Background: an optimization exercise with open tools, aiming at small area. Do not read the settings as production practice.
In this exercise RTL edits were held to simulation tests only and were not proved equivalent to the original.
Not every run is shown, and edits may drop behaviour that the tests do not exercise.

`design/flow/run.sh`:
```
#!/bin/bash
# synth_recipe.tcl (not shown) runs the flow's synth.tcl, then flattens the netlist and writes it again
# the make line also repeats each setting of config.mk as NAME=value (left out here)
make -C /OpenROAD-flow-scripts/flow DESIGN_CONFIG=/design/flow/config.mk WORK_HOME=/design/flow/orfs CLKGATE_MAP_FILE= SYNTH_SCRIPT=/design/flow/synth_recipe.tcl finish
```
`design/flow/config.mk`:
```
export PLATFORM = sky130hd
export DESIGN_NAME = Remoto
export DESIGN_NICKNAME = Remoto
export VERILOG_FILES = /design/flow/design.v
export SDC_FILE = /design/flow/constraint.sdc
export NUM_CORES = 4
export LEC_CHECK = 0
export CAP_MARGIN = 20
export CORE_MARGIN = 2
export CORE_UTILIZATION = 40
export SLEW_MARGIN = 20
```
`design/flow/constraint.sdc`:
```
create_clock -name core_clock -period 14.0 [get_ports {clk}]
set_input_delay 2.8000 -clock core_clock [delete_from_list [all_inputs] [get_ports {clk}]]
set_output_delay 2.8000 -clock core_clock [all_outputs]
set_load 0.01 [all_outputs]
```
`design/flow/design.v`:
```
module ula(clock,rst,a,b,r,op,sb,sa,enable,sinA, sinB);
	input [7:0]a;
	input [7:0]b;
	input op;
	input clock;
	input rst;
	output reg [8:0]r;
	output sa, sb;
	input sinA;
	input sinB;
	reg saa;
	reg sbb;
	reg sinal;
	input enable;
	reg [6:0]aa;
	reg [6:0]bb;
	reg [7:0]rr;
	reg [7:0]rr_n;
	reg sinal_n;
	always @(*) begin
		saa = sinA;
		sbb = sinB;
		aa = a[6:0];
		bb = b[6:0];
		rr_n = rr;
		sinal_n = sinal;
		case(op)
			0: begin
				if(saa == 0 && sbb == 0)begin
					rr_n = aa + bb;
					sinal_n = 0;
				end
				if(saa == 1 && sbb == 0)begin
					if(aa > bb)begin
						rr_n = aa - bb;
						sinal_n = saa;
					end
					else begin
						rr_n = bb - aa;
						sinal_n = sbb;
					end
				end
				if(saa == 0 && sbb == 1)begin
					if(aa > bb)begin
						rr_n = aa - bb;
						sinal_n = saa;
					end
					else begin
						rr_n = bb - aa;
						sinal_n = sbb;
					end
				end
				if(saa == 1 && sbb == 1)begin
					rr_n = aa + bb;
					sinal_n = 1;
				end
			end	
			1: begin
			sbb = ~sbb;
			if(saa == 0 && sbb == 0)begin
					rr_n = aa + bb;
					sinal_n = 0;
				end
				if(saa == 1 && sbb == 0)begin
					if(aa > bb)begin
						rr_n = aa - bb;
						sinal_n = saa;
					end
					else begin
						rr_n = bb - aa;
						sinal_n = sbb;
					end
				end
				if(saa == 0 && sbb == 1)begin
					if(aa > bb)begin
						rr_n = aa - bb;
						sinal_n = saa;
					end
					else begin
						rr_n = bb - aa;
						sinal_n = sbb;
					end
				end
				if(saa == 1 && sbb == 1)begin
					rr_n = aa + bb;
					sinal_n = 1;
				end
			end	
		endcase
	end
	always @(posedge clock) begin
		if (rst) begin
			rr <= 0;
			sinal <= 0;
		end
		else begin
			rr <= rr_n;
			sinal <= sinal_n;
		end
	end
	always @(posedge clock) begin
		if (rst) begin
			r <= 0;
		end
		else if (rr==0) begin
			r[8] <= 1;
			r[7:0] <= rr;
		end
		else begin
			r[8] <= ~sinal;
			r[7:0] <= rr;
		end
	end
	assign sa = saa;
	assign sb = sbb;
endmodule
module bcdout(saida,saida1,saida2,in,enable);
	input [8:0] in;
	output reg [6:0]saida;
	output reg [6:0]saida1;
	output reg [6:0]saida2;
	input enable;
	reg sinal;
	reg [7:0]uni;
	reg [7:0]dez;
	reg [7:0]dezz;
	reg [7:0]cen;
	reg [6:0] su, sd, sc;
	reg [7:0] aux;
	always @(*) begin
		sinal = 0;
		aux = 0;
		uni = 0;
		dezz = 0;
		dez = 0;
		cen = 0;
		if (enable) begin
			sinal = in[8];
			aux[7:0] = in[7:0];
			uni = aux%10;
			dezz = aux%100;
			dez = dezz/10;
			cen = aux/100;
			case(uni)
				8'b00000000: 
					saida = 7'b0000001;
	            8'b00000001: 
					saida = 7'b1001111;
	            8'b00000010: 
					saida = 7'b0010010;
	            8'b00000011: 
					saida = 7'b0000110;
	            8'b00000100: 
					saida = 7'b1001100;
	            8'b00000101: 
					saida = 7'b0100100;
	            8'b00000110: 
					saida = 7'b0100000;
	            8'b00000111: 
					saida = 7'b0001111;
	            8'b00001000: 
					saida = 7'b0000000;
	            8'b00001001: 
					saida = 7'b0000100;
				default:
					saida = 7'b1111110;
        endcase
        		case(dez)
				8'b00000000: 
					saida1 = 7'b0000001;
	            8'b00000001: 
					saida1 = 7'b1001111;
	            8'b00000010: 
					saida1 = 7'b0010010;
	            8'b00000011: 
					saida1 = 7'b0000110;
	            8'b00000100: 
					saida1 = 7'b1001100;
	            8'b00000101: 
					saida1 = 7'b0100100;
	            8'b00000110: 
					saida1 = 7'b0100000;
	            8'b00000111: 
					saida1 = 7'b0001111;
	            8'b00001000: 
					saida1 = 7'b0000000;
	            8'b00001001: 
					saida1 = 7'b0000100;
				default:
					saida1 = 7'b1111110;
        endcase
        case(cen)
				8'b00000000: 
					saida2 = 7'b0000001;
	            8'b00000001: 
					saida2 = 7'b1001111;
				8'b00000010: 
					saida2 = 7'b0010010;
				default:
					saida2 = 7'b1111110;
        endcase
		end
		else begin
				saida = 7'b1111111;
				saida1 = 7'b1111111;
				saida2 = 7'b1111111;
			end	
	end
endmodule
module Remoto(clk,rst,entrada,comando,su,sd,suB,sdB,saida_1,saida1_1,saida2_1,soma_result_1,sinal_A,sinal_B);
parameter inicia            = 2'b00;   
parameter inicia_1          = 2'b01;    
parameter leitura           = 2'b10; 
parameter zera_B    = 3'b010;
parameter zera_tudo = 3'b011;
parameter soma      = 3'b100;
parameter sub       = 3'b101;
parameter muda_sinal= 3'b110;
parameter  DESLIGADO = 0;
parameter  ESPERA = 1;
parameter limite_um      =  4095; 
parameter lid_zero      =  3594;  
parameter  RECEBE_A_DEZ = 2;
parameter  RECEBE_A_UNI = 3;
parameter  MUDA_SINAL_A = 4;
parameter  RECEBE_A_DEZ_B = 5;
parameter  RECEBE_A_UNI_B = 6;
parameter  MUDA_SINAL_B = 7;
parameter  ZERA_TUDO = 8;	
parameter lid_um  			=  3281;  
parameter tempo_zero      =  648;
parameter tempo_bit  =  312;
input         clk;      
input         rst;
input         entrada;    
output reg [7:0] comando;
output reg[6:0] su;
output reg[6:0] sd;
output reg[6:0] suB;
output reg[6:0] sdB; 
wire [8:0] soma_result;
output reg [8:0] soma_result_1;
reg [4:0] estado_m;
reg [7:0] vetorA;
reg [7:0] vetorA_aux;
reg [7:0] vetorA_2;
reg [7:0] vetorA_1;
reg [7:0] vetorB;
reg [7:0] vetorB_aux;
reg [7:0] vetorB_1;
reg [7:0] vetorB_2;
reg on;
output reg sinal_A;
output reg sinal_B;
reg    [11:0] contado_inicial;            
reg           contado_inicial_flag;      
reg [26:0]delay;
reg [2:0]op;
wire [6:0] saida;
wire [6:0] saida1;
wire [6:0] saida2;
output [6:0] saida_1;
output [6:0] saida1_1;
output [6:0] saida2_1;
reg    [11:0] contador_inicial;           
reg           contador_inicial_flag;    
reg    [11:0] contagem;           
reg           contagem_flag;     
reg     [5:0] bitcount;              
reg     [1:0] estado;             
reg    [31:0] dados_control;        
reg nova_mensagem;
reg    [8:0] sr;
reg   [26:0] dl;        
assign saida_1 = saida;
assign saida1_1 = saida1;
assign saida2_1 = saida2;
ula G1(.clock(clk),.rst(rst),.a(vetorA),.b(vetorB),.r(soma_result),.op(op), .enable(on), .sinA(sinal_A),.sinB(sinal_B));
bcdout G2(.saida(saida),.saida1(saida1),.saida2(saida2),.in(soma_result_1),.enable(on));
always @(posedge clk )
if (rst)
			 contado_inicial <= 0;
else if ((estado == inicia) && !entrada)
			 contado_inicial <= contado_inicial + 1'b1;
		else                           
			 contado_inicial <= 0;	              		 	
always @(posedge clk)	
if (rst)
			 contador_inicial <= 0;
else if ((estado == inicia_1) && entrada)
			 contador_inicial <= contador_inicial + 1'b1;
		else  
			 contador_inicial <= 0;	            		 	
always @(posedge clk )
if (rst)
			 contagem <= 0;
else if ((estado == leitura) && entrada)
			 contagem <= contagem + 1'b1;
		else
			 contagem <= 1'b0;        
always @(posedge clk)
if (rst)
	     bitcount <= 6'b0;
else if (estado == leitura)
		begin
			if (contagem == tempo_bit)
					bitcount <= bitcount + 1'b1; 
		end   
	  else
	     bitcount <= 6'b0;
always @(posedge clk) 
		if (rst)
			estado <= inicia;
		else
			case (estado)
 			    inicia  : if (contado_inicial > lid_zero)  
			  	              estado <= inicia_1; 
			    inicia_1: if (contador_inicial > lid_um)
			  	              estado <= leitura;
			    leitura : if ((contagem >= limite_um) || (bitcount >= 33))
			  					      estado <= inicia;
	        default  : estado <= inicia; 
			 endcase
always @(posedge clk)
	  if (rst)
			 dados_control <= 0;
	  else if (estado == leitura)
		begin
			 if (contagem >= tempo_zero) 
			    dados_control[bitcount-1'b1] <= 1'b1;  
		end
		else
			 dados_control <= 0;
always @(posedge clk)
	  if (rst) begin
			comando <= 0;
			nova_mensagem <= 1'b0;
	  end
	  else if (bitcount == 32) begin
			 if (dados_control[31:24] == ~dados_control[23:16])
			 begin		
				comando[7:0] <= dados_control[23:16]; 
			 	nova_mensagem <= 1'b1;
			 end
			 else
				  nova_mensagem <= 1'b0 ;
		end
		else begin
			nova_mensagem <= 1'b0 ;
		end
always @(posedge clk) begin
	sr = soma_result_1;
	dl = delay;
	if (rst) begin
		estado_m <= DESLIGADO;
		on <= 0;
		op <= 1;
		vetorA <= 8'b11111111;
		vetorB <= 8'b11111111;
		sinal_A <= 0;
		sinal_B <= 0;
		soma_result_1 <= 0;
		delay <= 0;
	end
	else begin
	if(sr==0)begin
		sr=9'b000000000;
	end
	else if(!on && sr[8]==0) begin
		sr[8]=1'b1;
	end
	case(estado_m)
		DESLIGADO: begin
				if(comando == 8'b00010010 && nova_mensagem)begin
					estado_m <= ESPERA;
					on <= 1;
					vetorA<=0;
					vetorB<=0;
					op<=0;
					if(soma_result==0)begin
						sr=9'b000000000;
					end
				end
			end
		ESPERA:begin
				if(comando == 8'b00010010 && nova_mensagem)begin 
					vetorA<=8'b11111111;
					vetorB<=8'b11111111;
					sr = 9'b100000000;
					estado_m <= DESLIGADO;
					on<=0;
				end
				else if(comando == 8'b00001111)begin  
					estado_m <=  RECEBE_A_DEZ;
					vetorA<=0;
					sinal_A<=0;
					sr = 9'b100000000;
				end
				else if(comando == 8'b00010000)begin  
					estado_m <=  ZERA_TUDO;
					vetorA<=0;
					vetorB<=0;
					sinal_A<=0;
					sinal_B<=0;
					sr = 9'b100000000;
				end
				else if(comando == 8'b00010011)begin 
					estado_m <= RECEBE_A_DEZ_B;
					vetorB<=0;
					sinal_B<=0;
					sr = 9'b100000000;
				end
				else if(comando == 8'b00011010)begin 
					op<=0;
					if(soma_result==0)begin
						sr=9'b000000000;
					end
					else begin
						sr = soma_result;
					end
				end
				else if(comando == 8'b00011110)begin 
					op<=1;
					if(soma_result==0)begin
						sr=9'b000000000;
					end
					else begin
					sr = soma_result;
					end
				end
			end
		ZERA_TUDO:begin
				estado_m <= RECEBE_A_DEZ;
				sr = 9'b100000000;
		end
		RECEBE_A_DEZ_B:begin
				if(comando >= 0 && comando < 10)begin
					vetorB <=comando;
					sinal_B <=0;
					estado_m <= RECEBE_A_UNI_B;
					dl = 0;
				end
			end	
		RECEBE_A_DEZ:begin
				if(comando >= 0 && comando < 10)begin
					vetorA <= comando;
					sinal_A <=0;
					estado_m <= RECEBE_A_UNI;
					dl = 0;
				end
			end	
		RECEBE_A_UNI:begin
			dl = dl + 1'b1;
				if((dl > 78125 && (comando >= 0 && comando < 10)) && nova_mensagem)begin
					vetorA<=vetorA * 10 + comando;
					estado_m <= MUDA_SINAL_A;
					dl = 0;
				end
				else if((dl > 78125 && comando > 9) && nova_mensagem)begin
					estado_m <= MUDA_SINAL_A;
					dl = 0;
				end
			end
		RECEBE_A_UNI_B:begin
			dl = dl + 1'b1;
				if((dl > 78125 && (comando >= 0 && comando < 10)) && nova_mensagem)begin
					vetorB<=vetorB * 10 + comando;
					estado_m <= MUDA_SINAL_B;
					dl = 0;
				end
				else if((dl > 78125 && comando > 9) && nova_mensagem)begin
					estado_m <= MUDA_SINAL_B;
					dl = 0;
				end
			end
		MUDA_SINAL_A:begin
			if(comando == 8'b00001100)begin
				sinal_A<=~sinal_A;
				estado_m <=ESPERA;
			end
			else if(comando > 9 && comando != 8'b00001100)begin
				estado_m <=ESPERA;
			end
		end
		MUDA_SINAL_B:begin
			if(comando == 8'b00001100 )begin
				sinal_B<=~sinal_B;
				estado_m <=ESPERA;
			end
			else if(comando > 9 && comando != 8'b00001100)begin
				estado_m <=ESPERA;
			end
		end
	endcase	
	soma_result_1 <= sr;
	delay <= dl;
	end
end
always @(*) begin
		vetorA_1 = 0;
		vetorA_2 = 0;
		su = 7'b1111111;
		sd = 7'b1111111;
		if(vetorA > 200) begin
			su = 7'b1111111;
			sd = 7'b1111111;
		end
		else begin
			vetorA_1 = vetorA%10;
			vetorA_2 = vetorA/10;
			case(vetorA_1)
				0: 
					su = 7'b0000001;
	            1: 
					su = 7'b1001111;
	            2: 
					su = 7'b0010010;
	            3: 
					su = 7'b0000110;
	            4: 
					su = 7'b1001100;
	            5: 
					su = 7'b0100100;
	            6: 
					su = 7'b0100000;
	            7: 
					su = 7'b0001111;
	            8: 
					su = 7'b0000000;
	            9: 
					su = 7'b0000100;
        endcase
	        case(vetorA_2)
		        	0: 
		        		sd = 7'b0000001;
			        1: 
			        	sd = 7'b1001111;
			        2: 
			        	sd = 7'b0010010;
			        3: 
			        	sd = 7'b0000110;
			        4: 
			        	sd = 7'b1001100;
			        5: 
			        	sd = 7'b0100100;
			        6: 
			        	sd = 7'b0100000;
			        7: 
			        	sd = 7'b0001111;
			        8: 
			        	sd = 7'b0000000;
			        9: 
			        	sd = 7'b0000100;
			endcase
		end	
	end
	always @(*) begin
		vetorB_1 = 0;
		vetorB_2 = 0;
		suB = 7'b1111111;
		sdB = 7'b1111111;
		if(vetorB > 200) begin
			suB = 7'b1111111;
			sdB = 7'b1111111;
		end
		else begin
			vetorB_1 = vetorB%10;
			vetorB_2 = vetorB/10;
			case(vetorB_1)
					0: 
						suB = 7'b0000001;
		            1: 
						suB = 7'b1001111;
		            2: 
						suB = 7'b0010010;
		            3: 
						suB = 7'b0000110;
		            4: 
						suB = 7'b1001100;
		            5: 
						suB = 7'b0100100;
		            6: 
						suB = 7'b0100000;
		            7: 
						suB = 7'b0001111;
		            8: 
						suB = 7'b0000000;
		            9: 
						suB = 7'b0000100;
	        endcase
	        case(vetorB_2)
		        	0: 
		        		sdB = 7'b0000001;
			        1: 
			        	sdB = 7'b1001111;
			        2: 
			        	sdB = 7'b0010010;
			        3: 
			        	sdB = 7'b0000110;
			        4: 
			        	sdB = 7'b1001100;
			        5: 
			        	sdB = 7'b0100100;
			        6: 
			        	sdB = 7'b0100000;
			        7: 
			        	sdB = 7'b0001111;
			        8: 
			        	sdB = 7'b0000000;
			        9: 
			        	sdB = 7'b0000100;
			endcase
		end
	end	
endmodule
```
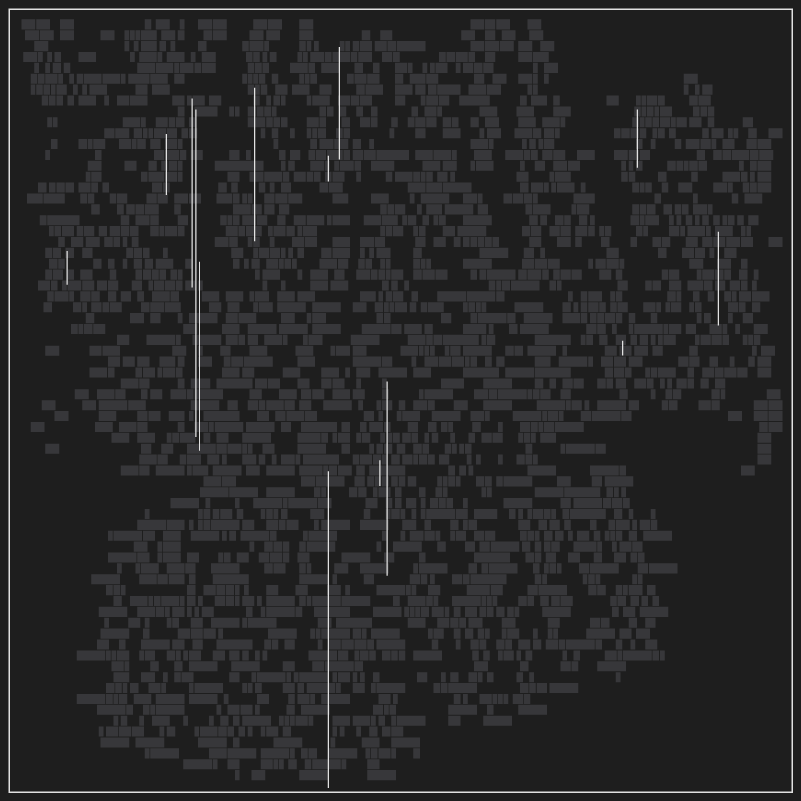
(run_1/layer_met4.png)
Scale: 4 px per µm. Cells faint in the background.
14 nets have wire on it. The wires run mostly vertical. The layer carries 445 µm of wire. The longest straight run is 81.6 µm.

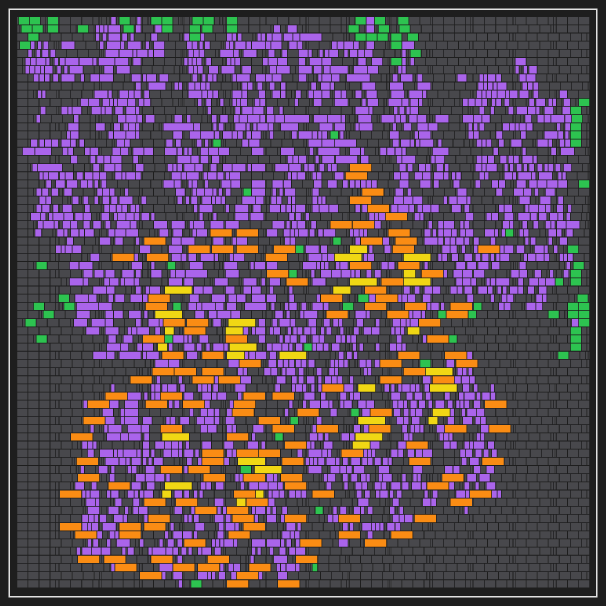
(run_1/placement_by_type.png)
Scale: 3 px per µm. Fill, decap, tap and diode cells in gray.
Orange shows flops, cells 147. Purple shows combinational and other logic, cells 1,723. Yellow shows clock drivers and dummy loads, cells 32. Green shows other buffers and delay cells, cells 90.
post-route cell area: 16,200 µm²
Final Util: 44.7%
FP Rows: 70
sequential share of cell area: 18.1%

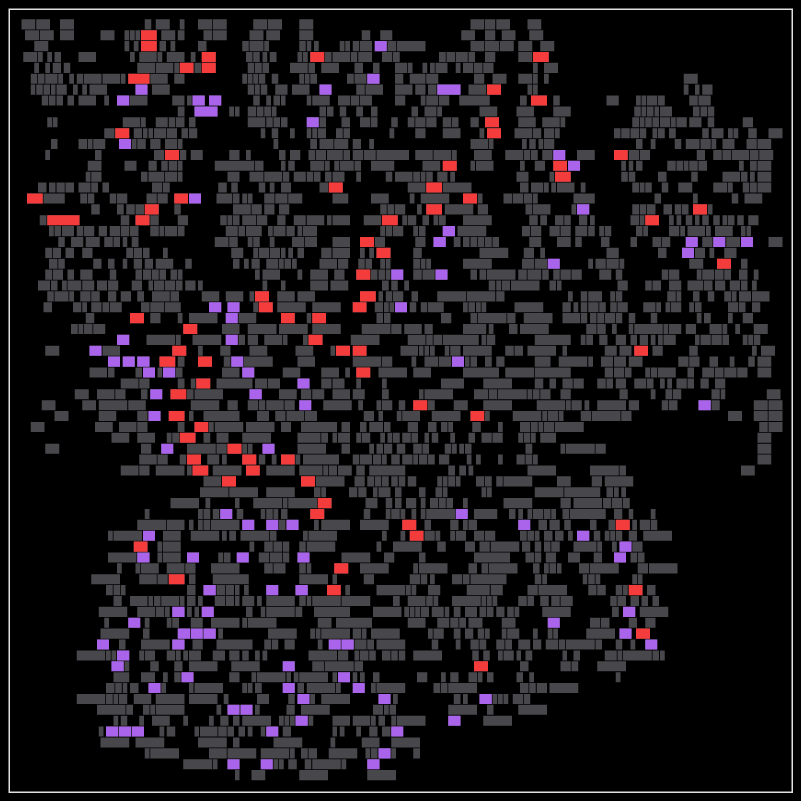
(run_1/logic_types.png)
Scale: 4 px per µm.
Purple shows XOR/XNOR gates, cells 102, most used xnor2_1. Red shows multiplexers, cells 77, most used mux2i_1.
multi-input logic portion of the cell area: 67.4%
commonest non-fill, non-tap cell in the layout: nor2_1
Final Non-Filler Cells: 2,460

==> qor.yml, run 1 <==
status: "timing/DRC/antenna clean"
synthTopCellsByArea: "dfxtp_1 (20%), ha_1 (9.7%), nor2_1 (5.9%)"
dpl.hpwl_um: 27900
cp.required_ns: 11.20
antenna_cells: 0
fillers: 3598
end_kind: "primary output"
first_global_vias: 13100
multi_input_area_um2: 11000
drcViolationCount: 0
synthCells: 1971
async_flop_share_pct: 0
drt-initial-drc-count: 895
cts_resized: 0
syn_nets: 2095
finalHoldViolCount: 0
slew_headroom_pct: 33.2
cts_hold_buf: 0
synth_enable_flop_cells: 0
routed_wl_um: 38100
synth_top_area_share_pct: 20.1
synth-seq-cells: 147
cts_sinks: 147
regArea_um2: 2940
grt_pass1_wl_um: 64000
grt_antenna_before_repair: 0
whs_ns: 0.436
yosysTopAreaCell: "dfxtp_1"
cts_max_level: 4
hold_class: "flip-flop to flip-flop"
setup_violations: 0
fp.dieH_um: 195
finalCritPeriodShare_pct: 69.0
cp-start-kind: "flip-flop"
vias: 14400
fmax_mhz: 103
worstMarginPinSlew_ns: 0.997
final.setup.tns_ns: 0
path_clk_slew_ns: 0.07
ys_warn_count: 4
post_cts_buffers: 0
die_x_um: 195
synth_top_flop_cell: "dfxtp_1"
coreArea_um2: 36300
fin_skew_ns: 0.0154
cts_tree: "built"
worst_slack_ns: 4.34
dieArea_um2: 38200
yosysMostFrequentCell: "nor2_1"
dpl_worst_slack_ns: 4.86
finalCriticalPeriod_ns: 9.66
rsz0062_at_grt: "false"
cts_inserted_buffers: 17
yosysSeqAreaShare_pct: 20.1
arrival_ns: 6.86
ant_nets: 0
area_growth_pct: 10.9
synth_common_cells: "nor2_1 (232), nand2_1 (153), a21oi_1 (147), dfxtp_1 (147), o21ai_0 (127)"
drt_first_pass_iters: 5
ys_types: 104
path_class: "flip-flop to primary output"
wire_per_inst_um: 15.5
slew_viol_final: 0
ios: 71
fin_nets: 2103
cts.path.max_buffers: 2
drive_gt1_share_pct: 6.02
gp_congestion: 0.899
overflow: 0
grt_max_degree: 62
placed_area_um2: 15600
viasPerCell: 5.84
start_util_pct: 40.3
portBuffers: 70
grt_usage_pct: 19.5
syn_avg_cell_area_um2: 7.43
drv_cap: 0
cp_max_fo: 26
clk-insertion-delay-late_ns: 0.43
syn-cell-area_um2: 14600
ctsRootBufferMaster: "clkbuf_16"
[run 1: final timing paths]
kind                          from     endpoint  slack, ns  cells after the start
setup / recovery  soma_result_1[6]  saida1_1[0]       4.34                     24
hold reg to reg           G1.sinal      G1.r[8]       0.44                      1
hold / removal            G1.sinal      G1.r[8]       0.44                      1
setup reg to reg         vetorB[3]     G1.rr[5]       9.88                     13
[run 1: critical path, cell delays in order (launching register included)]
cell	delay (ns)
dfxtp_1	0.88
o31ai_1	0.27
inv_1	0.11
ha_1	0.24
o21a_1	0.26
nor3_1	0.50
mux2i_1	0.27
nor2_1	0.06
ha_1	0.21
a21oi_1	0.16
inv_1	0.09
ha_1	0.29
o21ai_1	0.38
nand2b_1	0.19
nor3_1	0.40
a21oi_1	0.18
a221o_1	0.37
nor3_1	0.21
nor2_1	0.10
and2_1	0.18
inv_1	0.06
ha_1	0.15
a21oi_1	0.07
o31ai_1	0.26
clkdlybuf4s50_1	0.57
[run 1: state kept, by name (all words and copies together) (netlist names), 2 cells and up]
signal and flops:
delay 27, G1.rr 8, vetorA 8, comando 8
bitcount 6, soma_result_1 9, contado_inicial 12, G1.r 9
vetorB 8, estado_m 4, contador_inicial 12, dados_control 16
contagem 12, estado 2
[run 1: per-stage QoR]
stage          cells
2_1_floorplan   1971
3_3_place_gp    2428
3_5_place_dp    2428
4_1_cts         2460
5_1_grt         2460
6_report        2460
[run 1: layout make-up]
class,count,share of cell area (%)
Timing Repair Buffer,90,5.21
Tap cell,468,3.61
Inverter,80,1.85
Clock inverter,15,1.16
Multi-Input combinational cell,1643,67.4
Clock buffer,17,2.62
Sequential cell,147,18.1
[run 1: placed cells by master, fill, tap and decap left out, types with 65 or more instances in the layout]
cell and n:
nor2_1 232, nand2_1 153, dfxtp_1 147, a21oi_1 147, o21ai_0 127, ha_1 114
inv_1 79, nand3_1 78, clkdlybuf4s50_1 69, nor3_1 65
[run 1: cells by family (layout without fill, tap and decap cells)]
| logic type | Yosys count | after routing | share of synthesized area (%) |
|---|---|---|---|
| AND/OR/NAND/NOR | 760 | 760 | 25.6 |
| buffers and inverters | 181 | 202 | 5.18 |
| AO/OA/AOI/OAI | 577 | 577 | 26.3 |
| flip-flops | 147 | 147 | 20.1 |
| adder cells (fa/ha/maj) | 127 | 127 | 11.1 |
| XOR/XNOR | 102 | 102 | 6.20 |
| multiplexers | 77 | 77 | 5.52 |
[run 1: metal layers]
metal,track usage [%],share of wire (%)
met4,4.04,1.2
met1,26.5,49
met2,33.4,46
met5,0,0
met3,2.28,4.0
--- run 2 (changed files replaced; the others as in run 1) ---
==> design/flow/design.v <==
module ula(clock,a_dez,a_uni,b_dez,b_uni,op,sinA,sinB,r);
	input clock;
	input [3:0] a_dez, a_uni, b_dez, b_uni;
	input op;
	input sinA;
	input sinB;
	output reg [9:0] r;
	reg [8:0] rr;
	reg sinal;
	wire sub = sinA ^ sinB ^ op;
	wire ge = {a_dez, a_uni} >= {b_dez, b_uni};
	wire ca = sub & ~ge;
	wire cb = sub & ge;
	wire [3:0] au = ca ? 4'd9 - a_uni : a_uni;
	wire [3:0] at = ca ? 4'd9 - a_dez : a_dez;
	wire [3:0] bu = cb ? 4'd9 - b_uni : b_uni;
	wire [3:0] bt = cb ? 4'd9 - b_dez : b_dez;
	wire [4:0] s0 = au + bu + sub;
	wire c0 = (s0 >= 5'd10);
	wire [3:0] u = c0 ? s0 - 5'd10 : s0;
	wire [4:0] s1 = at + bt + c0;
	wire c1 = (s1 >= 5'd10);
	wire [3:0] t = c1 ? s1 - 5'd10 : s1;
	always @(posedge clock) begin
		rr <= {c1 & ~sub, t, u};
		sinal <= sinA ^ ca;
		r <= {(rr == 9'd0) | ~sinal, rr};
	end
endmodule
module bcdout(saida,saida1,saida2,h,t,u,enable);
	input h;
	input [3:0] t;
	input [3:0] u;
	input enable;
	output [6:0] saida;
	output [6:0] saida1;
	output [6:0] saida2;
	seg7 U(.d(u), .off(~enable), .s(saida));
	seg7 D(.d(t), .off(~enable), .s(saida1));
	assign saida2 = enable ? (h ? 7'b1001111 : 7'b0000001) : 7'b1111111;
endmodule
module Remoto(clk,rst,entrada,comando,su,sd,suB,sdB,saida_1,saida1_1,saida2_1,soma_result_1,sinal_A,sinal_B);
input         clk;
input         rst;
input         entrada;
output reg [7:0] comando;
output [6:0] su;
output [6:0] sd;
output [6:0] suB;
output [6:0] sdB;
output [6:0] saida_1;
output [6:0] saida1_1;
output [6:0] saida2_1;
output [8:0] soma_result_1;
output reg sinal_A;
output reg sinal_B;
localparam [1:0] INICIA = 2'b00, INICIA_1 = 2'b01, LEITURA = 2'b10;
reg [1:0]  estado;
reg [11:0] cnt;         
reg [5:0]  bitcount;    
reg [7:0]  rbuf;        
reg        cur;         
reg        chk;         
reg        nova_mensagem;
wire st_ini  = (estado == INICIA);
wire st_ini1 = (estado == INICIA_1);
wire st_leit = (estado == LEITURA);
wire t_ini   = &{cnt[11], cnt[10], cnt[9], cnt[3], cnt[1], cnt[0]};         
wire t_ini1  = &{cnt[11], cnt[10], cnt[7], cnt[6], cnt[4], cnt[1]};         
wire c_full  = &cnt;                                                      
wire c_bit   = (cnt == 12'd312);
wire c_one   = (cnt >= 12'd648);
wire bc33    = bitcount[5] & bitcount[0];                                 
wire bc32    = bitcount[5] & ~bitcount[0];                                
wire lvl     = st_ini ? ~entrada : entrada;
wire leave   = (st_ini & t_ini) | (st_ini1 & t_ini1) | (st_leit & (c_full | bc33));
always @(posedge clk)
	if (rst | leave | ~lvl)
		cnt <= 12'd0;
	else
		cnt <= cnt + 1'b1;
always @(posedge clk)
	if (rst)
		estado <= INICIA;
	else if (st_ini & t_ini)
		estado <= INICIA_1;
	else if (st_ini1 & t_ini1)
		estado <= LEITURA;
	else if (leave)
		estado <= INICIA;
always @(posedge clk)
	if (rst | ~st_leit)
		bitcount <= 6'd0;
	else if (c_bit)
		bitcount <= bitcount + 1'b1;
always @(posedge clk)
	if (st_leit) begin
		if (c_bit) begin
			cur <= 1'b0;
			if (bitcount <= 6'd24) begin
				rbuf <= {cur, rbuf[7:1]};
				chk  <= 1'b1;
			end else begin
				rbuf <= {rbuf[0], rbuf[7:1]};
				chk  <= chk & (cur ^ rbuf[0]);
			end
		end else if (c_one)
			cur <= 1'b1;
	end
wire valido = chk & (cur ^ rbuf[0]);
always @(posedge clk)
	if (rst) begin
		comando <= 8'd0;
		nova_mensagem <= 1'b0;
	end else begin
		nova_mensagem <= bc32 & valido;
		if (bc32 & valido)
			comando <= {rbuf[0], rbuf[7:1]};
	end
localparam [3:0] DESLIGADO = 4'b0000,
                 ESPERA    = 4'b0001,
                 ZERA_TUDO = 4'b0011,
                 DEZ_A     = 4'b0100,
                 DEZ_B     = 4'b0101,
                 UNI_A     = 4'b1000,
                 UNI_B     = 4'b1001,
                 MUDA_A    = 4'b1100,
                 MUDA_B    = 4'b1101;
reg [3:0]  estado_m;
reg [3:0]  a_dez, a_uni, b_dez, b_uni;
reg        op;
reg [26:0] delay;
wire off     = (estado_m == DESLIGADO);
wire digito  = (comando < 8'd10);
wire liga    = (comando == 8'h12) & nova_mensagem;
wire em_uni  = estado_m[3] & ~estado_m[2];
wire [26:0] dl = delay + 1'b1;
wire espera  = dl > 27'd78125;
wire [9:0] soma_result;
reg  [9:0] res;
assign soma_result_1 = {res[9], res[8] * 8'd100 + res[7:4] * 8'd10 + res[3:0]};
always @(posedge clk)
	if (em_uni)
		delay <= dl;
	else
		delay <= 27'd0;
always @(posedge clk)
	if (rst) begin
		estado_m <= DESLIGADO;
		sinal_A <= 1'b0;
		sinal_B <= 1'b0;
		res <= 10'd0;
	end else
		case (estado_m)
			DESLIGADO:
				if (liga) begin
					estado_m <= ESPERA;
					a_dez <= 4'd0; a_uni <= 4'd0;
					b_dez <= 4'd0; b_uni <= 4'd0;
					op <= 1'b0;
				end
			ESPERA:
				if (liga) begin
					estado_m <= DESLIGADO;
					res <= 10'h200;
				end else if (comando == 8'h0F) begin
					estado_m <= DEZ_A;
					a_dez <= 4'd0; a_uni <= 4'd0;
					sinal_A <= 1'b0;
					res <= 10'h200;
				end else if (comando == 8'h10) begin
					estado_m <= ZERA_TUDO;
					a_dez <= 4'd0; a_uni <= 4'd0;
					b_dez <= 4'd0; b_uni <= 4'd0;
					sinal_A <= 1'b0;
					sinal_B <= 1'b0;
					res <= 10'h200;
				end else if (comando == 8'h13) begin
					estado_m <= DEZ_B;
					b_dez <= 4'd0; b_uni <= 4'd0;
					sinal_B <= 1'b0;
					res <= 10'h200;
				end else if (comando == 8'h1A) begin
					op <= 1'b0;
					res <= soma_result;
				end else if (comando == 8'h1E) begin
					op <= 1'b1;
					res <= soma_result;
				end
			ZERA_TUDO: begin
				estado_m <= DEZ_A;
				res <= 10'h200;
			end
			DEZ_A:
				if (digito) begin
					a_uni <= comando[3:0];
					sinal_A <= 1'b0;
					estado_m <= UNI_A;
				end
			DEZ_B:
				if (digito) begin
					b_uni <= comando[3:0];
					sinal_B <= 1'b0;
					estado_m <= UNI_B;
				end
			UNI_A:
				if (espera & nova_mensagem) begin
					if (digito) begin
						a_dez <= a_uni; a_uni <= comando[3:0];
					end
					estado_m <= MUDA_A;
				end
			UNI_B:
				if (espera & nova_mensagem) begin
					if (digito) begin
						b_dez <= b_uni; b_uni <= comando[3:0];
					end
					estado_m <= MUDA_B;
				end
			MUDA_A:
				if (comando == 8'h0C) begin
					sinal_A <= ~sinal_A;
					estado_m <= ESPERA;
				end else if (~digito)
					estado_m <= ESPERA;
			MUDA_B:
				if (comando == 8'h0C) begin
					sinal_B <= ~sinal_B;
					estado_m <= ESPERA;
				end else if (~digito)
					estado_m <= ESPERA;
			default: ;
		endcase
ula G1(.clock(clk), .a_dez(a_dez), .a_uni(a_uni), .b_dez(b_dez), .b_uni(b_uni),
       .op(op), .sinA(sinal_A), .sinB(sinal_B), .r(soma_result));
bcdout G2(.saida(saida_1), .saida1(saida1_1), .saida2(saida2_1),
          .h(res[8]), .t(res[7:4]), .u(res[3:0]), .enable(~off));
seg7 DA0(.d(a_uni), .off(off), .s(su));
seg7 DA1(.d(a_dez), .off(off), .s(sd));
seg7 DB0(.d(b_uni), .off(off), .s(suB));
seg7 DB1(.d(b_dez), .off(off), .s(sdB));
endmodule
module seg7(input [3:0] d, input off, output [6:0] s);
	wire A = d[3], B = d[2], C = d[1], D = d[0];
	wire sa = A | C | (B & D) | (~B & ~D);
	wire sb = ~B | (~C & ~D) | (C & D);
	wire sc = B | ~C | D;
	wire sd = A | (~B & ~D) | (~B & C) | (C & ~D) | (B & ~C & D);
	wire se = (~B & ~D) | (C & ~D);
	wire sf = A | (~C & ~D) | (B & ~C) | (B & ~D);
	wire sg = A | (~B & C) | (B & ~C) | (C & ~D);
	assign s = ~({sa, sb, sc, sd, se, sf, sg} & {7{~off}});
endmodule
==> design/flow/config.mk <==
export PLATFORM = sky130hd
export DESIGN_NAME = Remoto
export DESIGN_NICKNAME = Remoto
export VERILOG_FILES = /design/flow/design.v
export SDC_FILE = /design/flow/constraint.sdc
export NUM_CORES = 4
export LEC_CHECK = 0
export ABC_AREA = 1
export CAP_MARGIN = 20
export CORE_MARGIN = 2
export CORE_UTILIZATION = 70
export SLEW_MARGIN = 20
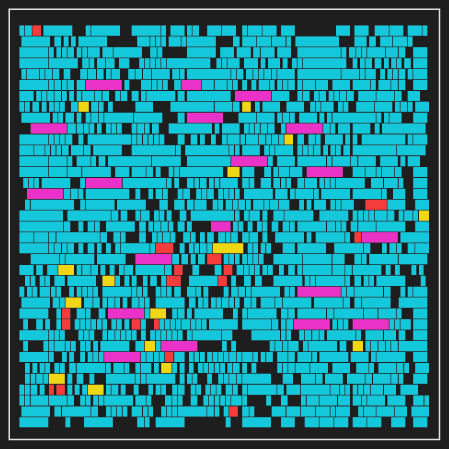
(run_2/sizes.png)
Scale: 4 px per µm.
Yellow shows _3 and _4 cells, cells 15, share 1.3%. Magenta shows _6 and larger, cells 19, share 1.7%, most used clkbuf_16. Red shows _2 cells, cells 17, share 1.5%, most used nand2_2. Cyan shows _0 and _1 cells, cells 1,071, share 95%, most used nand2_1.

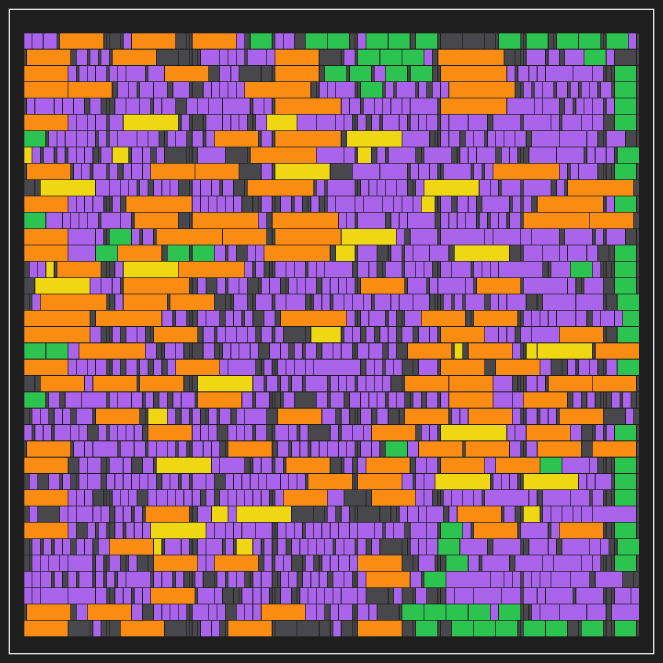
(run_2/placement_by_type.png)
Scale: 6 px per µm. Fill, decap, tap and diode cells in gray.
core outline area: 10,300 µm²
sequential share of cell area: 30.4%

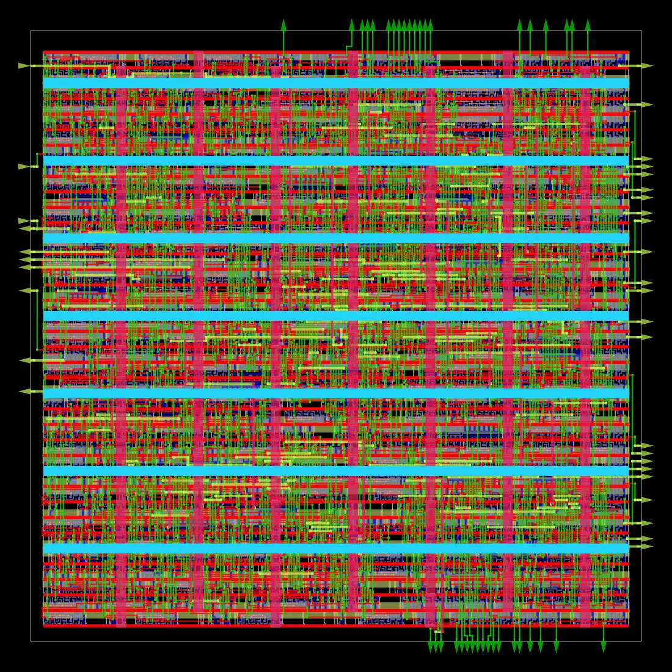
(run_2/layout.png)
Final Non-Filler Cells: 1,258
io pins: 71
die height: 107 µm
routed wire length: 17,900 µm

==> run 2 against run 1 <==
Flip-flop and latch count decreased by 28. Via count fell by 51%. Synthesized area shrank 49%. Synthesized cell count decreased by 47%. Cell count shrank 49%. Worst hold slack got worse by 0.082 ns. Critical path depth increased by 7. Wire length down 53%. Highest routed layer unchanged.
==> qor.yml, run 2 <==
status: "timing/DRC/antenna clean"
start_util_pct: 72.2
grt_max_degree: 47
hold_start: "G1.rr[7]"
ctsRootBufferMaster: "clkbuf_8"
fin_nets: 1168
drt_first_pass_iters: 5
hold_depth: 0
die_x_um: 107
antenna_cells: 0
cts_hold_buf: 0
crit_slowest_cell: "nor2_1"
yosysSeqAreaShare_pct: 35.6
fmax_mhz: 151
post_cts_buffers: 0
cp-start-kind: "flip-flop"
drive_gt1_share_pct: 4.55
cp_common_cell: "inv_1"
regToRegStartpoint: "b_uni[1]"
synth_top_flop_cell: "dfxtp_1"
slew_viol_final: 0
clk-insertion-delay-late_ns: 0.53
r2r_slack_ns: 7.39
dpl.hpwl_um: 12500
async_flop_share_pct: 0
placementRows: 37
synthCells: 1047
syn_nets: 1106
synth_top_area_share_pct: 24.7
fin_util_pct: 84.6
rsz0062_at_grt: "false"
r2r_end: "G1.rr[7]"
cts_sinks: 119
cts_inserted_buffers: 17
setup_violations: 0
finalCriticalPeriod_ns: 6.61
fin_skew_ns: 0.00499
regMostFlops: "delay"
placed_area_um2: 8190
wire_per_inst_um: 14.3
layout_commonest_cell: "nand2_1"
syn_avg_cell_area_um2: 7.12
slew_headroom_pct: 34.2
portBuffers: 69
drt-initial-drc-count: 612
cp_max_fo: 9
final_cell_mix: "nand2_1 (204), nor2_1 (179), inv_1 (144)"
final.setup.tns_ns: 0
yosysTopAreaCell: "dfxtp_1"
area_growth_pct: 17.3
path_clk_slew_ns: 0.06
min_to: "G1.r[7]"
first_global_vias: 6507
ys_types: 47
dpl.cell_count: 1226
largest_registers: "delay x27, cnt x12"
drv_cap: 0
gp_congestion: 0.919
end_kind: "flip-flop"
ant_nets: 0
synth_common_cells: "nand2_1 (204), nor2_1 (179), inv_1 (144)"
ys_warn_count: 2
viasPerCell: 5.64
cts_tree: "built"
cts_max_level: 4
vias: 7089
arrival_ns: 7.02
worst_path_largest_cell_delay_ns: 0.49
synth_enable_flop_cells: 27
[run 2: changes by cell type in the layout (fill, tap and decap cells not counted), moves of 35 or more]
cell / delta
a21oi_1: -82
o21ai_0: -69
inv_1: +65
ha_1: -64
mux2i_1: -59
dfxtp_1: -55
nor2_1: -53
nand2_1: +51
xnor2_1: -51
nor3_1: -38
nand3_1: -36
nor2b_1: -35
[run 2: worst max-delay path, delay by kind of cell, from the launching register on]
family | cells | cell delay, ns
flops | 1 | 0.47
buf+inv | 7 | 0.81
fa+ha+maj | 7 | 2.28
simple gates | 8 | 1.15
compound gates | 5 | 0.97
xor+xnor | 4 | 0.77
[run 2: layout make-up]
type                            instances  area, µm²
Inverter                              147        552
Clock buffer                           20        435
Clock inverter                         12        103
Tap cell                              136        170
Sequential cell                       119       2650
Fill cell                             653       1590
Multi-Input combinational cell        754       4130
Timing Repair Buffer                   70        698
[run 2: worst max-delay path by stage]
stage / from / end / cells after the start
3_5_place_dp: b_uni[1] / G1.rr[7] / 31
4_1_cts: res[5] / soma_result_1[7] / 10
3_3_place_gp: b_uni[1] / G1.rr[7] / 31
2_1_floorplan: b_uni[1] / G1.rr[7] / 31
5_1_grt: b_uni[1] / G1.rr[7] / 31
6_report: b_uni[1] / G1.rr[7] / 31
[run 2: cell families (layout without fill, tap and decap cells)]
logic type      count (synthesis)  in the layout  synth area share [%]
flops                         119            119                  35.6
compound gates                171            171                  13.3
other cells                     1              1                0.0503
buf+inv                       174            249                  9.20
fa+ha+maj                      56             56                  10.0
simple gates                  498            498                  28.5
xor+xnor                       28             28                  3.29
[run 2: layer usage]
layer  track usage, %  routed length [µm]
met1             41.8                7760
met2             53.2                8660
met3             7.48                1080
met4             12.2                 434
met5                0                   0
[run 2: stage by stage]
step / setup WS (ns) / hold slack [ns]
2_1_floorplan: 8.47 / 0.326
3_3_place_gp: 8.14 / 0.342
3_5_place_dp: 7.80 / 0.340
4_1_cts: 7.43 / 0.351
5_1_grt: 6.96 / 0.355
6_report: 7.39 / 0.353
==> inputs of run 3 (changes only) <==
--- a/design/flow/config.mk
+++ b/design/flow/config.mk
@@ -10,3 +10,3 @@
 export CORE_MARGIN = 2
-export CORE_UTILIZATION = 70
+export CORE_UTILIZATION = 40
 export SLEW_MARGIN = 20
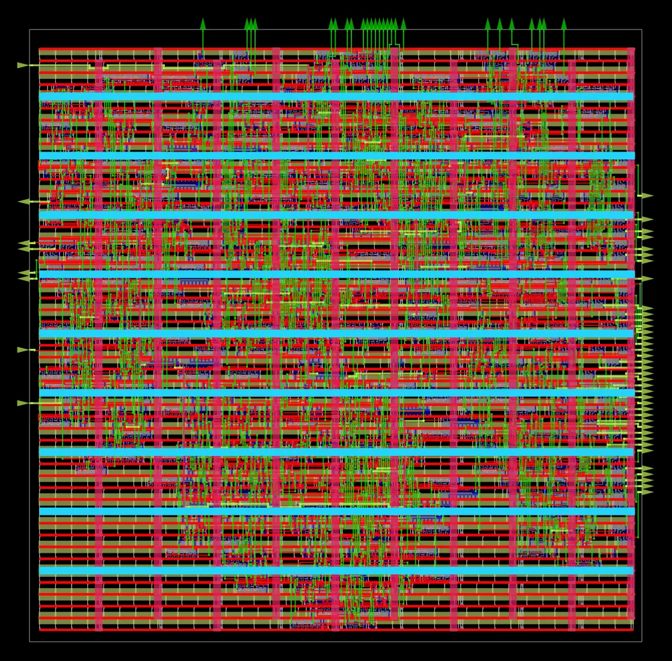
(run_3/layout.png)
die height: 140 µm
post-route cell area: 8910 µm²
Final Non-Filler Cells: 1,352

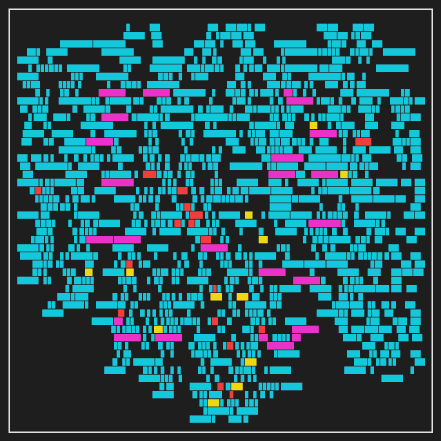
(run_3/sizes.png)
Scale: 3 px per µm.
setup ws final: 7.62 ns
non-clock buffer count: 71
Layout area overhead: 19.7%

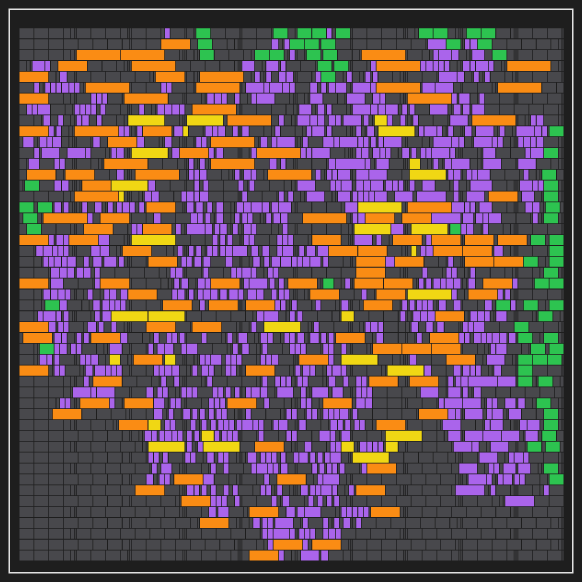
(run_3/placement_by_type.png)
Scale: 4 px per µm. Fill, decap, tap and diode cells in gray.
Green shows other buffers and delay cells, cells 71. Purple shows combinational and other logic, cells 901. Yellow shows clock drivers and dummy loads, cells 32. Orange shows flops, cells 119.

==> run 3 against run 2 <==
Non-clock buffer count increased by 1. Cell count is 7.5% higher. Design area is 2.0% higher. Wire length down 2.0%. Fmax rose by 3.6%. Highest routed layer unchanged.
==> qor.yml, run 3 <==
status: "timing/DRC/antenna clean"
drt_first_pass_iters: 5
cts_resized: 0
largest_registers: "delay x27, cnt x12"
dieArea_um2: 19700
path_class: "flip-flop to primary output"
antenna_cells: 0
largest_reg_flops: 27
synth_enable_flop_cells: 27
cp_max_fo: 7
regMostFlops: "delay"
dpl_worst_slack_ns: 7.78
slew_viol_final: 0
synth_common_cells: "nand2_1 (204), nor2_1 (179), inv_1 (144)"
rsz0062_at_grt: "false"
ys_warn_count: 2
portBuffers: 69
placementRows: 49
finalHoldViolCount: 0
drive_gt1_share_pct: 4.72
ios: 71
gp_congestion: 0.869
drcViolationCount: 0
cts_sinks: 119
ant_nets: 0
fillers: 1830
syn-cell-area_um2: 7450
cp-start-kind: "flip-flop"
yosysTopAreaCell: "dfxtp_1"
viasPerCell: 4.93
cts_inserted_buffers: 17
routed_wl_um: 17600
synth-seq-cells: 119
finalCritPeriodShare_pct: 45.6
cp_common_cell: "ha_1"
clk-insertion-delay-late_ns: 0.42
ctsRootBufferMaster: "clkbuf_16"
highest_layer: "met4"
drv_cap: 0
synthTopCellsByArea: "dfxtp_1 (25%), edfxtp_1 (11%), nand2_1 (10%)"
fmax_mhz: 157
yosysSeqAreaShare_pct: 35.6
cts_tree: "built"
synthCells: 1047
yosysMostFrequentCell: "nand2_1"
post_cts_buffers: 0
crit_slowest_cell: "clkdlybuf4s50_1"
finalCriticalPeriod_ns: 6.38
grt_antenna_before_repair: 0
final_cell_mix: "nand2_1 (204), nor2_1 (179), inv_1 (144)"
die_x_um: 140
drt-initial-drc-count: 368
grt_usage_pct: 18.7
end_kind: "primary output"
final.setup.tns_ns: 0
first_global_vias: 6470
path_clk_slew_ns: 0.05
worstPathCellList: "inv_1, ha_1, ha_1, fa_1, xor2_1, ha_1, ha_1, a21oi_1, xor2_1, clkdlybuf4s50_1"
cts_hold_buf: 0
cp.required_ns: 11.20
ys_types: 47
dpl.hpwl_um: 13600
hold_class: "flip-flop to flip-flop"
async_flop_share_pct: 0
arrival_ns: 3.58
fin_nets: 1169
grt_max_degree: 31
worstMarginPinSlew_ns: 1.03
fin_skew_ns: 0.0116
dr_wl_met2_um: 8200
## run 3: cell counts after synthesis
No cell type changed its count.
## run 3: routing by layer
metal	vias up	global-route usage, %
li1	3542	-
met5	-	0
met4	0	5.89
met3	13	3.28
met2	110	31.5
met1	3007	24.5
## run 3: cell type report
type                    instances  area (µm²)  share of cell area, %
well taps                     229         287                   3.21
multi-input cells             754        4120                   46.2
inverters                     147         552                   6.19
clock inverters                14         173                   1.94
repair buffers                 71         706                   7.92
flip-flops and latches        119        2650                   29.8
clock buffers                  18         429                   4.81
## run 3: path summary, 6_finish.rpt
| check | start | endpoint | slack [ns] | depth (start not counted) |
|---|---|---|---|---|
| max | res[5] | soma_result_1[7] | 7.62 | 10 |
| min | G1.rr[2] | G1.r[2] | 0.35 | 0 |
| max reg2reg | b_uni[1] | G1.rr[7] | 7.69 | 31 |
| min reg2reg | G1.rr[2] | G1.r[2] | 0.35 | 0 |
## run 3: kinds of logic (layout without fill, tap and decap cells)
family / count (synthesis) / count (layout) / synth area share [%]
AND/OR/NAND/NOR: 498 / 498 / 28.5
adder cells (fa/ha/maj): 56 / 56 / 10.0
buffers and inverters: 174 / 250 / 9.20
flip-flops: 119 / 119 / 35.6
AO/OA/AOI/OAI: 171 / 171 / 13.3
other: 1 / 1 / 0.0503
XOR/XNOR: 28 / 28 / 3.29
## run 3: worst max-delay path, delay by kind of cell (launching register included)
kind / cells / cell delay [ns]
flops: 1 / 0.46
xor+xnor: 2 / 0.31
compound gates: 1 / 0.18
buf+inv: 2 / 0.68
fa+ha+maj: 5 / 1.54
## run 3: through the flow
step / instances / hold WS (ns) / util [%] / cell area [µm²]
2_1_floorplan: 1047 / 0.326 / - / 7450
3_3_place_gp: 1320 / 0.340 / 45.8 / 8310
3_5_place_dp: 1320 / 0.337 / 45.8 / 8310
4_1_cts: 1352 / 0.353 / 49.1 / 8910
5_1_grt: 1352 / 0.360 / 49.1 / 8910
6_report: 1352 / 0.351 / 49.1 / 8910
==> inputs of run 4 (changes only) <==
--- a/design/flow/config.mk
+++ b/design/flow/config.mk
@@ -10,3 +10,6 @@
 export CORE_MARGIN = 2
-export CORE_UTILIZATION = 40
+export CORE_UTILIZATION = 70
+export CTS_BUF_LIST = sky130_fd_sc_hd__clkbuf_4
+export CTS_CLUSTER_DIAMETER = 100
+export CTS_CLUSTER_SIZE = 30
 export SLEW_MARGIN = 20
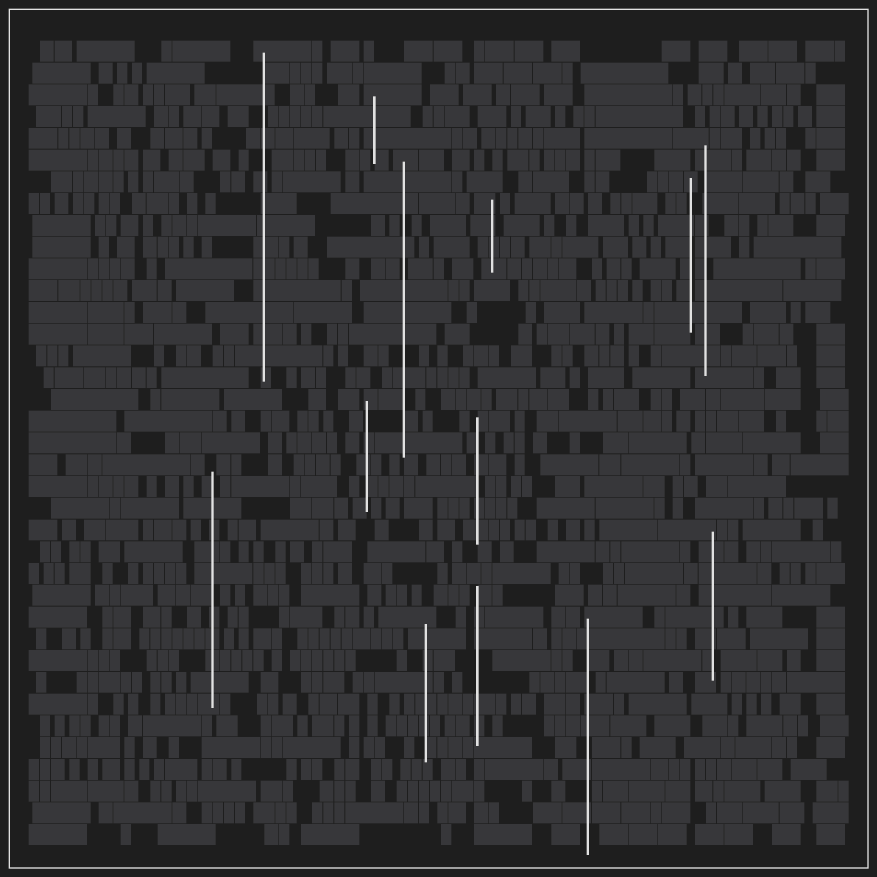
(run_4/layer_met4.png)
Scale: 8 px per µm. Cells faint in the background.
DR vias: 6,917
routed wire length: 16,600 µm

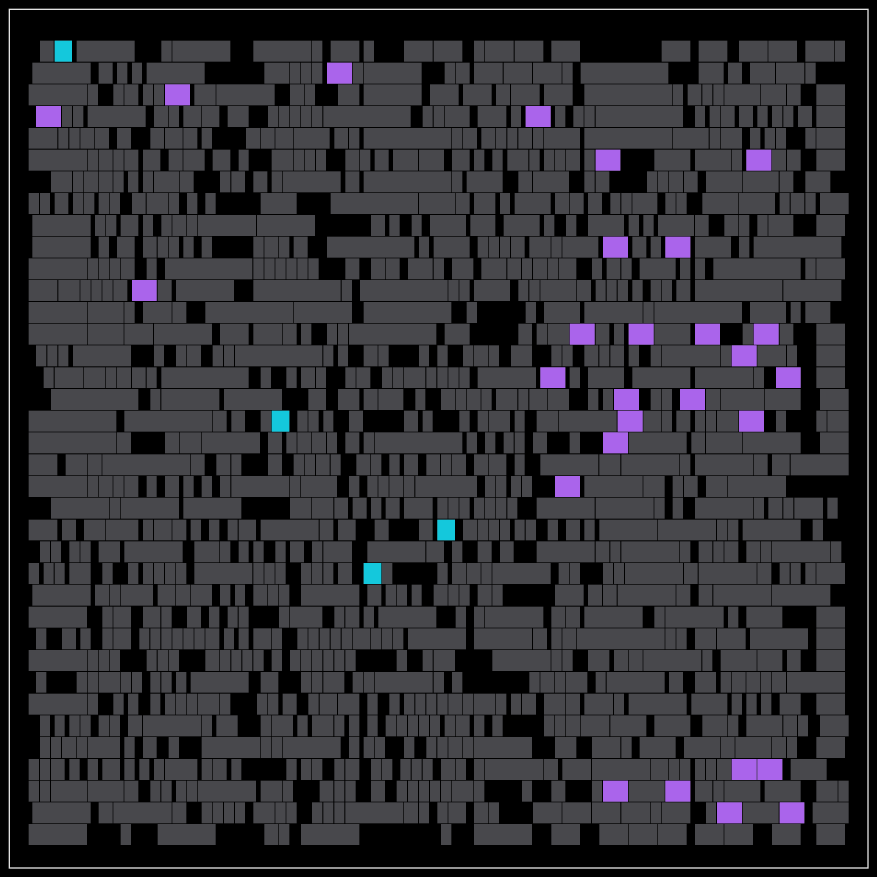
(run_4/logic_types.png)
Scale: 8 px per µm.
Cyan shows AND and OR gates, cells 4, most used or2_2. Purple shows XOR/XNOR gates, cells 28, most used xor2_1.
Final Non-Filler Cells: 1,258
commonest non-fill, non-tap cell in the layout: nand2_1

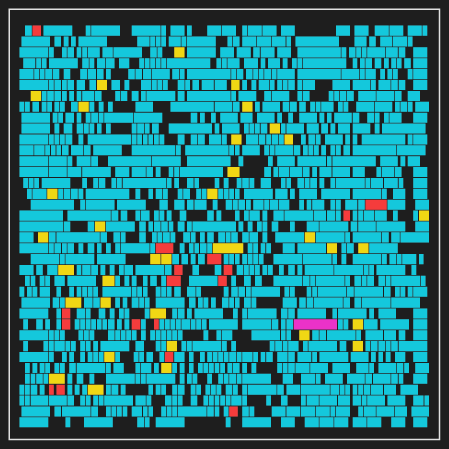
(run_4/sizes.png)
Scale: 4 px per µm.
post-route cell area: 8450 µm²
non-clock buffer count: 70
setup ws final: 7.43 ns
Layout area overhead: 13.4%

==> run 4 against run 3 <==
Still clean. Utilization increased by 33 points. Sequential share of layout area increased by 1.6 points. Global-route usage increased by 11 points. Worst setup slack got worse by 0.19 ns. Non-clock buffer count decreased by 1. Critical path type unchanged.
==> qor.yml, run 4 <==
syn_avg_cell_area_um2: 7.12
fp.dieH_um: 107
path_class: "flip-flop to primary output"
fin_util_pct: 81.8
syn-cell-area_um2: 7450
synth-seq-cells: 119
grt_antenna_before_repair: 0
slew_headroom_pct: 32.2
placementRows: 37
dieArea_um2: 11500
syn_nets: 1106
fin_skew_ns: 0.0153
synth_top_flop_cell: "dfxtp_1"
r2r.worst_path.cells: 31
regToRegStartpoint: "b_uni[1]"
r2r_slack_ns: 7.68
cts_resized: 0
yosysMostFrequentCell: "nand2_1"
fin_nets: 1168
setup_violations: 0
synthCells: 1047
min_to: "G1.r[7]"
antenna_cells: 0
grt_usage_pct: 30.1
overflow: 0
drive_gt1_share_pct: 4.63
drt_first_pass_iters: 5
finalCriticalPeriod_ns: 6.57
arrival_ns: 3.77
hold_class: "flip-flop to flip-flop"
cp_max_fo: 7
path_clk_slew_ns: 0.10
drcViolationCount: 0
synthTopCellsByArea: "dfxtp_1 (25%), edfxtp_1 (11%), nand2_1 (10%)"
r2r_end: "G1.rr[7]"
cts_sinks: 119
cp.required_ns: 11.20
largest_reg_flops: 27
fmax_mhz: 152
cts_max_level: 4
status: "timing/DRC/antenna clean"
finalCritPeriodShare_pct: 46.9
synth_enable_flop_cells: 27
ant_nets: 0
regMostFlops: "delay"
end_kind: "primary output"
cts_inserted_buffers: 17
synth_top_area_share_pct: 24.7
final_cell_mix: "nand2_1 (204), nor2_1 (179), inv_1 (144)"
clk-insertion-delay-late_ns: 0.55
cp-start-kind: "flip-flop"
portBuffers: 69
slew_viol_final: 0
cts.path.max_buffers: 2
worstMarginPinSlew_ns: 1.02
yosysTopAreaCell: "dfxtp_1"
rsz0062_at_grt: "false"
drv_cap: 0
viasPerCell: 5.50
==> run 4: worst max path at each step <==
stage	endpoint	depth (start not counted)	start	slack [ns]
final	soma_result_1[7]	10	res[5]	7.43
after global routing	G1.rr[7]	31	b_uni[1]	7.14
after CTS	soma_result_1[7]	10	res[5]	7.40
after detailed placement	G1.rr[7]	31	b_uni[1]	7.80
after global placement	G1.rr[7]	31	b_uni[1]	8.14
after floorplan	G1.rr[7]	31	b_uni[1]	8.47
==> run 4: per-stage QoR <==
stage	std cells	setup WS, ns	instance area, µm²	hold slack, ns
final	1258	7.43	8450	0.357
after global routing	1258	7.14	8450	0.366
after floorplan	1047	8.47	7450	0.326
after CTS	1258	7.40	8440	0.357
after detailed placement	1226	7.80	8190	0.340
after global placement	1226	8.14	8190	0.342
==> run 4: layer usage <==
layer	global-route usage, %	vias up	wire length (µm)
li1	-	3534	-
met1	39.8	3173	7580
met2	48.9	179	7890
met3	7.48	31	851
met4	8.81	0	284
met5	0	-	0
==> run 4: logic make-up (layout without fill, tap and decap cells) <==
logic type | count (synthesis) | count (layout) | synth area share [%]
simple gates | 498 | 498 | 28.5
buf+inv | 174 | 249 | 9.20
compound gates | 171 | 171 | 13.3
flops | 119 | 119 | 35.6
fa+ha+maj | 56 | 56 | 10.0
xor+xnor | 28 | 28 | 3.29
other cells | 1 | 1 | 0.0503
==> run 4: critical path, stage by stage (launching register included) <==
cell	delay [ns]
dfxtp_1	0.49
inv_1	0.15
ha_1	0.32
ha_1	0.23
fa_1	0.40
xor2_1	0.16
ha_1	0.27
ha_1	0.32
a21oi_1	0.18
xor2_1	0.17
clkdlybuf4s50_1	0.55
==> run 4: cell type report <==
type                            count  area (µm²)
Multi-Input combinational cell    754        4130
Timing Repair Buffer               70         698
Tap cell                          136         170
Clock buffer                       19         143
Fill cell                         724        1880
Sequential cell                   119        2650
Inverter                          147         552
Clock inverter                     13         106
==> inputs of run 5 (changes only) <==
--- a/design/flow/design.v
+++ b/design/flow/design.v
@@ -6,6 +6,9 @@
 	input sinB;
-	output reg [9:0] r;
-	reg [8:0] rr;
-	reg sinal;
-	wire sub = sinA ^ sinB ^ op;
+	output [9:0] r;
+	reg op1, op2;
+	always @(posedge clock) begin
+		op1 <= op;
+		op2 <= op1;
+	end
+	wire sub = sinA ^ sinB ^ op2;
 	wire ge = {a_dez, a_uni} >= {b_dez, b_uni};
@@ -23,7 +26,4 @@
 	wire [3:0] t = c1 ? s1 - 5'd10 : s1;
-	always @(posedge clock) begin
-		rr <= {c1 & ~sub, t, u};
-		sinal <= sinA ^ ca;
-		r <= {(rr == 9'd0) | ~sinal, rr};
-	end
+	wire [8:0] mag = {c1 & ~sub, t, u};
+	assign r = {(mag == 9'd0) | ~(sinA ^ ca), mag};
 endmodule
@@ -71,3 +71,3 @@
 wire c_bit   = (cnt == 12'd312);
-wire c_one   = (cnt >= 12'd648);
+wire c_one   = (cnt == 12'd648);
 wire bc33    = bitcount[5] & bitcount[0];                                 
@@ -76,2 +76,15 @@
 wire leave   = (st_ini & t_ini) | (st_ini1 & t_ini1) | (st_leit & (c_full | bc33));
+wire [12:0] cnt_c;
+wire [6:0]  bc_c;
+assign cnt_c[0] = 1'b1;
+assign bc_c[0]  = 1'b1;
+genvar gi;
+generate
+	for (gi = 0; gi < 12; gi = gi + 1) begin : cnt_inc
+		assign cnt_c[gi+1] = cnt_c[gi] & cnt[gi];
+	end
+	for (gi = 0; gi < 6; gi = gi + 1) begin : bc_inc
+		assign bc_c[gi+1] = bc_c[gi] & bitcount[gi];
+	end
+endgenerate
 always @(posedge clk)
@@ -80,3 +93,3 @@
 	else
-		cnt <= cnt + 1'b1;
+		cnt <= cnt ^ cnt_c[11:0];
 always @(posedge clk)
@@ -94,3 +107,3 @@
 	else if (c_bit)
-		bitcount <= bitcount + 1'b1;
+		bitcount <= bitcount ^ bc_c[5:0];
 always @(posedge clk)
@@ -132,2 +145,3 @@
 reg [26:0] delay;
+reg        espera;
 wire off     = (estado_m == DESLIGADO);
@@ -136,12 +150,16 @@
 wire em_uni  = estado_m[3] & ~estado_m[2];
-wire [26:0] dl = delay + 1'b1;
-wire espera  = dl > 27'd78125;
+wire dl_z26 = ~|delay[25:0];
+wire dl_fb  = delay[26] ^ delay[4] ^ delay[1] ^ delay[0] ^ dl_z26;
 wire [9:0] soma_result;
 reg  [9:0] res;
-assign soma_result_1 = {res[9], res[8] * 8'd100 + res[7:4] * 8'd10 + res[3:0]};
-always @(posedge clk)
-	if (em_uni)
-		delay <= dl;
-	else
-		delay <= 27'd0;
+wire [6:0] res_meio = {res[7:4], 2'b00} + res[7:4] + res[3:1] + (res[8] ? 7'd50 : 7'd0);
+assign soma_result_1 = {res[9], res_meio, res[0]};
+always @(posedge clk)
+	if (em_uni) begin
+		delay  <= {delay[25:0], dl_fb};
+		espera <= (delay == 27'h2e182ff) | (espera & ~(delay[26] & dl_z26));
+	end else begin
+		delay  <= 27'd1;
+		espera <= 1'b0;
+	end
 always @(posedge clk)
--- a/design/flow/config.mk
+++ b/design/flow/config.mk
@@ -11,3 +11,3 @@
 export CORE_UTILIZATION = 70
-export CTS_BUF_LIST = sky130_fd_sc_hd__clkbuf_4
+export CTS_BUF_LIST = sky130_fd_sc_hd__clkbuf_8
 export CTS_CLUSTER_DIAMETER = 100
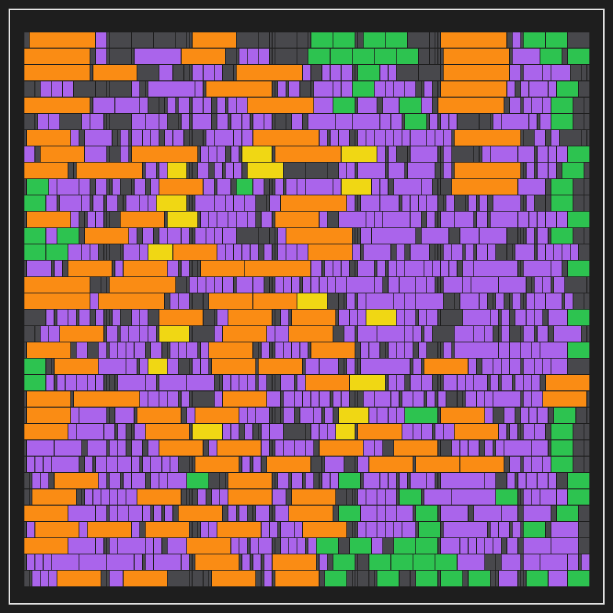
(run_5/placement_by_type.png)
Scale: 6 px per µm. Fill, decap, tap and diode cells in gray.
sequential share of cell area: 32.0%
core outline area: 8720 µm²

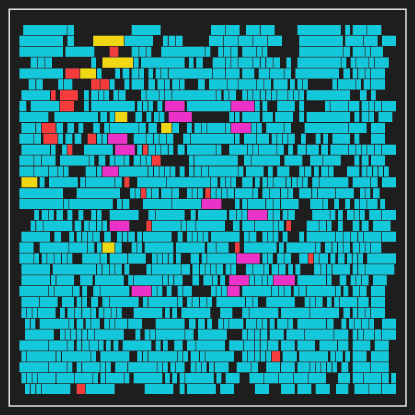
(run_5/sizes.png)
Scale: 4 px per µm.
Cyan shows _0 and _1 cells, cells 854, share 95%, most used inv_1. Red shows _2 cells, cells 22, share 2.4%, most used inv_2. Magenta shows _6 and larger, cells 15, share 1.7%, most used clkbuf_8. Yellow shows _3 and _4 cells, cells 7, share 0.78%.

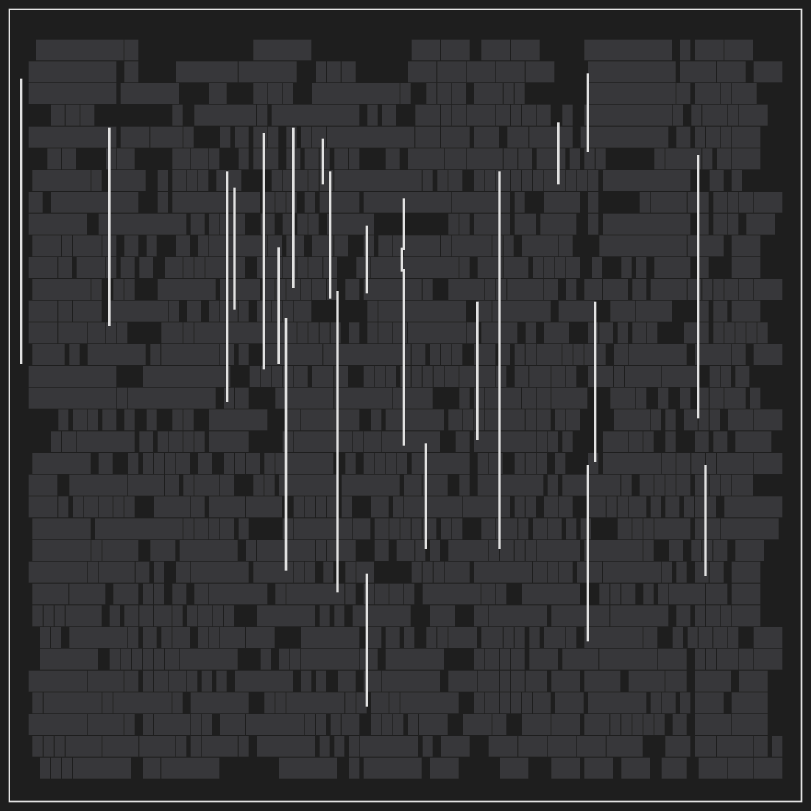
(run_5/layer_met4.png)
Scale: 8 px per µm. Cells faint in the background.
The layer carries 494 µm of wire. The wires run mostly vertical.

==> run 5 against run 4 <==
Via count fell by 16%. Worst hold slack lost 0.0077 ns. First-iteration DRC count fell by 20%. Synthesized cell count decreased by 20%. Clock skew decreased by 0.0024 ns. Design area down 14%. Utilization grew 1.1 points. Non-clock buffer count increased by 1. Sequential share of layout area is 0.56 points higher. Cell count shrank 20%. Largest cell class unchanged. Highest routed layer unchanged.
==> qor.yml, run 5 <==
placementRows: 34
synth_xor_area_share_pct: 2.86
path_class: "flip-flop to flip-flop"
drt_first_pass_iters: 7
cts_resized: 0
fin_nets: 957
async_flop_share_pct: 0
use_met3_pct: 6.31
r2r.worst_path.cells: 34
synthAdderAreaFrac_pct: 12.8
path_clk_slew_ns: 0.11
yosysTopAreaCell: "dfxtp_1"
finalHoldViolCount: 0
min_to: "G1.op2"
ys_warn_count: 2
gp_congestion: 0.908
hold_depth: 0
syn_avg_cell_area_um2: 7.53
synth_compound_area_share_pct: 14.1
worst_slack_ns: 7.35
cts_hold_buf: 0
drv_cap: 0
finalCritPeriodShare_pct: 47.5
slew_headroom_pct: 38.2
rsz0062_at_grt: "false"
cts_sinks: 102
grt.busiest_layer: "met2"
met2_usage_pct: 55.7
worstSetupStartpoint: "b_uni[1]"
hold_start: "G1.op1"
cts.path.max_buffers: 2
wire_per_inst_um: 14.8
cp_max_fo: 8
end_kind: "flip-flop"
cp-start-kind: "flip-flop"
ant_nets: 0
layout_commonest_cell: "inv_1"
grt_antenna_before_repair: 0
drive_gt1_share_pct: 4.90
cp.required_ns: 14.31
finalCriticalPeriod_ns: 6.65
final_cell_mix: "inv_1 (132), nand2_1 (120), nor2_1 (120)"
synth_top_family_by_area: "simple AND/OR/NAND/NOR gates"
routed_wl_um: 14900
syn_nets: 900
worst_path_largest_cell_delay_ns: 0.47
drt-initial-drc-count: 381
drcViolationCount: 0
fillers: 550
die_x_um: 98.8
regMostFlops: "delay"
grt_pass1_wl_um: 25300
overflow: 0
syn-cell-area_um2: 6300
status: "timing/DRC/antenna clean"
dpl_worst_slack_ns: 7.54
r2r_end: "res[9]"
cp_common_cell: "nand2_1"
yosysSeqAreaShare_pct: 36.7
clk-insertion-delay-late_ns: 0.37
fp.dieH_um: 98.8
first_global_vias: 5760
cts_tree: "built"
r2r_slack_ns: 7.35
fin_skew_ns: 0.0129
largest_registers: "delay x27, cnt x12, res x10"
ctsRootBufferMaster: "clkbuf_8"
ios: 71
grt_usage_pct: 31.4
dieArea_um2: 9770
met1_usage_pct: 36.5
largest_reg_flops: 27
ys_types: 46
synth-seq-cells: 102
synthCells: 836
fmax_mhz: 150
area_growth_pct: 14.9
worstMarginPinSlew_ns: 0.918
slew_viol_final: 0
synth_top_flop_cell: "dfxtp_1"
cts_max_level: 3
arrival_ns: 6.96
yosysMostFrequentCell: "inv_1"
regToRegStartpoint: "b_uni[1]"
antenna_cells: 0
[run 5: worst max path at each step]
stage | cells past startpoint | end
floorplan | 34 | res[9]
global placement | 34 | res[9]
detailed placement | 34 | res[9]
CTS | 34 | res[9]
global route | 34 | res[9]
finish | 34 | res[9]
[run 5: critical path, delay by kind of cell (launching register included)]
family | cells | cell delay, ns
adder cells (fa/ha/maj) | 7 | 2.41
AND/OR/NAND/NOR | 13 | 1.70
AO/OA/AOI/OAI | 6 | 0.78
XOR/XNOR | 3 | 0.67
buffers and inverters | 5 | 0.54
flip-flops | 1 | 0.47
[run 5: logic make-up after synthesis]
kind of cell | Yosys count
compound gates | 156
xor+xnor | 19
fa+ha+maj | 61
flops | 102
buf+inv | 169
simple gates | 328
other cells | 1
[run 5: routing by layer]
metal  routed length, µm  share of wire (%)
met1                5760                 39
met2                7740                 52
met3                 939                6.3
met4                 493                3.3
met5                   0                  0
[run 5: cell type report]
cell class	count	area, µm²	share of cell area [%]
clock buffer	9	124	1.71
clock inverter	7	86.3	1.19
inverter	144	541	7.47
multi-input combinational	565	3320	45.9
sequential	102	2310	32.0
tap	108	135	1.87
timing repair buffer	71	713	9.86
[run 5: per-stage QoR]
step	area, µm²	std cells	hold WS (ns)
6_report	7230	1006	0.350
3_3_place_gp	7010	989	0.317
4_1_cts	7220	1005	0.347
5_1_grt	7230	1006	0.369
3_5_place_dp	7010	989	0.316
2_1_floorplan	6300	836	0.310
==> inputs of run 6 (changes only) <==
==> design/flow/flow/run.sh (new file) <==
#!/bin/bash
# The standard layout with three changes:
#  - synthesis leaves adders to ABC instead of mapping them to the library's
#    adder cells first (ADDER_MAP_FILE empty);
#  - ABC maps for area without the buffering and upsizing passes of ORFS's
#    area script (flow/abc_area.script, used through a copy of ORFS's scripts
#    folder for the synthesis step only);
#  - the port buffers are the smallest buffer instead of the one buffer_ports
#    picks by default.
set -euo pipefail
here=$(pwd)
rm -rf "$here/synth_scripts"
cp -r "$FLOW_HOME/scripts" "$here/synth_scripts"
cp "$here/flow/abc_area.script" "$here/synth_scripts/abc_area.script"
export ADDER_MAP_FILE=
export BUFFER_PORTS_ARGS="-buffer_cell sky130_fd_sc_hd__buf_1"
SCRIPTS_DIR="$here/synth_scripts" bash standard.sh synth > synth.log 2>&1
bash standard.sh > layout.log 2>&1
==> design/flow/flow/abc_area.script (new file) <==
strash
dc2
dch -f
map -a
topo
dnsize -c
==> design/flow/standard.sh (new file) <==
#!/bin/bash
# synth_recipe.tcl (not shown) runs the flow's synth.tcl, then flattens the netlist and writes it again
# the make line also repeats each setting of config.mk as NAME=value (left out here)
make -C /OpenROAD-flow-scripts/flow DESIGN_CONFIG=/design/flow/config.mk WORK_HOME=/design/flow/orfs CLKGATE_MAP_FILE= SYNTH_SCRIPT=/design/flow/synth_recipe.tcl "${@:-finish}"
removed: design/flow/run.sh
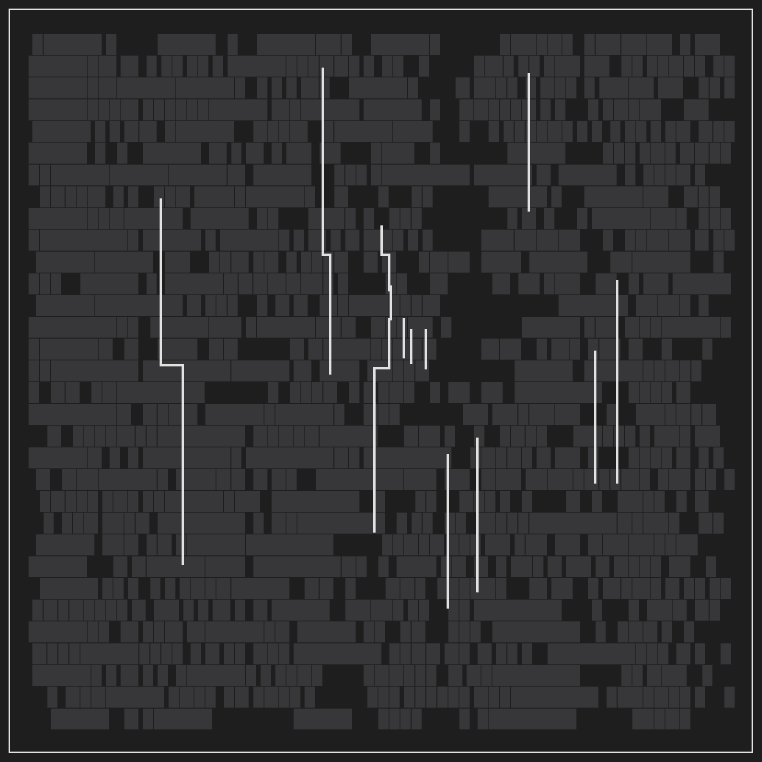
(run_6/layer_met4.png)
Scale: 8 px per µm. Cells faint in the background.
The layer carries 239 µm of wire. The layer holds 1.8% of the routed length. 10 nets have wire on it. The wires run mostly vertical. The longest straight run is 25.2 µm.

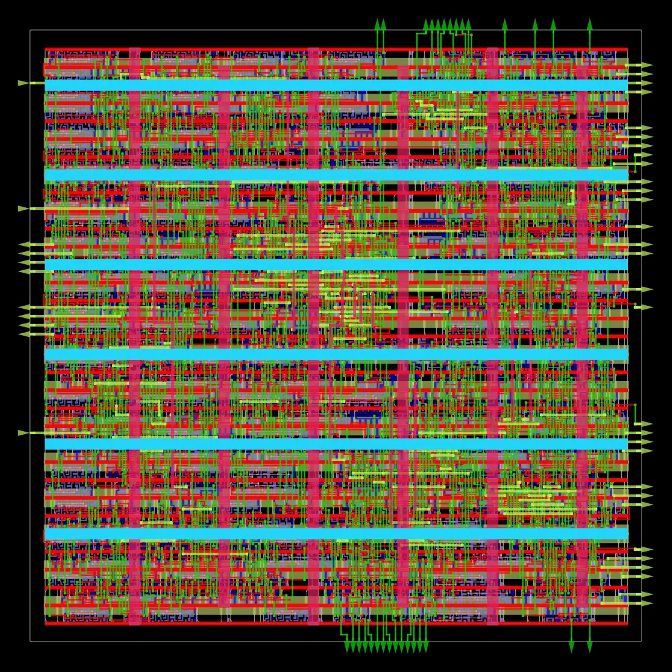
(run_6/layout.png)
full die area: 8590 µm²
die height: 92.7 µm
routed wire length: 13,100 µm

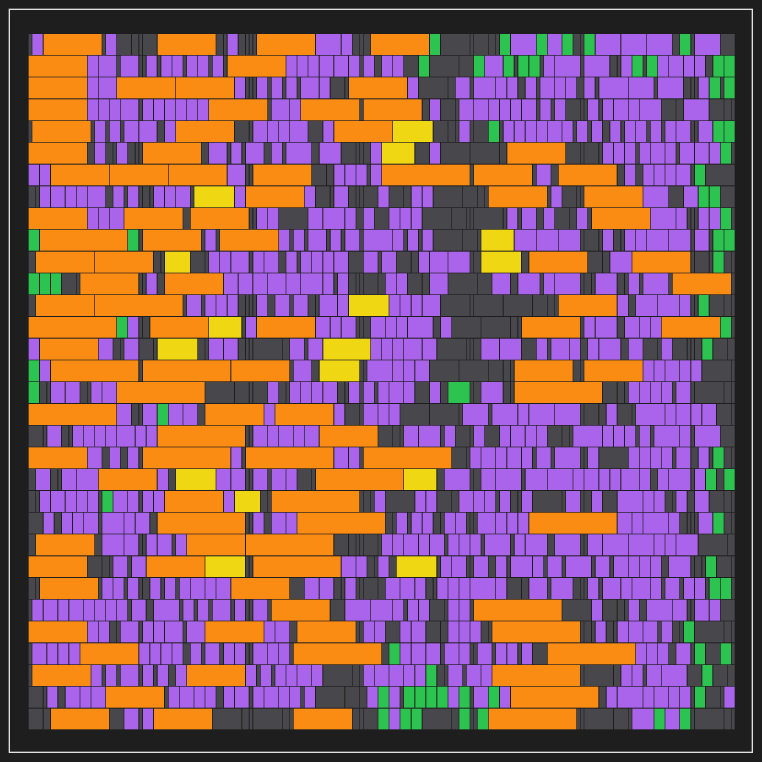
(run_6/placement_by_type.png)
Scale: 8 px per µm. Fill, decap, tap and diode cells in gray.
Green shows other buffers and delay cells, cells 70. Purple shows combinational and other logic, cells 669. Yellow shows clock drivers and dummy loads, cells 16. Orange shows flops, cells 102.

==> run 6 against run 5 <==
Still clean on timing, DRC and antenna. Via count shrank 6.2%. Sequential share of layout area rose by 6.2 points. First-iteration DRC count decreased by 1.6%. Worst setup slack improved by 0.80 ns. Design area shrank 16%. Clock skew shrank 0.0021 ns. Critical endpoint is now saida1_1[0]. Largest cell class unchanged.
==> qor.yml, run 6 <==
status: "timing/DRC/antenna clean"
placementRows: 32
worstMarginPinSlew_ns: 0.987
fin_skew_ns: 0.0108
cts.path.max_buffers: 2
clk-insertion-delay-late_ns: 0.38
coreArea_um2: 7690
layout_commonest_cell: "nor2_1"
synth_top_area_share_pct: 27.3
slew_headroom_pct: 33.8
dpl.hpwl_um: 9780
multi_input_area_um2: 2640
drv_cap: 0
synth_enable_flop_cells: 27
cp-start-kind: "flip-flop"
gp_congestion: 1.01
dpl_worst_slack_ns: 8.58
cts_inserted_buffers: 9
drt_first_pass_iters: 8
synth_top_family_by_area: "simple AND/OR/NAND/NOR gates"
grt_max_degree: 44
dpl.cell_count: 943
synth-simple-area-share_pct: 24.3
area_growth_pct: 9.88
hold_start: "G1.op1"
die_x_um: 92.7
finalCritPeriodShare_pct: 41.7
end_kind: "primary output"
grt_antenna_before_repair: 0
cts_max_level: 3
path_clk_slew_ns: 0.10
fin_nets: 855
min_to: "G1.op2"
vias: 5422
finalHoldViolCount: 0
final.setup.tns_ns: 0
synthCells: 778
wire_per_inst_um: 13.6
drt-initial-drc-count: 375
start_util_pct: 71.6
syn_avg_cell_area_um2: 7.08
ant_nets: 0
synthTopCellsByArea: "dfxtp_1 (27%), edfxtp_1 (15%), nor2_1 (12%)"
regMostFlops: "delay"
grt_usage_pct: 31.0
regToRegStartpoint: "a_uni[1]"
synth_xor_area_share_pct: 5.25
rsz0062_at_grt: "false"
r2r_slack_ns: 8.37
synth_compound_area_share_pct: 17.9
cp.required_ns: 11.20
path_class: "flip-flop to primary output"
synth-seq-cells: 102
synth_common_cells: "nor2_1 (174), clkinv_1 (133), nand2_1 (97)"
hold_class: "flip-flop to flip-flop"
async_flop_share_pct: 0
viasPerCell: 5.65
worst_slack_ns: 8.16
yosysSeqAreaShare_pct: 42.0
first_global_vias: 4982
setup_violations: 0
syn-cell-area_um2: 5510
finalCriticalPeriod_ns: 5.84
drive_gt1_share_pct: 1.98
synthMuxAreaShare_pct: 0
drcViolationCount: 0
ctsRootBufferMaster: "clkbuf_8"
synthAdderAreaFrac_pct: 0.545
yosysTopAreaCell: "dfxtp_1"
r2r.worst_path.cells: 34
syn_nets: 781
ios: 71
arrival_ns: 3.04
slew_viol_final: 0
synth_top_flop_cell: "dfxtp_1"
fmax_mhz: 171
post_cts_buffers: 0
largest_registers: "delay x27, cnt x12, res x10"
largest_reg_flops: 27
antenna_cells: 0
final_cells: 959
yosysMostFrequentCell: "nor2_1"
grt_pass1_wl_um: 21700
ys_warn_count: 2
hold_depth: 0
r2r_end: "res[9]"
portBuffers: 69
cts_tree: "built"
regArea_um2: 2310
cts_hold_buf: 0
ys_types: 34
cts_sinks: 102
cp_max_fo: 43
overflow: 0
cts_resized: 0
fillers: 576
final_cell_mix: "nor2_1 (174), clkinv_1 (133), nand2_1 (97)"
==> run 6: changes by cell type after synthesis, moves of 14 or more <==
cell / change
a21oi_1: -20
clkbuf_1: -16
clkinv_1: +132
ha_1: -55
inv_1: -133
nand2_1: -23
nor2_1: +54
o21ai_0: +14
==> run 6: layout make-up <==
cell class / count / area share [%]
Multi-Input combinational cell: 536 / 43.7
Sequential cell: 102 / 38.2
Clock inverter: 7 / 1.30
Inverter: 133 / 8.25
Clock buffer: 9 / 2.05
Tap cell: 102 / 2.11
Timing Repair Buffer: 70 / 4.40
==> run 6: kinds of logic after synthesis <==
kind of cell,Yosys count
buf+inv,140
flops,102
compound gates,170
other cells,1
xor+xnor,33
fa+ha+maj,3
simple gates,329
==> run 6: layer usage <==
layer  track usage (%)  share of wire (%)  up-vias
met5                 0                  0        -
met4              10.4                1.8        0
met1              37.7                 42     2466
met2              55.6                 50      211
met3              5.61                6.0       26
li1                  -                  -     2719
==> run 6: worst max-delay path, stage by stage, from the launching register on <==
cell      delay, ns
dfxtp_1        0.38
nor2_1         0.25
nand2_1        0.14
nor2_1         0.40
clkinv_1       0.92
o21ai_0        0.40
buf_1          0.19
==> run 6: worst max-delay path by stage <==
stage                      startpoint     endpoint  slack [ns]  cells past startpoint
final                     estado_m[0]  saida1_1[0]        8.16                      6
after global routing         a_uni[1]       res[9]        7.84                     33
after CTS                 estado_m[0]  saida1_1[0]        8.19                      6
after detailed placement     a_uni[1]       res[9]        8.58                     33
after global placement    estado_m[0]  saida2_1[2]        8.65                      6
after floorplan           estado_m[0]  saida2_1[2]        9.16                      6
==> run 6: per-stage QoR <==
stage	util [%]	instance area [µm²]	hold slack, ns
2_1_floorplan	-	5510	0.310
3_3_place_gp	76.1	5850	0.313
3_5_place_dp	76.1	5850	0.315
4_1_cts	78.7	6050	0.340
5_1_grt	78.7	6050	0.344
6_report	78.7	6050	0.339
==> inputs of run 7 (changes only) <==
--- a/design/flow/design.v
+++ b/design/flow/design.v
@@ -13,17 +13,28 @@
 	wire sub = sinA ^ sinB ^ op2;
-	wire ge = {a_dez, a_uni} >= {b_dez, b_uni};
-	wire ca = sub & ~ge;
-	wire cb = sub & ge;
-	wire [3:0] au = ca ? 4'd9 - a_uni : a_uni;
-	wire [3:0] at = ca ? 4'd9 - a_dez : a_dez;
-	wire [3:0] bu = cb ? 4'd9 - b_uni : b_uni;
-	wire [3:0] bt = cb ? 4'd9 - b_dez : b_dez;
-	wire [4:0] s0 = au + bu + sub;
-	wire c0 = (s0 >= 5'd10);
-	wire [3:0] u = c0 ? s0 - 5'd10 : s0;
-	wire [4:0] s1 = at + bt + c0;
-	wire c1 = (s1 >= 5'd10);
-	wire [3:0] t = c1 ? s1 - 5'd10 : s1;
+	wire [3:0] bu, bt;
+	bcd9 N2(.d(b_uni), .c(sub), .q(bu));
+	bcd9 N3(.d(b_dez), .c(sub), .q(bt));
+	wire c0, c1;
+	wire [3:0] xu, xt;
+	bcdadd S0(.a(a_uni), .b(bu), .ci(sub), .s(xu), .co(c0));
+	bcdadd S1(.a(a_dez), .b(bt), .ci(c0), .s(xt), .co(c1));
+	wire neg = sub & ~c1;
+	wire uz = (xu == 4'd0);
+	wire [3:0] nu = uz ? 4'd0 : 4'd10 - xu;
+	wire [3:0] nt = uz ? 4'd10 - xt : 4'd9 - xt;
+	wire [3:0] u = neg ? nu : xu;
+	wire [3:0] t = neg ? nt : xt;
+	wire ca = neg;
 	wire [8:0] mag = {c1 & ~sub, t, u};
 	assign r = {(mag == 9'd0) | ~(sinA ^ ca), mag};
+endmodule
+module bcd9(input [3:0] d, input c, output [3:0] q);
+	assign q = c ? {~(d[3] | d[2] | d[1]), d[2] ^ d[1], d[1], ~d[0]} : d;
+endmodule
+module bcdadd(input [3:0] a, input [3:0] b, input ci, output [3:0] s, output co);
+	wire [4:0] x = a + b + ci;
+	assign co = x[4] | (x[3] & (x[2] | x[1]));
+	wire k1 = x[1] & co;
+	wire k2 = (x[2] & co) | (x[2] & k1) | (co & k1);
+	assign s = {x[3] ^ k2, x[2] ^ co ^ k1, x[1] ^ co, x[0]};
 endmodule
@@ -67,7 +78,10 @@
 wire st_leit = (estado == LEITURA);
-wire t_ini   = &{cnt[11], cnt[10], cnt[9], cnt[3], cnt[1], cnt[0]};         
-wire t_ini1  = &{cnt[11], cnt[10], cnt[7], cnt[6], cnt[4], cnt[1]};         
-wire c_full  = &cnt;                                                      
-wire c_bit   = (cnt == 12'd312);
-wire c_one   = (cnt == 12'd648);
+localparam [11:0] CNT_312 = 12'h548, CNT_648 = 12'h270, CNT_3282 = 12'h4d6, CNT_3595 = 12'hd00;
+wire cnt_z11 = ~|cnt[10:0];
+wire cnt_fb  = cnt[11] ^ cnt[5] ^ cnt[3] ^ cnt[0] ^ cnt_z11;
+wire t_ini   = (cnt[10:0] == CNT_3595[10:0]);                             
+wire t_ini1  = ({cnt[11:4], cnt[2:1]} == {CNT_3282[11:4], CNT_3282[2:1]});  
+wire c_full  = cnt[11] & cnt_z11;                                         
+wire c_bit   = (cnt == CNT_312);
+wire c_one   = (cnt == CNT_648);
 wire bc33    = bitcount[5] & bitcount[0];                                 
@@ -76,5 +90,3 @@
 wire leave   = (st_ini & t_ini) | (st_ini1 & t_ini1) | (st_leit & (c_full | bc33));
-wire [12:0] cnt_c;
 wire [6:0]  bc_c;
-assign cnt_c[0] = 1'b1;
 assign bc_c[0]  = 1'b1;
@@ -82,5 +94,2 @@
 generate
-	for (gi = 0; gi < 12; gi = gi + 1) begin : cnt_inc
-		assign cnt_c[gi+1] = cnt_c[gi] & cnt[gi];
-	end
 	for (gi = 0; gi < 6; gi = gi + 1) begin : bc_inc
@@ -93,3 +102,3 @@
 	else
-		cnt <= cnt ^ cnt_c[11:0];
+		cnt <= {cnt[10:0], cnt_fb};
 always @(posedge clk)
--- a/design/flow/flow/run.sh
+++ b/design/flow/flow/run.sh
@@ -4,3 +4,4 @@
 #    adder cells first (ADDER_MAP_FILE empty);
-#  - ABC maps for area without the buffering and upsizing passes of ORFS's
+#  - ABC restructures the logic (&deepsyn) and maps it for area (amap),
+#    without the buffering and upsizing passes of ORFS's
 #    area script (flow/abc_area.script, used through a copy of ORFS's scripts
==> design/flow/flow/abc_area.script (replaced) <==
strash
&get -n
&deepsyn -T 20
&put
dch -f
amap -m -F 3 -A 10
topo
dnsize -c
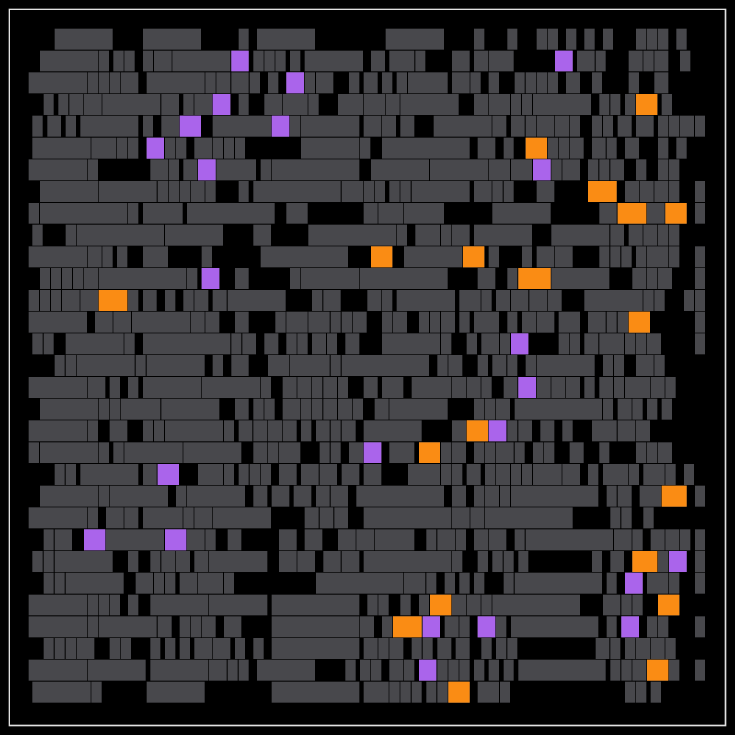
(run_7/logic_types.png)
Scale: 8 px per µm.
Purple shows AND and OR gates, cells 23, most used or2_0, where all over the die. Orange shows AND-OR and OR-AND gates, cells 19, most used o21a_1.
commonest non-fill, non-tap cell in the layout: nor2_1
Final Non-Filler Cells: 846
multi-input logic portion of the cell area: 41.6%

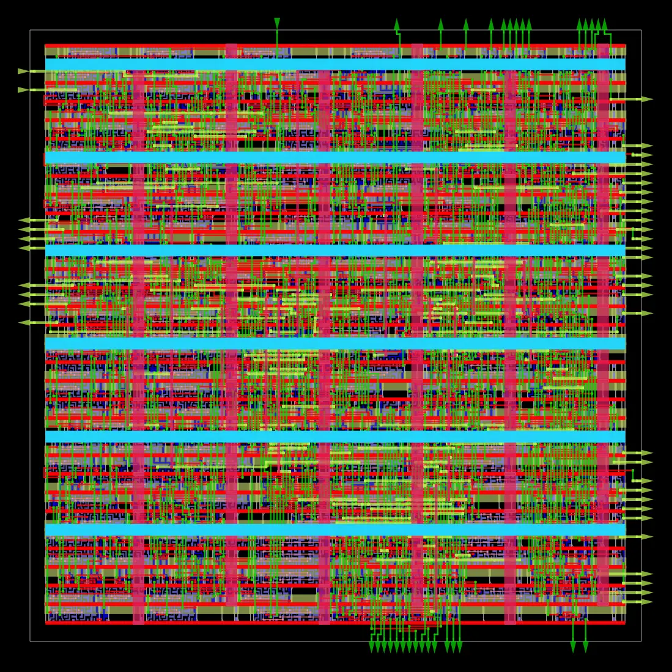
(run_7/layout.png)
routed wire length: 12,100 µm
chip width: 89.3 µm
post-route cell area: 5650 µm²
Final Util: 79.1%
die height: 89.3 µm

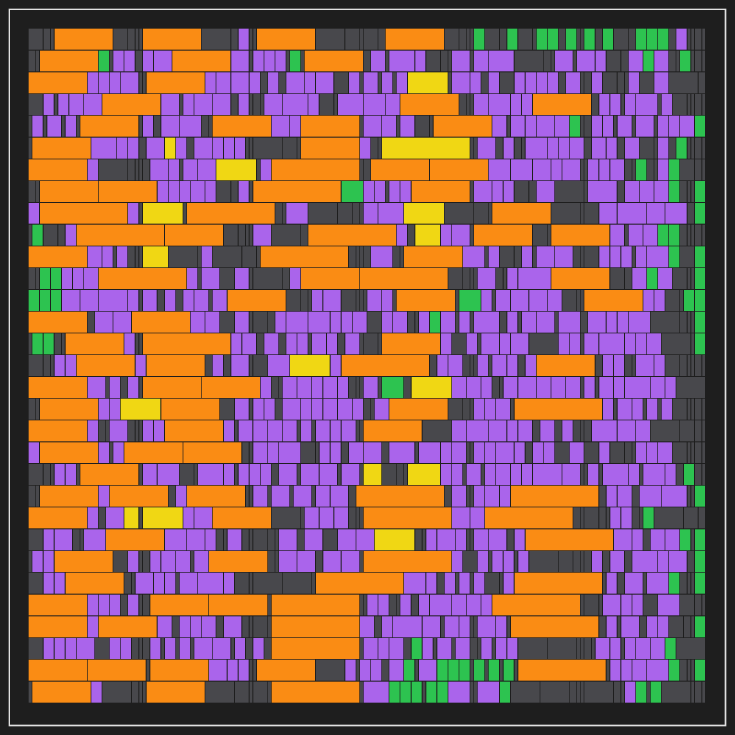
(run_7/placement_by_type.png)
Scale: 8 px per µm. Fill, decap, tap and diode cells in gray.
Yellow shows clock drivers and dummy loads, cells 16. Purple shows combinational and other logic, cells 557. Green shows other buffers and delay cells, cells 72. Orange shows flops, cells 102.
FP Rows: 31
sequential share of cell area: 40.9%

==> run 7 against run 6 <==
Critical endpoint is now res[9]. Utilization is 0.41 points higher. Die area is 7.1% lower. Wire length is 7.7% lower. Synthesized area is 7.5% lower. First-iteration DRC count is 2.4% higher. Cell count is 12% lower. Worst hold slack better by 0.0082 ns. Critical path type is now flip-flop to flip-flop. Still clean.
==> qor.yml, run 7 <==
drive_gt1_share_pct: 2.41
syn-cell-area_um2: 5100
synth_compound_area_share_pct: 21.0
crit_slowest_cell: "dfxtp_1"
yosysSeqAreaShare_pct: 45.4
coreArea_um2: 7140
slew_viol_final: 0
synth_common_cells: "nor2_1 (128), clkinv_1 (102), dfxtp_1 (75)"
finalCriticalPeriod_ns: 5.92
post_cts_buffers: 0
overflow: 0
regMostFlops: "delay"
portBuffers: 69
wire_per_inst_um: 14.3
dpl.hpwl_um: 9030
synth_enable_flop_cells: 27
dieArea_um2: 7980
grt_max_degree: 31
final_cell_mix: "nor2_1 (128), clkinv_1 (102), dfxtp_1 (75)"
grt_pass1_wl_um: 19500
synth_top_flop_cell: "dfxtp_1"
synthAdderAreaFrac_pct: 0
cts_max_level: 3
drv_cap: 0
synth_top_area_share_pct: 29.5
clk-insertion-delay-late_ns: 0.36
slew_headroom_pct: 26.5
yosysTopAreaCell: "dfxtp_1"
antenna_cells: 0
cp.required_ns: 14.31
cts.path.max_buffers: 2
whs_ns: 0.347
gp_congestion: 0.985
path_clk_slew_ns: 0.10
fillers: 520
fin_skew_ns: 0.00956
yosysMostFrequentCell: "nor2_1"
cp_max_fo: 11
final.setup.tns_ns: 0
ys_warn_count: 2
ys_types: 44
cts_hold_buf: 0
viasPerCell: 6.03
drt_first_pass_iters: 5
synth_top_family_by_area: "simple AND/OR/NAND/NOR gates"
rsz0062_at_grt: "false"
largest_registers: "delay x27, cnt x12, res x10"
syn_avg_cell_area_um2: 7.65
cts_tree: "built"
cp-start-kind: "flip-flop"
start_util_pct: 71.4
end_kind: "flip-flop"
vias: 5102
synthMuxAreaShare_pct: 0
status: "timing/DRC/antenna clean"
area_growth_pct: 10.8
first_global_vias: 4500
regArea_um2: 2310
cts_inserted_buffers: 9
drcViolationCount: 0
synth-simple-area-share_pct: 24.6
ctsRootBufferMaster: "clkbuf_8"
arrival_ns: 6.23
synthTopCellsByArea: "dfxtp_1 (29%), edfxtp_1 (16%), nor2_1 (9.4%)"
finalHoldViolCount: 0
finalCritPeriodShare_pct: 42.3
hold_class: "flip-flop to flip-flop"
synth-seq-cells: 102
cts_resized: 0
ant_nets: 0
grt_antenna_before_repair: 0
async_flop_share_pct: 0
multi_input_area_um2: 2350
fin_nets: 745
setup_violations: 0
grt_usage_pct: 31.1
ios: 71
drt-initial-drc-count: 384
largest_reg_flops: 27
path_class: "flip-flop to flip-flop"
fmax_mhz: 169
syn_nets: 669
cts_sinks: 102
synthCells: 666
worst_path_largest_cell_delay_ns: 0.40
worstMarginPinSlew_ns: 1.09
synth_xor_area_share_pct: 0.344
dpl.cell_count: 830
-- run 7: worst paths after layout --
check | startpoint | end | slack (ns) | depth (start not counted)
max | sinal_B | res[9] | 8.08 | 37
min | G1.op1 | G1.op2 | 0.35 | 0
max reg2reg | sinal_B | res[9] | 8.08 | 37
min reg2reg | G1.op1 | G1.op2 | 0.35 | 0
-- run 7: logic make-up (layout without fill, tap and decap cells) --
| group | Yosys count | count (layout) |
|---|---|---|
| other cells | 1 | 1 |
| xor+xnor | 2 | 2 |
| compound gates | 173 | 173 |
| buf+inv | 109 | 190 |
| simple gates | 279 | 279 |
| flops | 102 | 102 |
-- run 7: layout make-up --
cell class / count / area share [%]
multi-input combinational: 455 / 41.6
sequential: 102 / 40.9
inverter: 102 / 6.78
timing repair buffer: 72 / 4.98
clock buffer: 9 / 2.19
tap: 99 / 2.19
clock inverter: 7 / 1.31
-- run 7: worst max-delay path: cells and delay by family, from the launching register on --
kind	cells	cell delay, ns
flops	1	0.40
compound gates	17	3.08
buf+inv	5	0.73
simple gates	15	1.66
-- run 7: through the flow --
stage | util [%] | area [µm²] | setup slack, ns
global route | 79.1 | 5650 | 7.29
CTS | 79.1 | 5650 | 8.17
global placement | 76.4 | 5450 | 8.64
detailed placement | 76.4 | 5450 | 8.21
floorplan | - | 5100 | 8.50
finish | 79.1 | 5650 | 8.08
-- run 7: layer usage --
metal	vias up	global-route usage (%)	wire [µm]
li1	2506	-	-
met2	261	52.7	5890
met5	-	0	0
met3	34	5.91	1010
met1	2301	39.0	4900
met4	0	13.0	277
==> inputs of run 8 (changes only) <==
--- a/design/flow/flow/run.sh
+++ b/design/flow/flow/run.sh
@@ -4,4 +4,3 @@
 #    adder cells first (ADDER_MAP_FILE empty);
-#  - ABC restructures the logic (&deepsyn) and maps it for area (amap),
-#    without the buffering and upsizing passes of ORFS's
+#  - ABC maps for area without the buffering and upsizing passes of ORFS's
 #    area script (flow/abc_area.script, used through a copy of ORFS's scripts
==> design/flow/flow/abc_area.script (replaced) <==
strash
dc2
dch -f
map -a
topo
dnsize -c
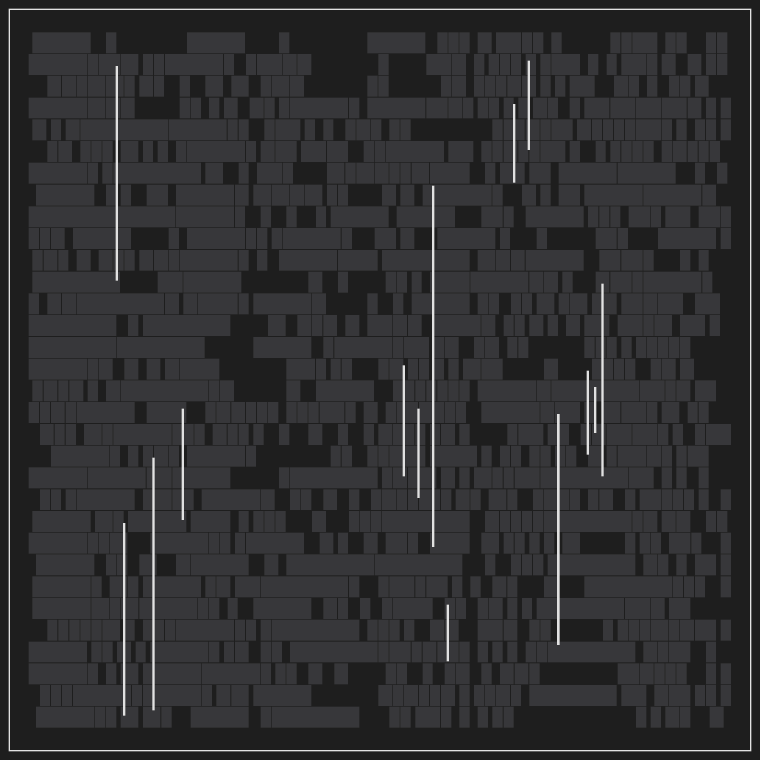
(run_8/layer_met4.png)
Scale: 8 px per µm. Cells faint in the background.
routed wire length: 13,000 µm
DR vias: 5,472

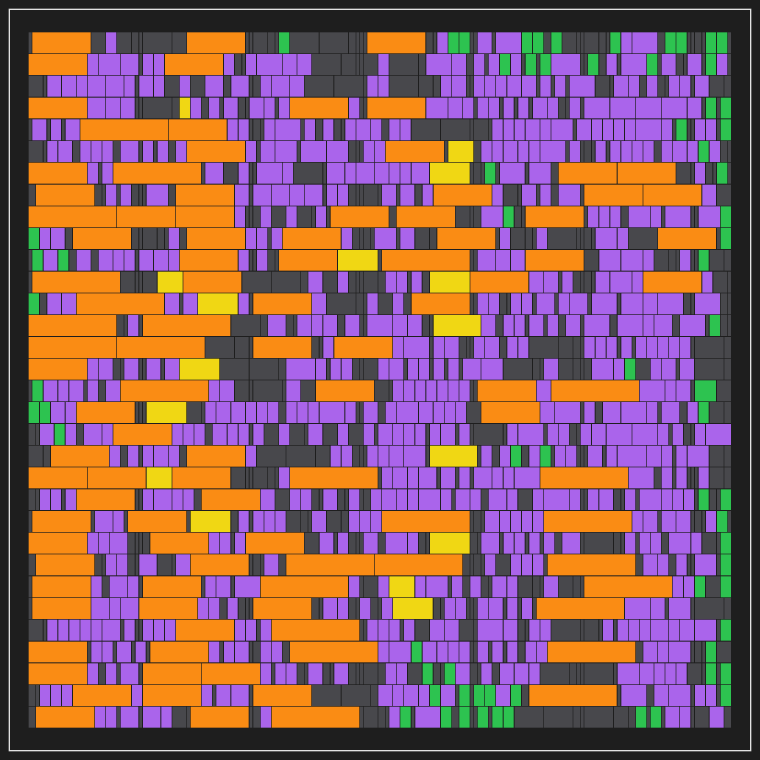
(run_8/placement_by_type.png)
Scale: 8 px per µm. Fill, decap, tap and diode cells in gray.
Yellow shows clock drivers and dummy loads, cells 16. Purple shows combinational and other logic, cells 661. Orange shows flops, cells 102. Green shows other buffers and delay cells, cells 70.

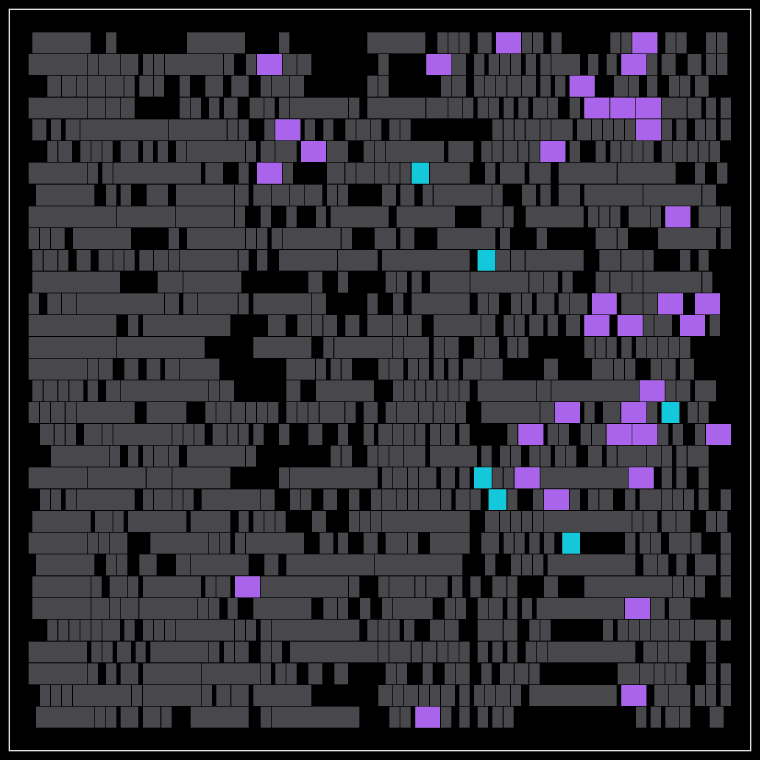
(run_8/logic_types.png)
Scale: 8 px per µm.
Cyan shows AND and OR gates, cells 6, most used or2_2. Purple shows XOR/XNOR gates, cells 35, most used xor2_1.

==> run 8 against run 7 <==
Global-route usage hardly changed. Still clean on timing, DRC and antenna. Non-clock buffer count down 2. Fmax grew 6.1%. Sequential share of layout area is 2.5 points lower. Cell count rose by 12%. Wire length increased by 8.0%. Flip-flop and latch count is the same. Clock skew grew 0.0042 ns. First-iteration DRC count up 2.6%.
==> qor.yml, run 8 <==
status: "timing/DRC/antenna clean"
cts_max_level: 3
final.setup.tns_ns: 0
worstSetupStartpoint: "res[5]"
critPathCapture: "soma_result_1[7]"
rsz0062_at_grt: "false"
r2r_end: "res[9]"
end_kind: "primary output"
drive_gt1_share_pct: 2.47
synth-seq-cells: 102
drv_cap: 0
start_util_pct: 71.7
final_cells: 951
final_cell_mix: "nor2_1 (160), clkinv_1 (126), nand2_1 (110)"
synth_compound_area_share_pct: 15.7
dieArea_um2: 8550
grt_antenna_before_repair: 0
slew_headroom_pct: 40.7
fin_skew_ns: 0.0138
cp-start-kind: "flip-flop"
async_flop_share_pct: 0
cts_hold_buf: 0
cts_sinks: 102
synth-simple-area-share_pct: 26.4
setup_violations: 0
ys_warn_count: 2
r2r_slack_ns: 9.00
syn_avg_cell_area_um2: 7.12
cts_tree: "built"
synth_top_area_share_pct: 27.4
cp.required_ns: 11.20
yosysMostFrequentCell: "nor2_1"
fmax_mhz: 179
clk-insertion-delay-late_ns: 0.36
regMostFlops: "delay"
yosysSeqAreaShare_pct: 42.2
regToRegStartpoint: "sinal_B"
synthTopCellsByArea: "dfxtp_1 (27%), edfxtp_1 (15%), nor2_1 (11%)"
post_cts_buffers: 0
layout_commonest_cell: "nor2_1"
syn-cell-area_um2: 5480
synth_enable_flop_cells: 27
viasPerCell: 5.75
coreArea_um2: 7650
grt_max_degree: 45
first_global_vias: 4911
path_clk_slew_ns: 0.11
grt_pass1_wl_um: 21800
cts_resized: 0
largest_registers: "delay x27, cnt x12, res x10"
arrival_ns: 2.78
largest_reg_flops: 27
r2r.worst_path.cells: 26
ctsRootBufferMaster: "clkbuf_8"
drt_first_pass_iters: 8
ant_nets: 0
grt_usage_pct: 31.1
area_growth_pct: 9.79
## run 8: cell types whose count changed after synthesis, moves of 9 or more
cell / delta
or2_0: -9
xnor2_1: +13
xor2_1: +20
o22ai_1: -33
nor2_1: +32
nand2_1: +61
clkinv_1: +25
## run 8: worst max-delay path, stage by stage, from the launching register on
cell,delay (ns)
dfxtp_1,0.47
clkinv_1,0.20
nor2_1,0.18
nor2_1,0.08
xor2_1,0.19
nand2_1,0.11
o21ai_0,0.31
maj3_1,0.27
a21oi_1,0.12
clkinv_1,0.06
nor2_1,0.03
o31ai_1,0.21
buf_1,0.18
## run 8: layout make-up
class	count	area, µm²
multi-input cells	534	2640
flip-flops and latches	102	2310
fillers	595	1630
inverters	127	477
repair buffers	70	267
well taps	102	128
clock buffers	9	124
clock inverters	7	71.3
## run 8: cell families (layout without fill, tap and decap cells)
logic type,after synthesis,count (layout)
AND/OR/NAND/NOR,348,348
AO/OA/AOI/OAI,148,148
buffers and inverters,134,213
flip-flops,102,102
XOR/XNOR,35,35
adder cells (fa/ha/maj),2,2
other,1,1
## run 8: metrics by stage
| step | cell area (µm²) | setup slack [ns] | utilization (%) |
|---|---|---|---|
| 3_3_place_gp | 5820 | 8.74 | 76.1 |
| 2_1_floorplan | 5480 | 8.96 | - |
| 6_report | 6020 | 8.42 | 78.7 |
| 4_1_cts | 6020 | 8.20 | 78.7 |
| 3_5_place_dp | 5820 | 8.59 | 76.1 |
| 5_1_grt | 6020 | 8.20 | 78.7 |
## run 8: per-layer routing
layer  track usage (%)  wire, µm  vias up
met2              54.2      6400      238
li1                  -         -     2718
met1              40.0      5620     2486
met4              11.2       259        0
met5                 0         0        -
met3              3.58       768       30
## run 8: worst min-delay path by stage
stage | start | endpoint | slack (ns) | depth (start not counted)
5_1_grt | G1.op1 | G1.op2 | 0.36 | 0
6_report | G1.op1 | G1.op2 | 0.35 | 0
3_5_place_dp | G1.op1 | G1.op2 | 0.32 | 0
4_1_cts | G1.op1 | G1.op2 | 0.36 | 0
2_1_floorplan | G1.op1 | G1.op2 | 0.31 | 0
3_3_place_gp | G1.op1 | G1.op2 | 0.32 | 0
==> inputs of run 9 (changes only) <==
--- a/design/flow/design.v
+++ b/design/flow/design.v
@@ -159,3 +159,4 @@
 wire em_uni  = estado_m[3] & ~estado_m[2];
-wire dl_z26 = ~|delay[25:0];
+wire dl_z25 = ~|delay[24:0];
+wire dl_z26 = dl_z25 & ~delay[25];
 wire dl_fb  = delay[26] ^ delay[4] ^ delay[1] ^ delay[0] ^ dl_z26;
@@ -165,10 +166,7 @@
 assign soma_result_1 = {res[9], res_meio, res[0]};
-always @(posedge clk)
-	if (em_uni) begin
-		delay  <= {delay[25:0], dl_fb};
-		espera <= (delay == 27'h2e182ff) | (espera & ~(delay[26] & dl_z26));
-	end else begin
-		delay  <= 27'd1;
-		espera <= 1'b0;
-	end
+always @(posedge clk) begin
+	delay  <= {delay[25:0], em_uni & dl_fb};
+	espera <= em_uni & ((delay == 27'h170c17f) |
+	                    (espera & ~(~delay[26] & delay[25] & dl_z25)));
+end
 always @(posedge clk)
--- a/design/flow/flow/run.sh
+++ b/design/flow/flow/run.sh
@@ -4,3 +4,4 @@
 #    adder cells first (ADDER_MAP_FILE empty);
-#  - ABC maps for area without the buffering and upsizing passes of ORFS's
+#  - ABC restructures the logic (&deepsyn) and maps it for area (amap),
+#    without the buffering and upsizing passes of ORFS's
 #    area script (flow/abc_area.script, used through a copy of ORFS's scripts
==> design/flow/flow/abc_area.script (replaced) <==
strash
&get -n
&deepsyn -T 20
&put
dch -f
amap -m -F 3 -A 10
topo
dnsize -c
--- a/design/flow/config.mk
+++ b/design/flow/config.mk
@@ -10,3 +10,3 @@
 export CORE_MARGIN = 2
-export CORE_UTILIZATION = 70
+export CORE_UTILIZATION = 85
 export CTS_BUF_LIST = sky130_fd_sc_hd__clkbuf_8
==> run 9 against run 8 <==
The flow now stops in 3_1_place_gp_skip_io. Synthesized area fell by 9.5%. Synthesized cell count down 18%.
==> qor.yml, run 9 <==
status: "did not finish"
yosysTopAreaCell: "dfxtp_1"
placementRows: 27
ys_warn_count: 2
yosysMostFrequentCell: "nor2_1"
yosysSeqAreaShare_pct: 46.6
fp.dieH_um: 80.4
synth_enable_flop_cells: 27
synthCells: 635
lastStage: "3_1_place_gp_skip_io"
tool.error: "[ERROR GPL-0301] Utilization 103.022 % exceeds 100%."
ys_types: 40
start_util_pct: 89.0
syn-cell-area_um2: 4960
die_x_um: 80.4
synth-seq-cells: 102
synth_common_cells: "nor2_1 (110), clkinv_1 (88), dfxtp_1 (75)"
syn_avg_cell_area_um2: 7.81
syn_nets: 638
synth_top_area_share_pct: 30.3
synth_top_flop_cell: "dfxtp_1"
synthTopCellsByArea: "dfxtp_1 (30%), edfxtp_1 (16%), nor2_1 (8.3%)"
async_flop_share_pct: 0
==> run 9: cell count changes after synthesis, moves of 6 or more <==
cell / delta
nor2_1: -50
o31ai_1: -6
xnor2_1: -14
nand4_1: -6
nor4_1: -7
or3_1: +10
nand2_1: -68
xor2_1: -21
clkinv_1: -39
nor2b_1: +6
or2_0: +13
o22ai_1: +33
==> run 9: cells by family after synthesis <==
family | Yosys count | synth area share, %
and+or+nand+nor | 253 | 23.6
DFF | 102 | 46.6
other | 1 | 0.0756
AOI/OAI and AO/OA | 184 | 22.0
buffers and inverters | 95 | 7.72
==> inputs of run 10 (changes only) <==
--- a/design/flow/config.mk
+++ b/design/flow/config.mk
@@ -10,3 +10,3 @@
 export CORE_MARGIN = 2
-export CORE_UTILIZATION = 85
+export CORE_UTILIZATION = 70
 export CTS_BUF_LIST = sky130_fd_sc_hd__clkbuf_8
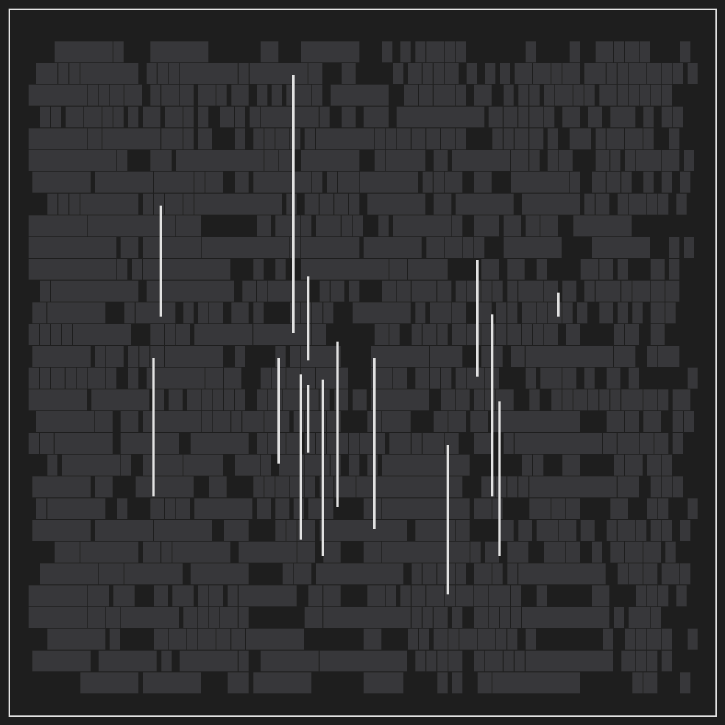
(run_10/layer_met4.png)
Scale: 8 px per µm. Cells faint in the background.
The longest straight run is 32.0 µm. The layer holds 2.2% of the routed length.

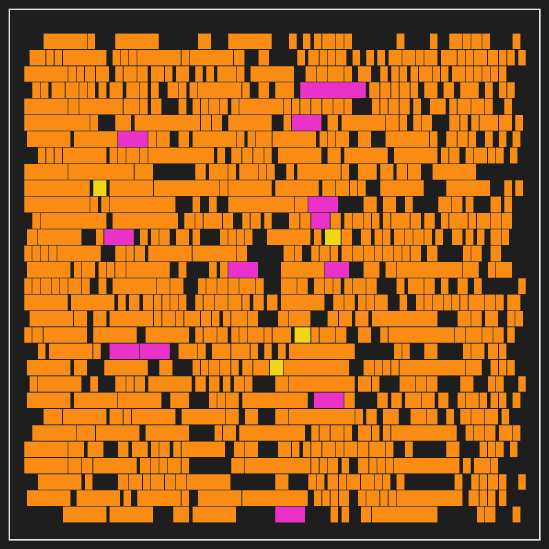
(run_10/sizes.png)
Scale: 6 px per µm.
Yellow shows _3 and _4 cells, cells 4, share 0.56%. Magenta shows _6 and larger, cells 12, share 1.7%, most used clkbuf_8. Orange shows _0 and _1 cells, cells 699, share 98%, most used nor2_1.
setup ws final: 7.51 ns
Layout area overhead: 10.8%
post-route cell area: 5500 µm²

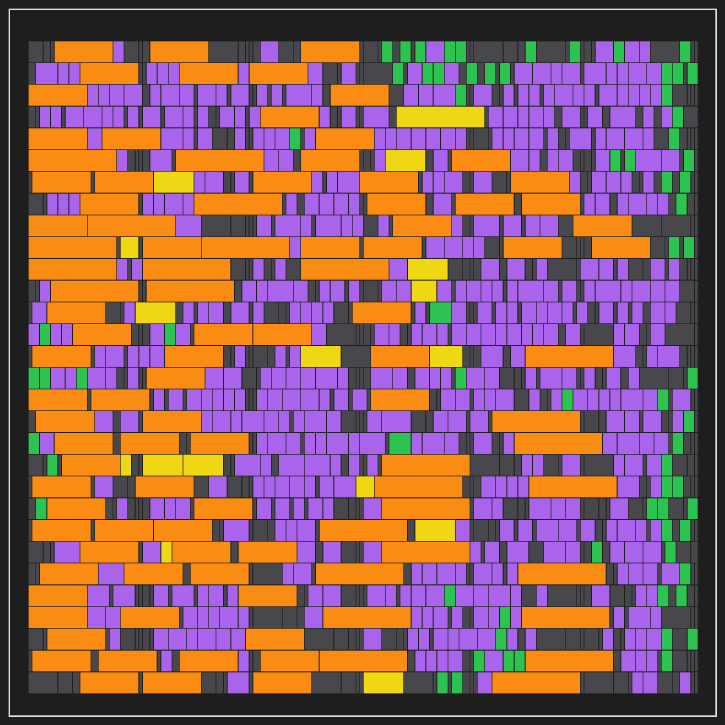
(run_10/placement_by_type.png)
Scale: 8 px per µm. Fill, decap, tap and diode cells in gray.
core outline area: 6830 µm²
Final Util: 80.4%
FP Rows: 30

==> run 10 against run 9 <==
The run now finishes clean. Synthesized cell count did not move. Synthesized area did not move.
==> qor.yml, run 10 <==
antenna_cells: 0
final_cell_mix: "nor2_1 (110), clkinv_1 (89), dfxtp_1 (75)"
fmax_mhz: 154
fp.dieH_um: 88.2
final.setup.tns_ns: 0
slew_viol_final: 0
worst_path_largest_cell_delay_ns: 0.49
crit_slowest_cell: "dfxtp_1"
final_cells: 811
synth_xor_area_share_pct: 0
syn-cell-area_um2: 4960
rsz0062_at_grt: "false"
layout_commonest_cell: "nor2_1"
ys_warn_count: 2
dieArea_um2: 7770
gp_congestion: 0.935
cts_tree: "built"
cp-start-kind: "flip-flop"
post_cts_buffers: 0
path_buf_inv: 2
synthTopCellsByArea: "dfxtp_1 (30%), edfxtp_1 (16%), nor2_1 (8.3%)"
cts_hold_buf: 0
synth_top_family_by_area: "simple AND/OR/NAND/NOR gates"
overflow: 0
grt_max_degree: 29
dpl.cell_count: 795
largest_reg_flops: 27
drt-initial-drc-count: 301
finalHoldViolCount: 0
cts_max_level: 3
ys_types: 40
status: "timing/DRC/antenna clean"
path_delay_family: "simple AND/OR/NAND/NOR gates"
synthCells: 635
path_clk_slew_ns: 0.10
fin_nets: 713
cp_max_fo: 9
grt_pass1_wl_um: 18100
synth_top_flop_cell: "dfxtp_1"
cts.path.max_buffers: 2
synth-simple-area-share_pct: 23.6
first_global_vias: 4252
synthAdderAreaFrac_pct: 0
portBuffers: 69
synthMuxAreaShare_pct: 0
yosysMostFrequentCell: "nor2_1"
cp.required_ns: 11.20
vias: 4908
synth-seq-cells: 102
clk-insertion-delay-late_ns: 0.36
dpl_worst_slack_ns: 7.98
synth_common_cells: "nor2_1 (110), clkinv_1 (88), dfxtp_1 (75)"
path_class: "flip-flop to primary output"
largest_registers: "delay x27, cnt x12, res x10"
ctsRootBufferMaster: "clkbuf_8"
grt_antenna_before_repair: 0
setup_violations: 0
placed_area_um2: 5300
die_x_um: 88.2
async_flop_share_pct: 0
ios: 71
drive_gt1_share_pct: 2.24
start_util_pct: 72.6
synth_compound_area_share_pct: 22.0
hold_class: "flip-flop to flip-flop"
dpl.hpwl_um: 8570
cts_sinks: 102
syn_nets: 638
synth_top_area_share_pct: 30.3
finalCritPeriodShare_pct: 46.3
cts_inserted_buffers: 9
syn_avg_cell_area_um2: 7.81
drv_cap: 0
grt_usage_pct: 29.5
drt_first_pass_iters: 5
slew_headroom_pct: 36.4
whs_ns: 0.350
finalCriticalPeriod_ns: 6.49
routed_wl_um: 11500
arrival_ns: 3.69
regMostFlops: "delay"
worstMarginPinSlew_ns: 0.940
cts_resized: 0
yosysSeqAreaShare_pct: 46.6
cp_common_cell: "nor2_1"
yosysTopAreaCell: "dfxtp_1"
viasPerCell: 6.05
ant_nets: 0
fin_skew_ns: 0.00918
worstPathCellList: "clkinv_1, o22ai_1, a21oi_1, nor2_1, nor2_1, nor2_1, nor2_1, a31oi_1, o22ai_1, and2_0, nor2_1, nor2_1, nor2_1, or2_0, and2_0, a31oi_1, nor2_1, nor2_1, a21oi_1, buf_1"
end_kind: "primary output"
drcViolationCount: 0
wire_per_inst_um: 14.1
synth_enable_flop_cells: 27
-- run 10: worst register-to-register path: cells and delay by family, from the launching register on --
kind	cells	cell delay (ns)
AO/OA/AOI/OAI	13	2.68
flip-flops	1	0.40
buffers and inverters	5	0.97
AND/OR/NAND/NOR	14	1.87
-- run 10: worst paths after layout --
path,endpoint,slack (ns),depth (start not counted),start
worst min register to register,G1.op2,0.35,0,G1.op1
worst max-delay path,soma_result_1[7],7.51,20,res[5]
worst min-delay path,G1.op2,0.35,0,G1.op1
worst max register to register,res[9],7.99,32,sinal_B
-- run 10: kinds of logic after synthesis --
kind of cell    after synthesis
other cells                   1
compound gates              184
simple gates                253
flops                       102
buf+inv                      95
-- run 10: per-layer routing --
layer | up-vias | GRT usage, % | part of all wire, %
li1 | 2425 | - | -
met1 | 2247 | 37.7 | 43
met2 | 202 | 50.2 | 48
met3 | 34 | 5.00 | 6.5
met4 | 0 | 11.0 | 2.2
met5 | - | 0 | 0
-- run 10: area by class of cell --
class | count | area [µm²]
flip-flops and latches | 102 | 2310
multi-input cells | 438 | 2260
fillers | 514 | 1340
inverters | 88 | 330
repair buffers | 71 | 274
clock buffers | 9 | 124
well taps | 96 | 120
clock inverters | 7 | 70.1

==> gallery <==
Full-chip view from the flow's report step.
(a)
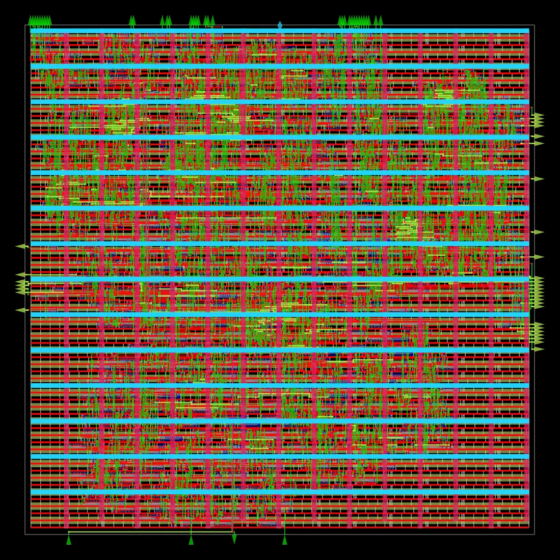
(b)
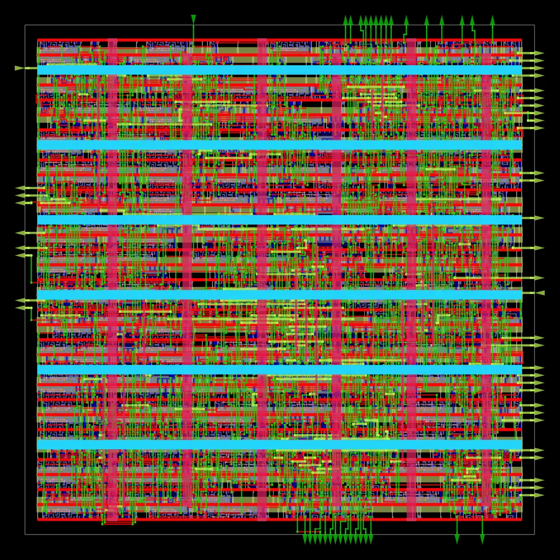
(c)
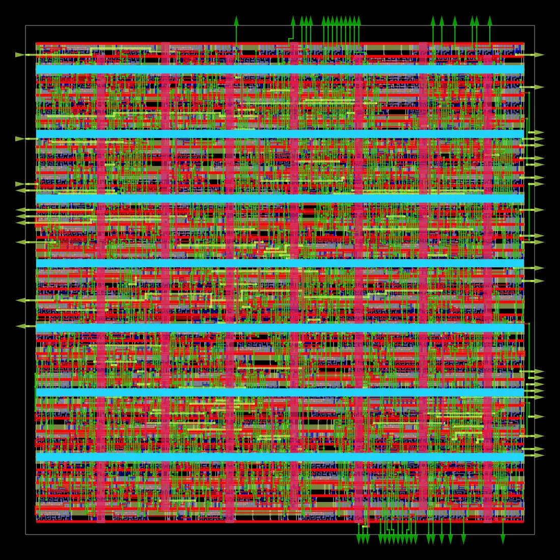
(d)
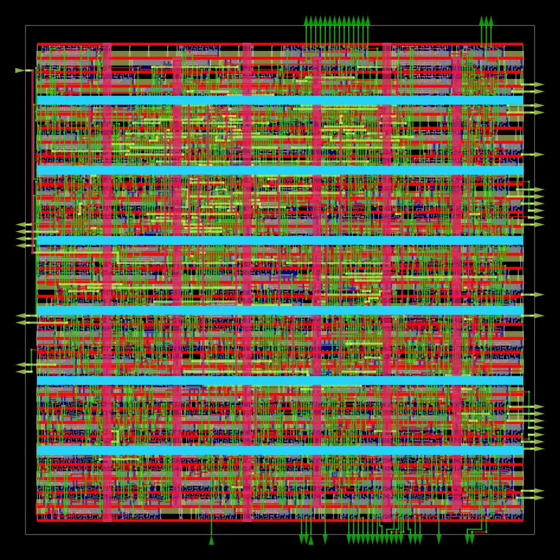
Of these, largest die: (a)
Of these, most wire: (a)
- run 1 = (a)
- run 4 = (c)
- run 5 = (d)
- run 8 = (b)


==> screenshots <==
Selected gate families.
picture 1
Scale: 8 px per µm.
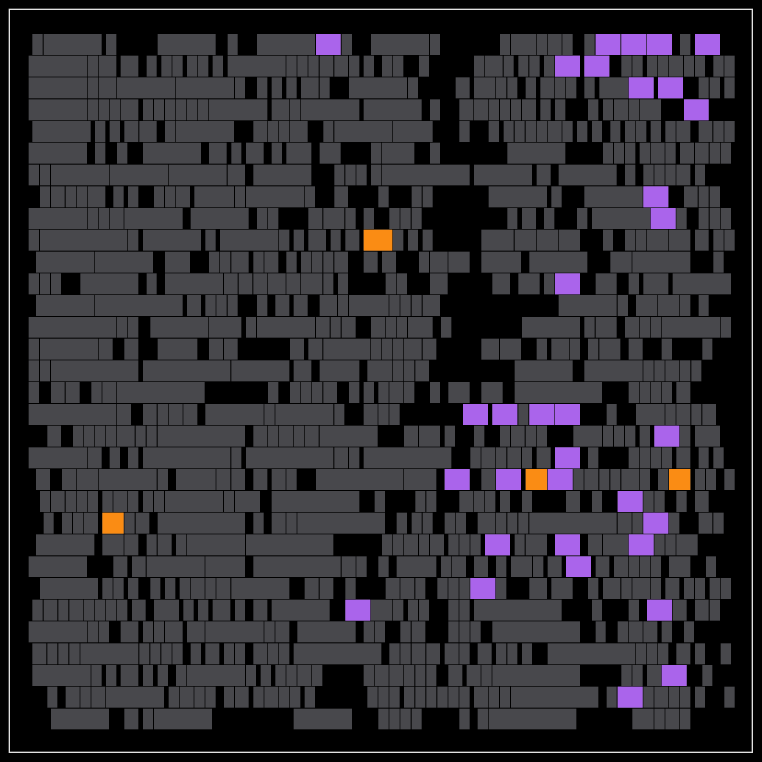
picture 2
Scale: 8 px per µm.
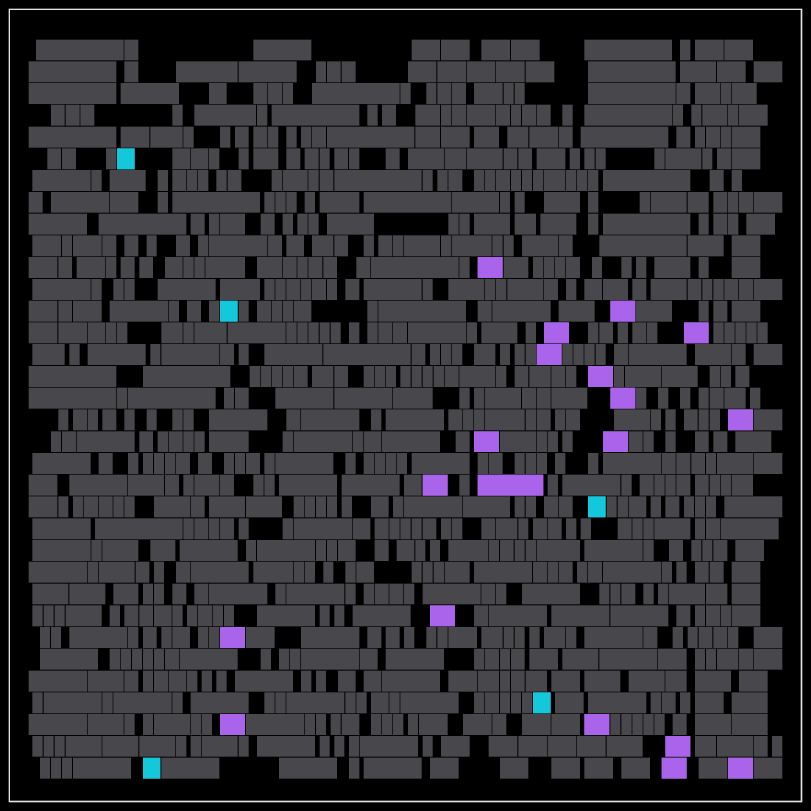
picture 3
Scale: 8 px per µm.
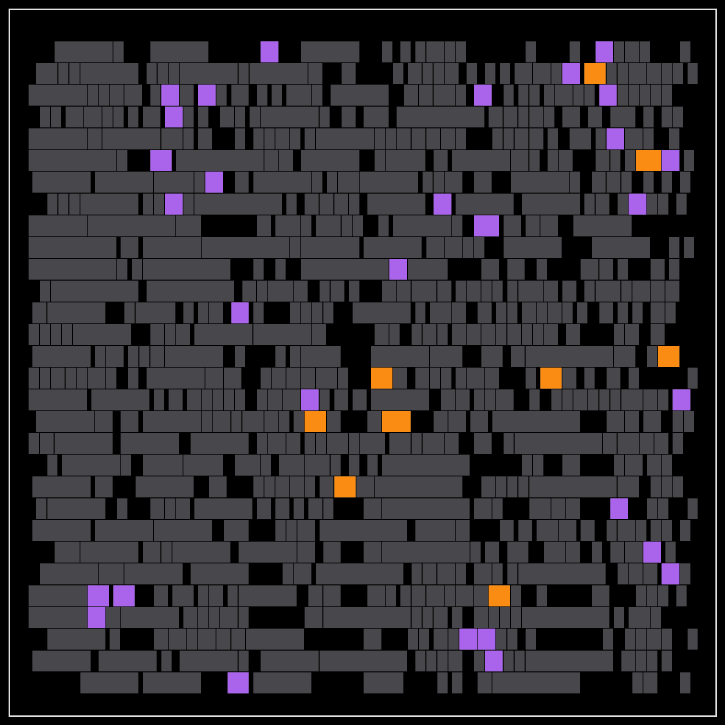
Of these, fewest cells: picture 3
For run 6, see picture 1.
For run 10, see picture 3.
For run 5, see picture 2.

Key to picture 3:
Purple shows AND and OR gates, cells 30, most used or2_0, where all over the die. Orange shows AND-OR and OR-AND gates, cells 9, most used o21a_1.

[static timing again, ports no longer ideal]
Ports are ideal in the flow. The routed layouts listed here were re-timed in OpenROAD.
Step 1 sets driving cells, clkbuf_16 on the clock port and buf_2 on the other inputs (assumed; they add their load-dependent delay and slew).
Step 2 times the ports against the registers' clock, not the clock port: input delays grow and output delays shrink by t, the midpoint of the rising clock arrivals with the driver on.
a / b / c = ideal ports / drivers / drivers and shift; a / b = the first two.
run | t (ns) | setup WS [ns] | hold slack, ns | latest minus earliest clock arrival (ns) | cell pins on the clock port's net
run 1 | 0.466 | 4.338 / 4.293 / 4.758 | 0.436 / 0.436 / 0.436 | 0.015 / 0.015 | 1
run 2 | 0.569 | 7.392 / 7.392 / 7.392 | 0.353 / 0.353 / 0.353 | 0.005 / 0.005 | 1
run 3 | 0.459 | 7.621 / 7.576 / 7.693 | 0.351 / 0.351 / 0.351 | 0.013 / 0.013 | 1
run 4 | 0.572 | 7.430 / 7.398 / 7.681 | 0.357 / 0.357 / 0.357 | 0.016 / 0.016 | 1
run 5 | 0.402 | 7.350 / 7.350 / 7.350 | 0.350 / 0.350 / 0.350 | 0.017 / 0.016 | 1
run 6 | 0.405 | 8.155 / 8.123 / 8.372 | 0.339 / 0.339 / 0.339 | 0.011 / 0.011 | 1
run 7 | 0.391 | 8.083 / 8.083 / 8.083 | 0.347 / 0.347 / 0.347 | 0.010 / 0.010 | 1
run 8 | 0.383 | 8.424 / 8.394 / 8.777 | 0.354 / 0.354 / 0.354 | 0.014 / 0.014 | 1
run 10 | 0.391 | 7.514 / 7.482 / 7.873 | 0.350 / 0.350 / 0.350 | 0.009 / 0.010 | 1
After both steps every run listed still meets setup and hold.
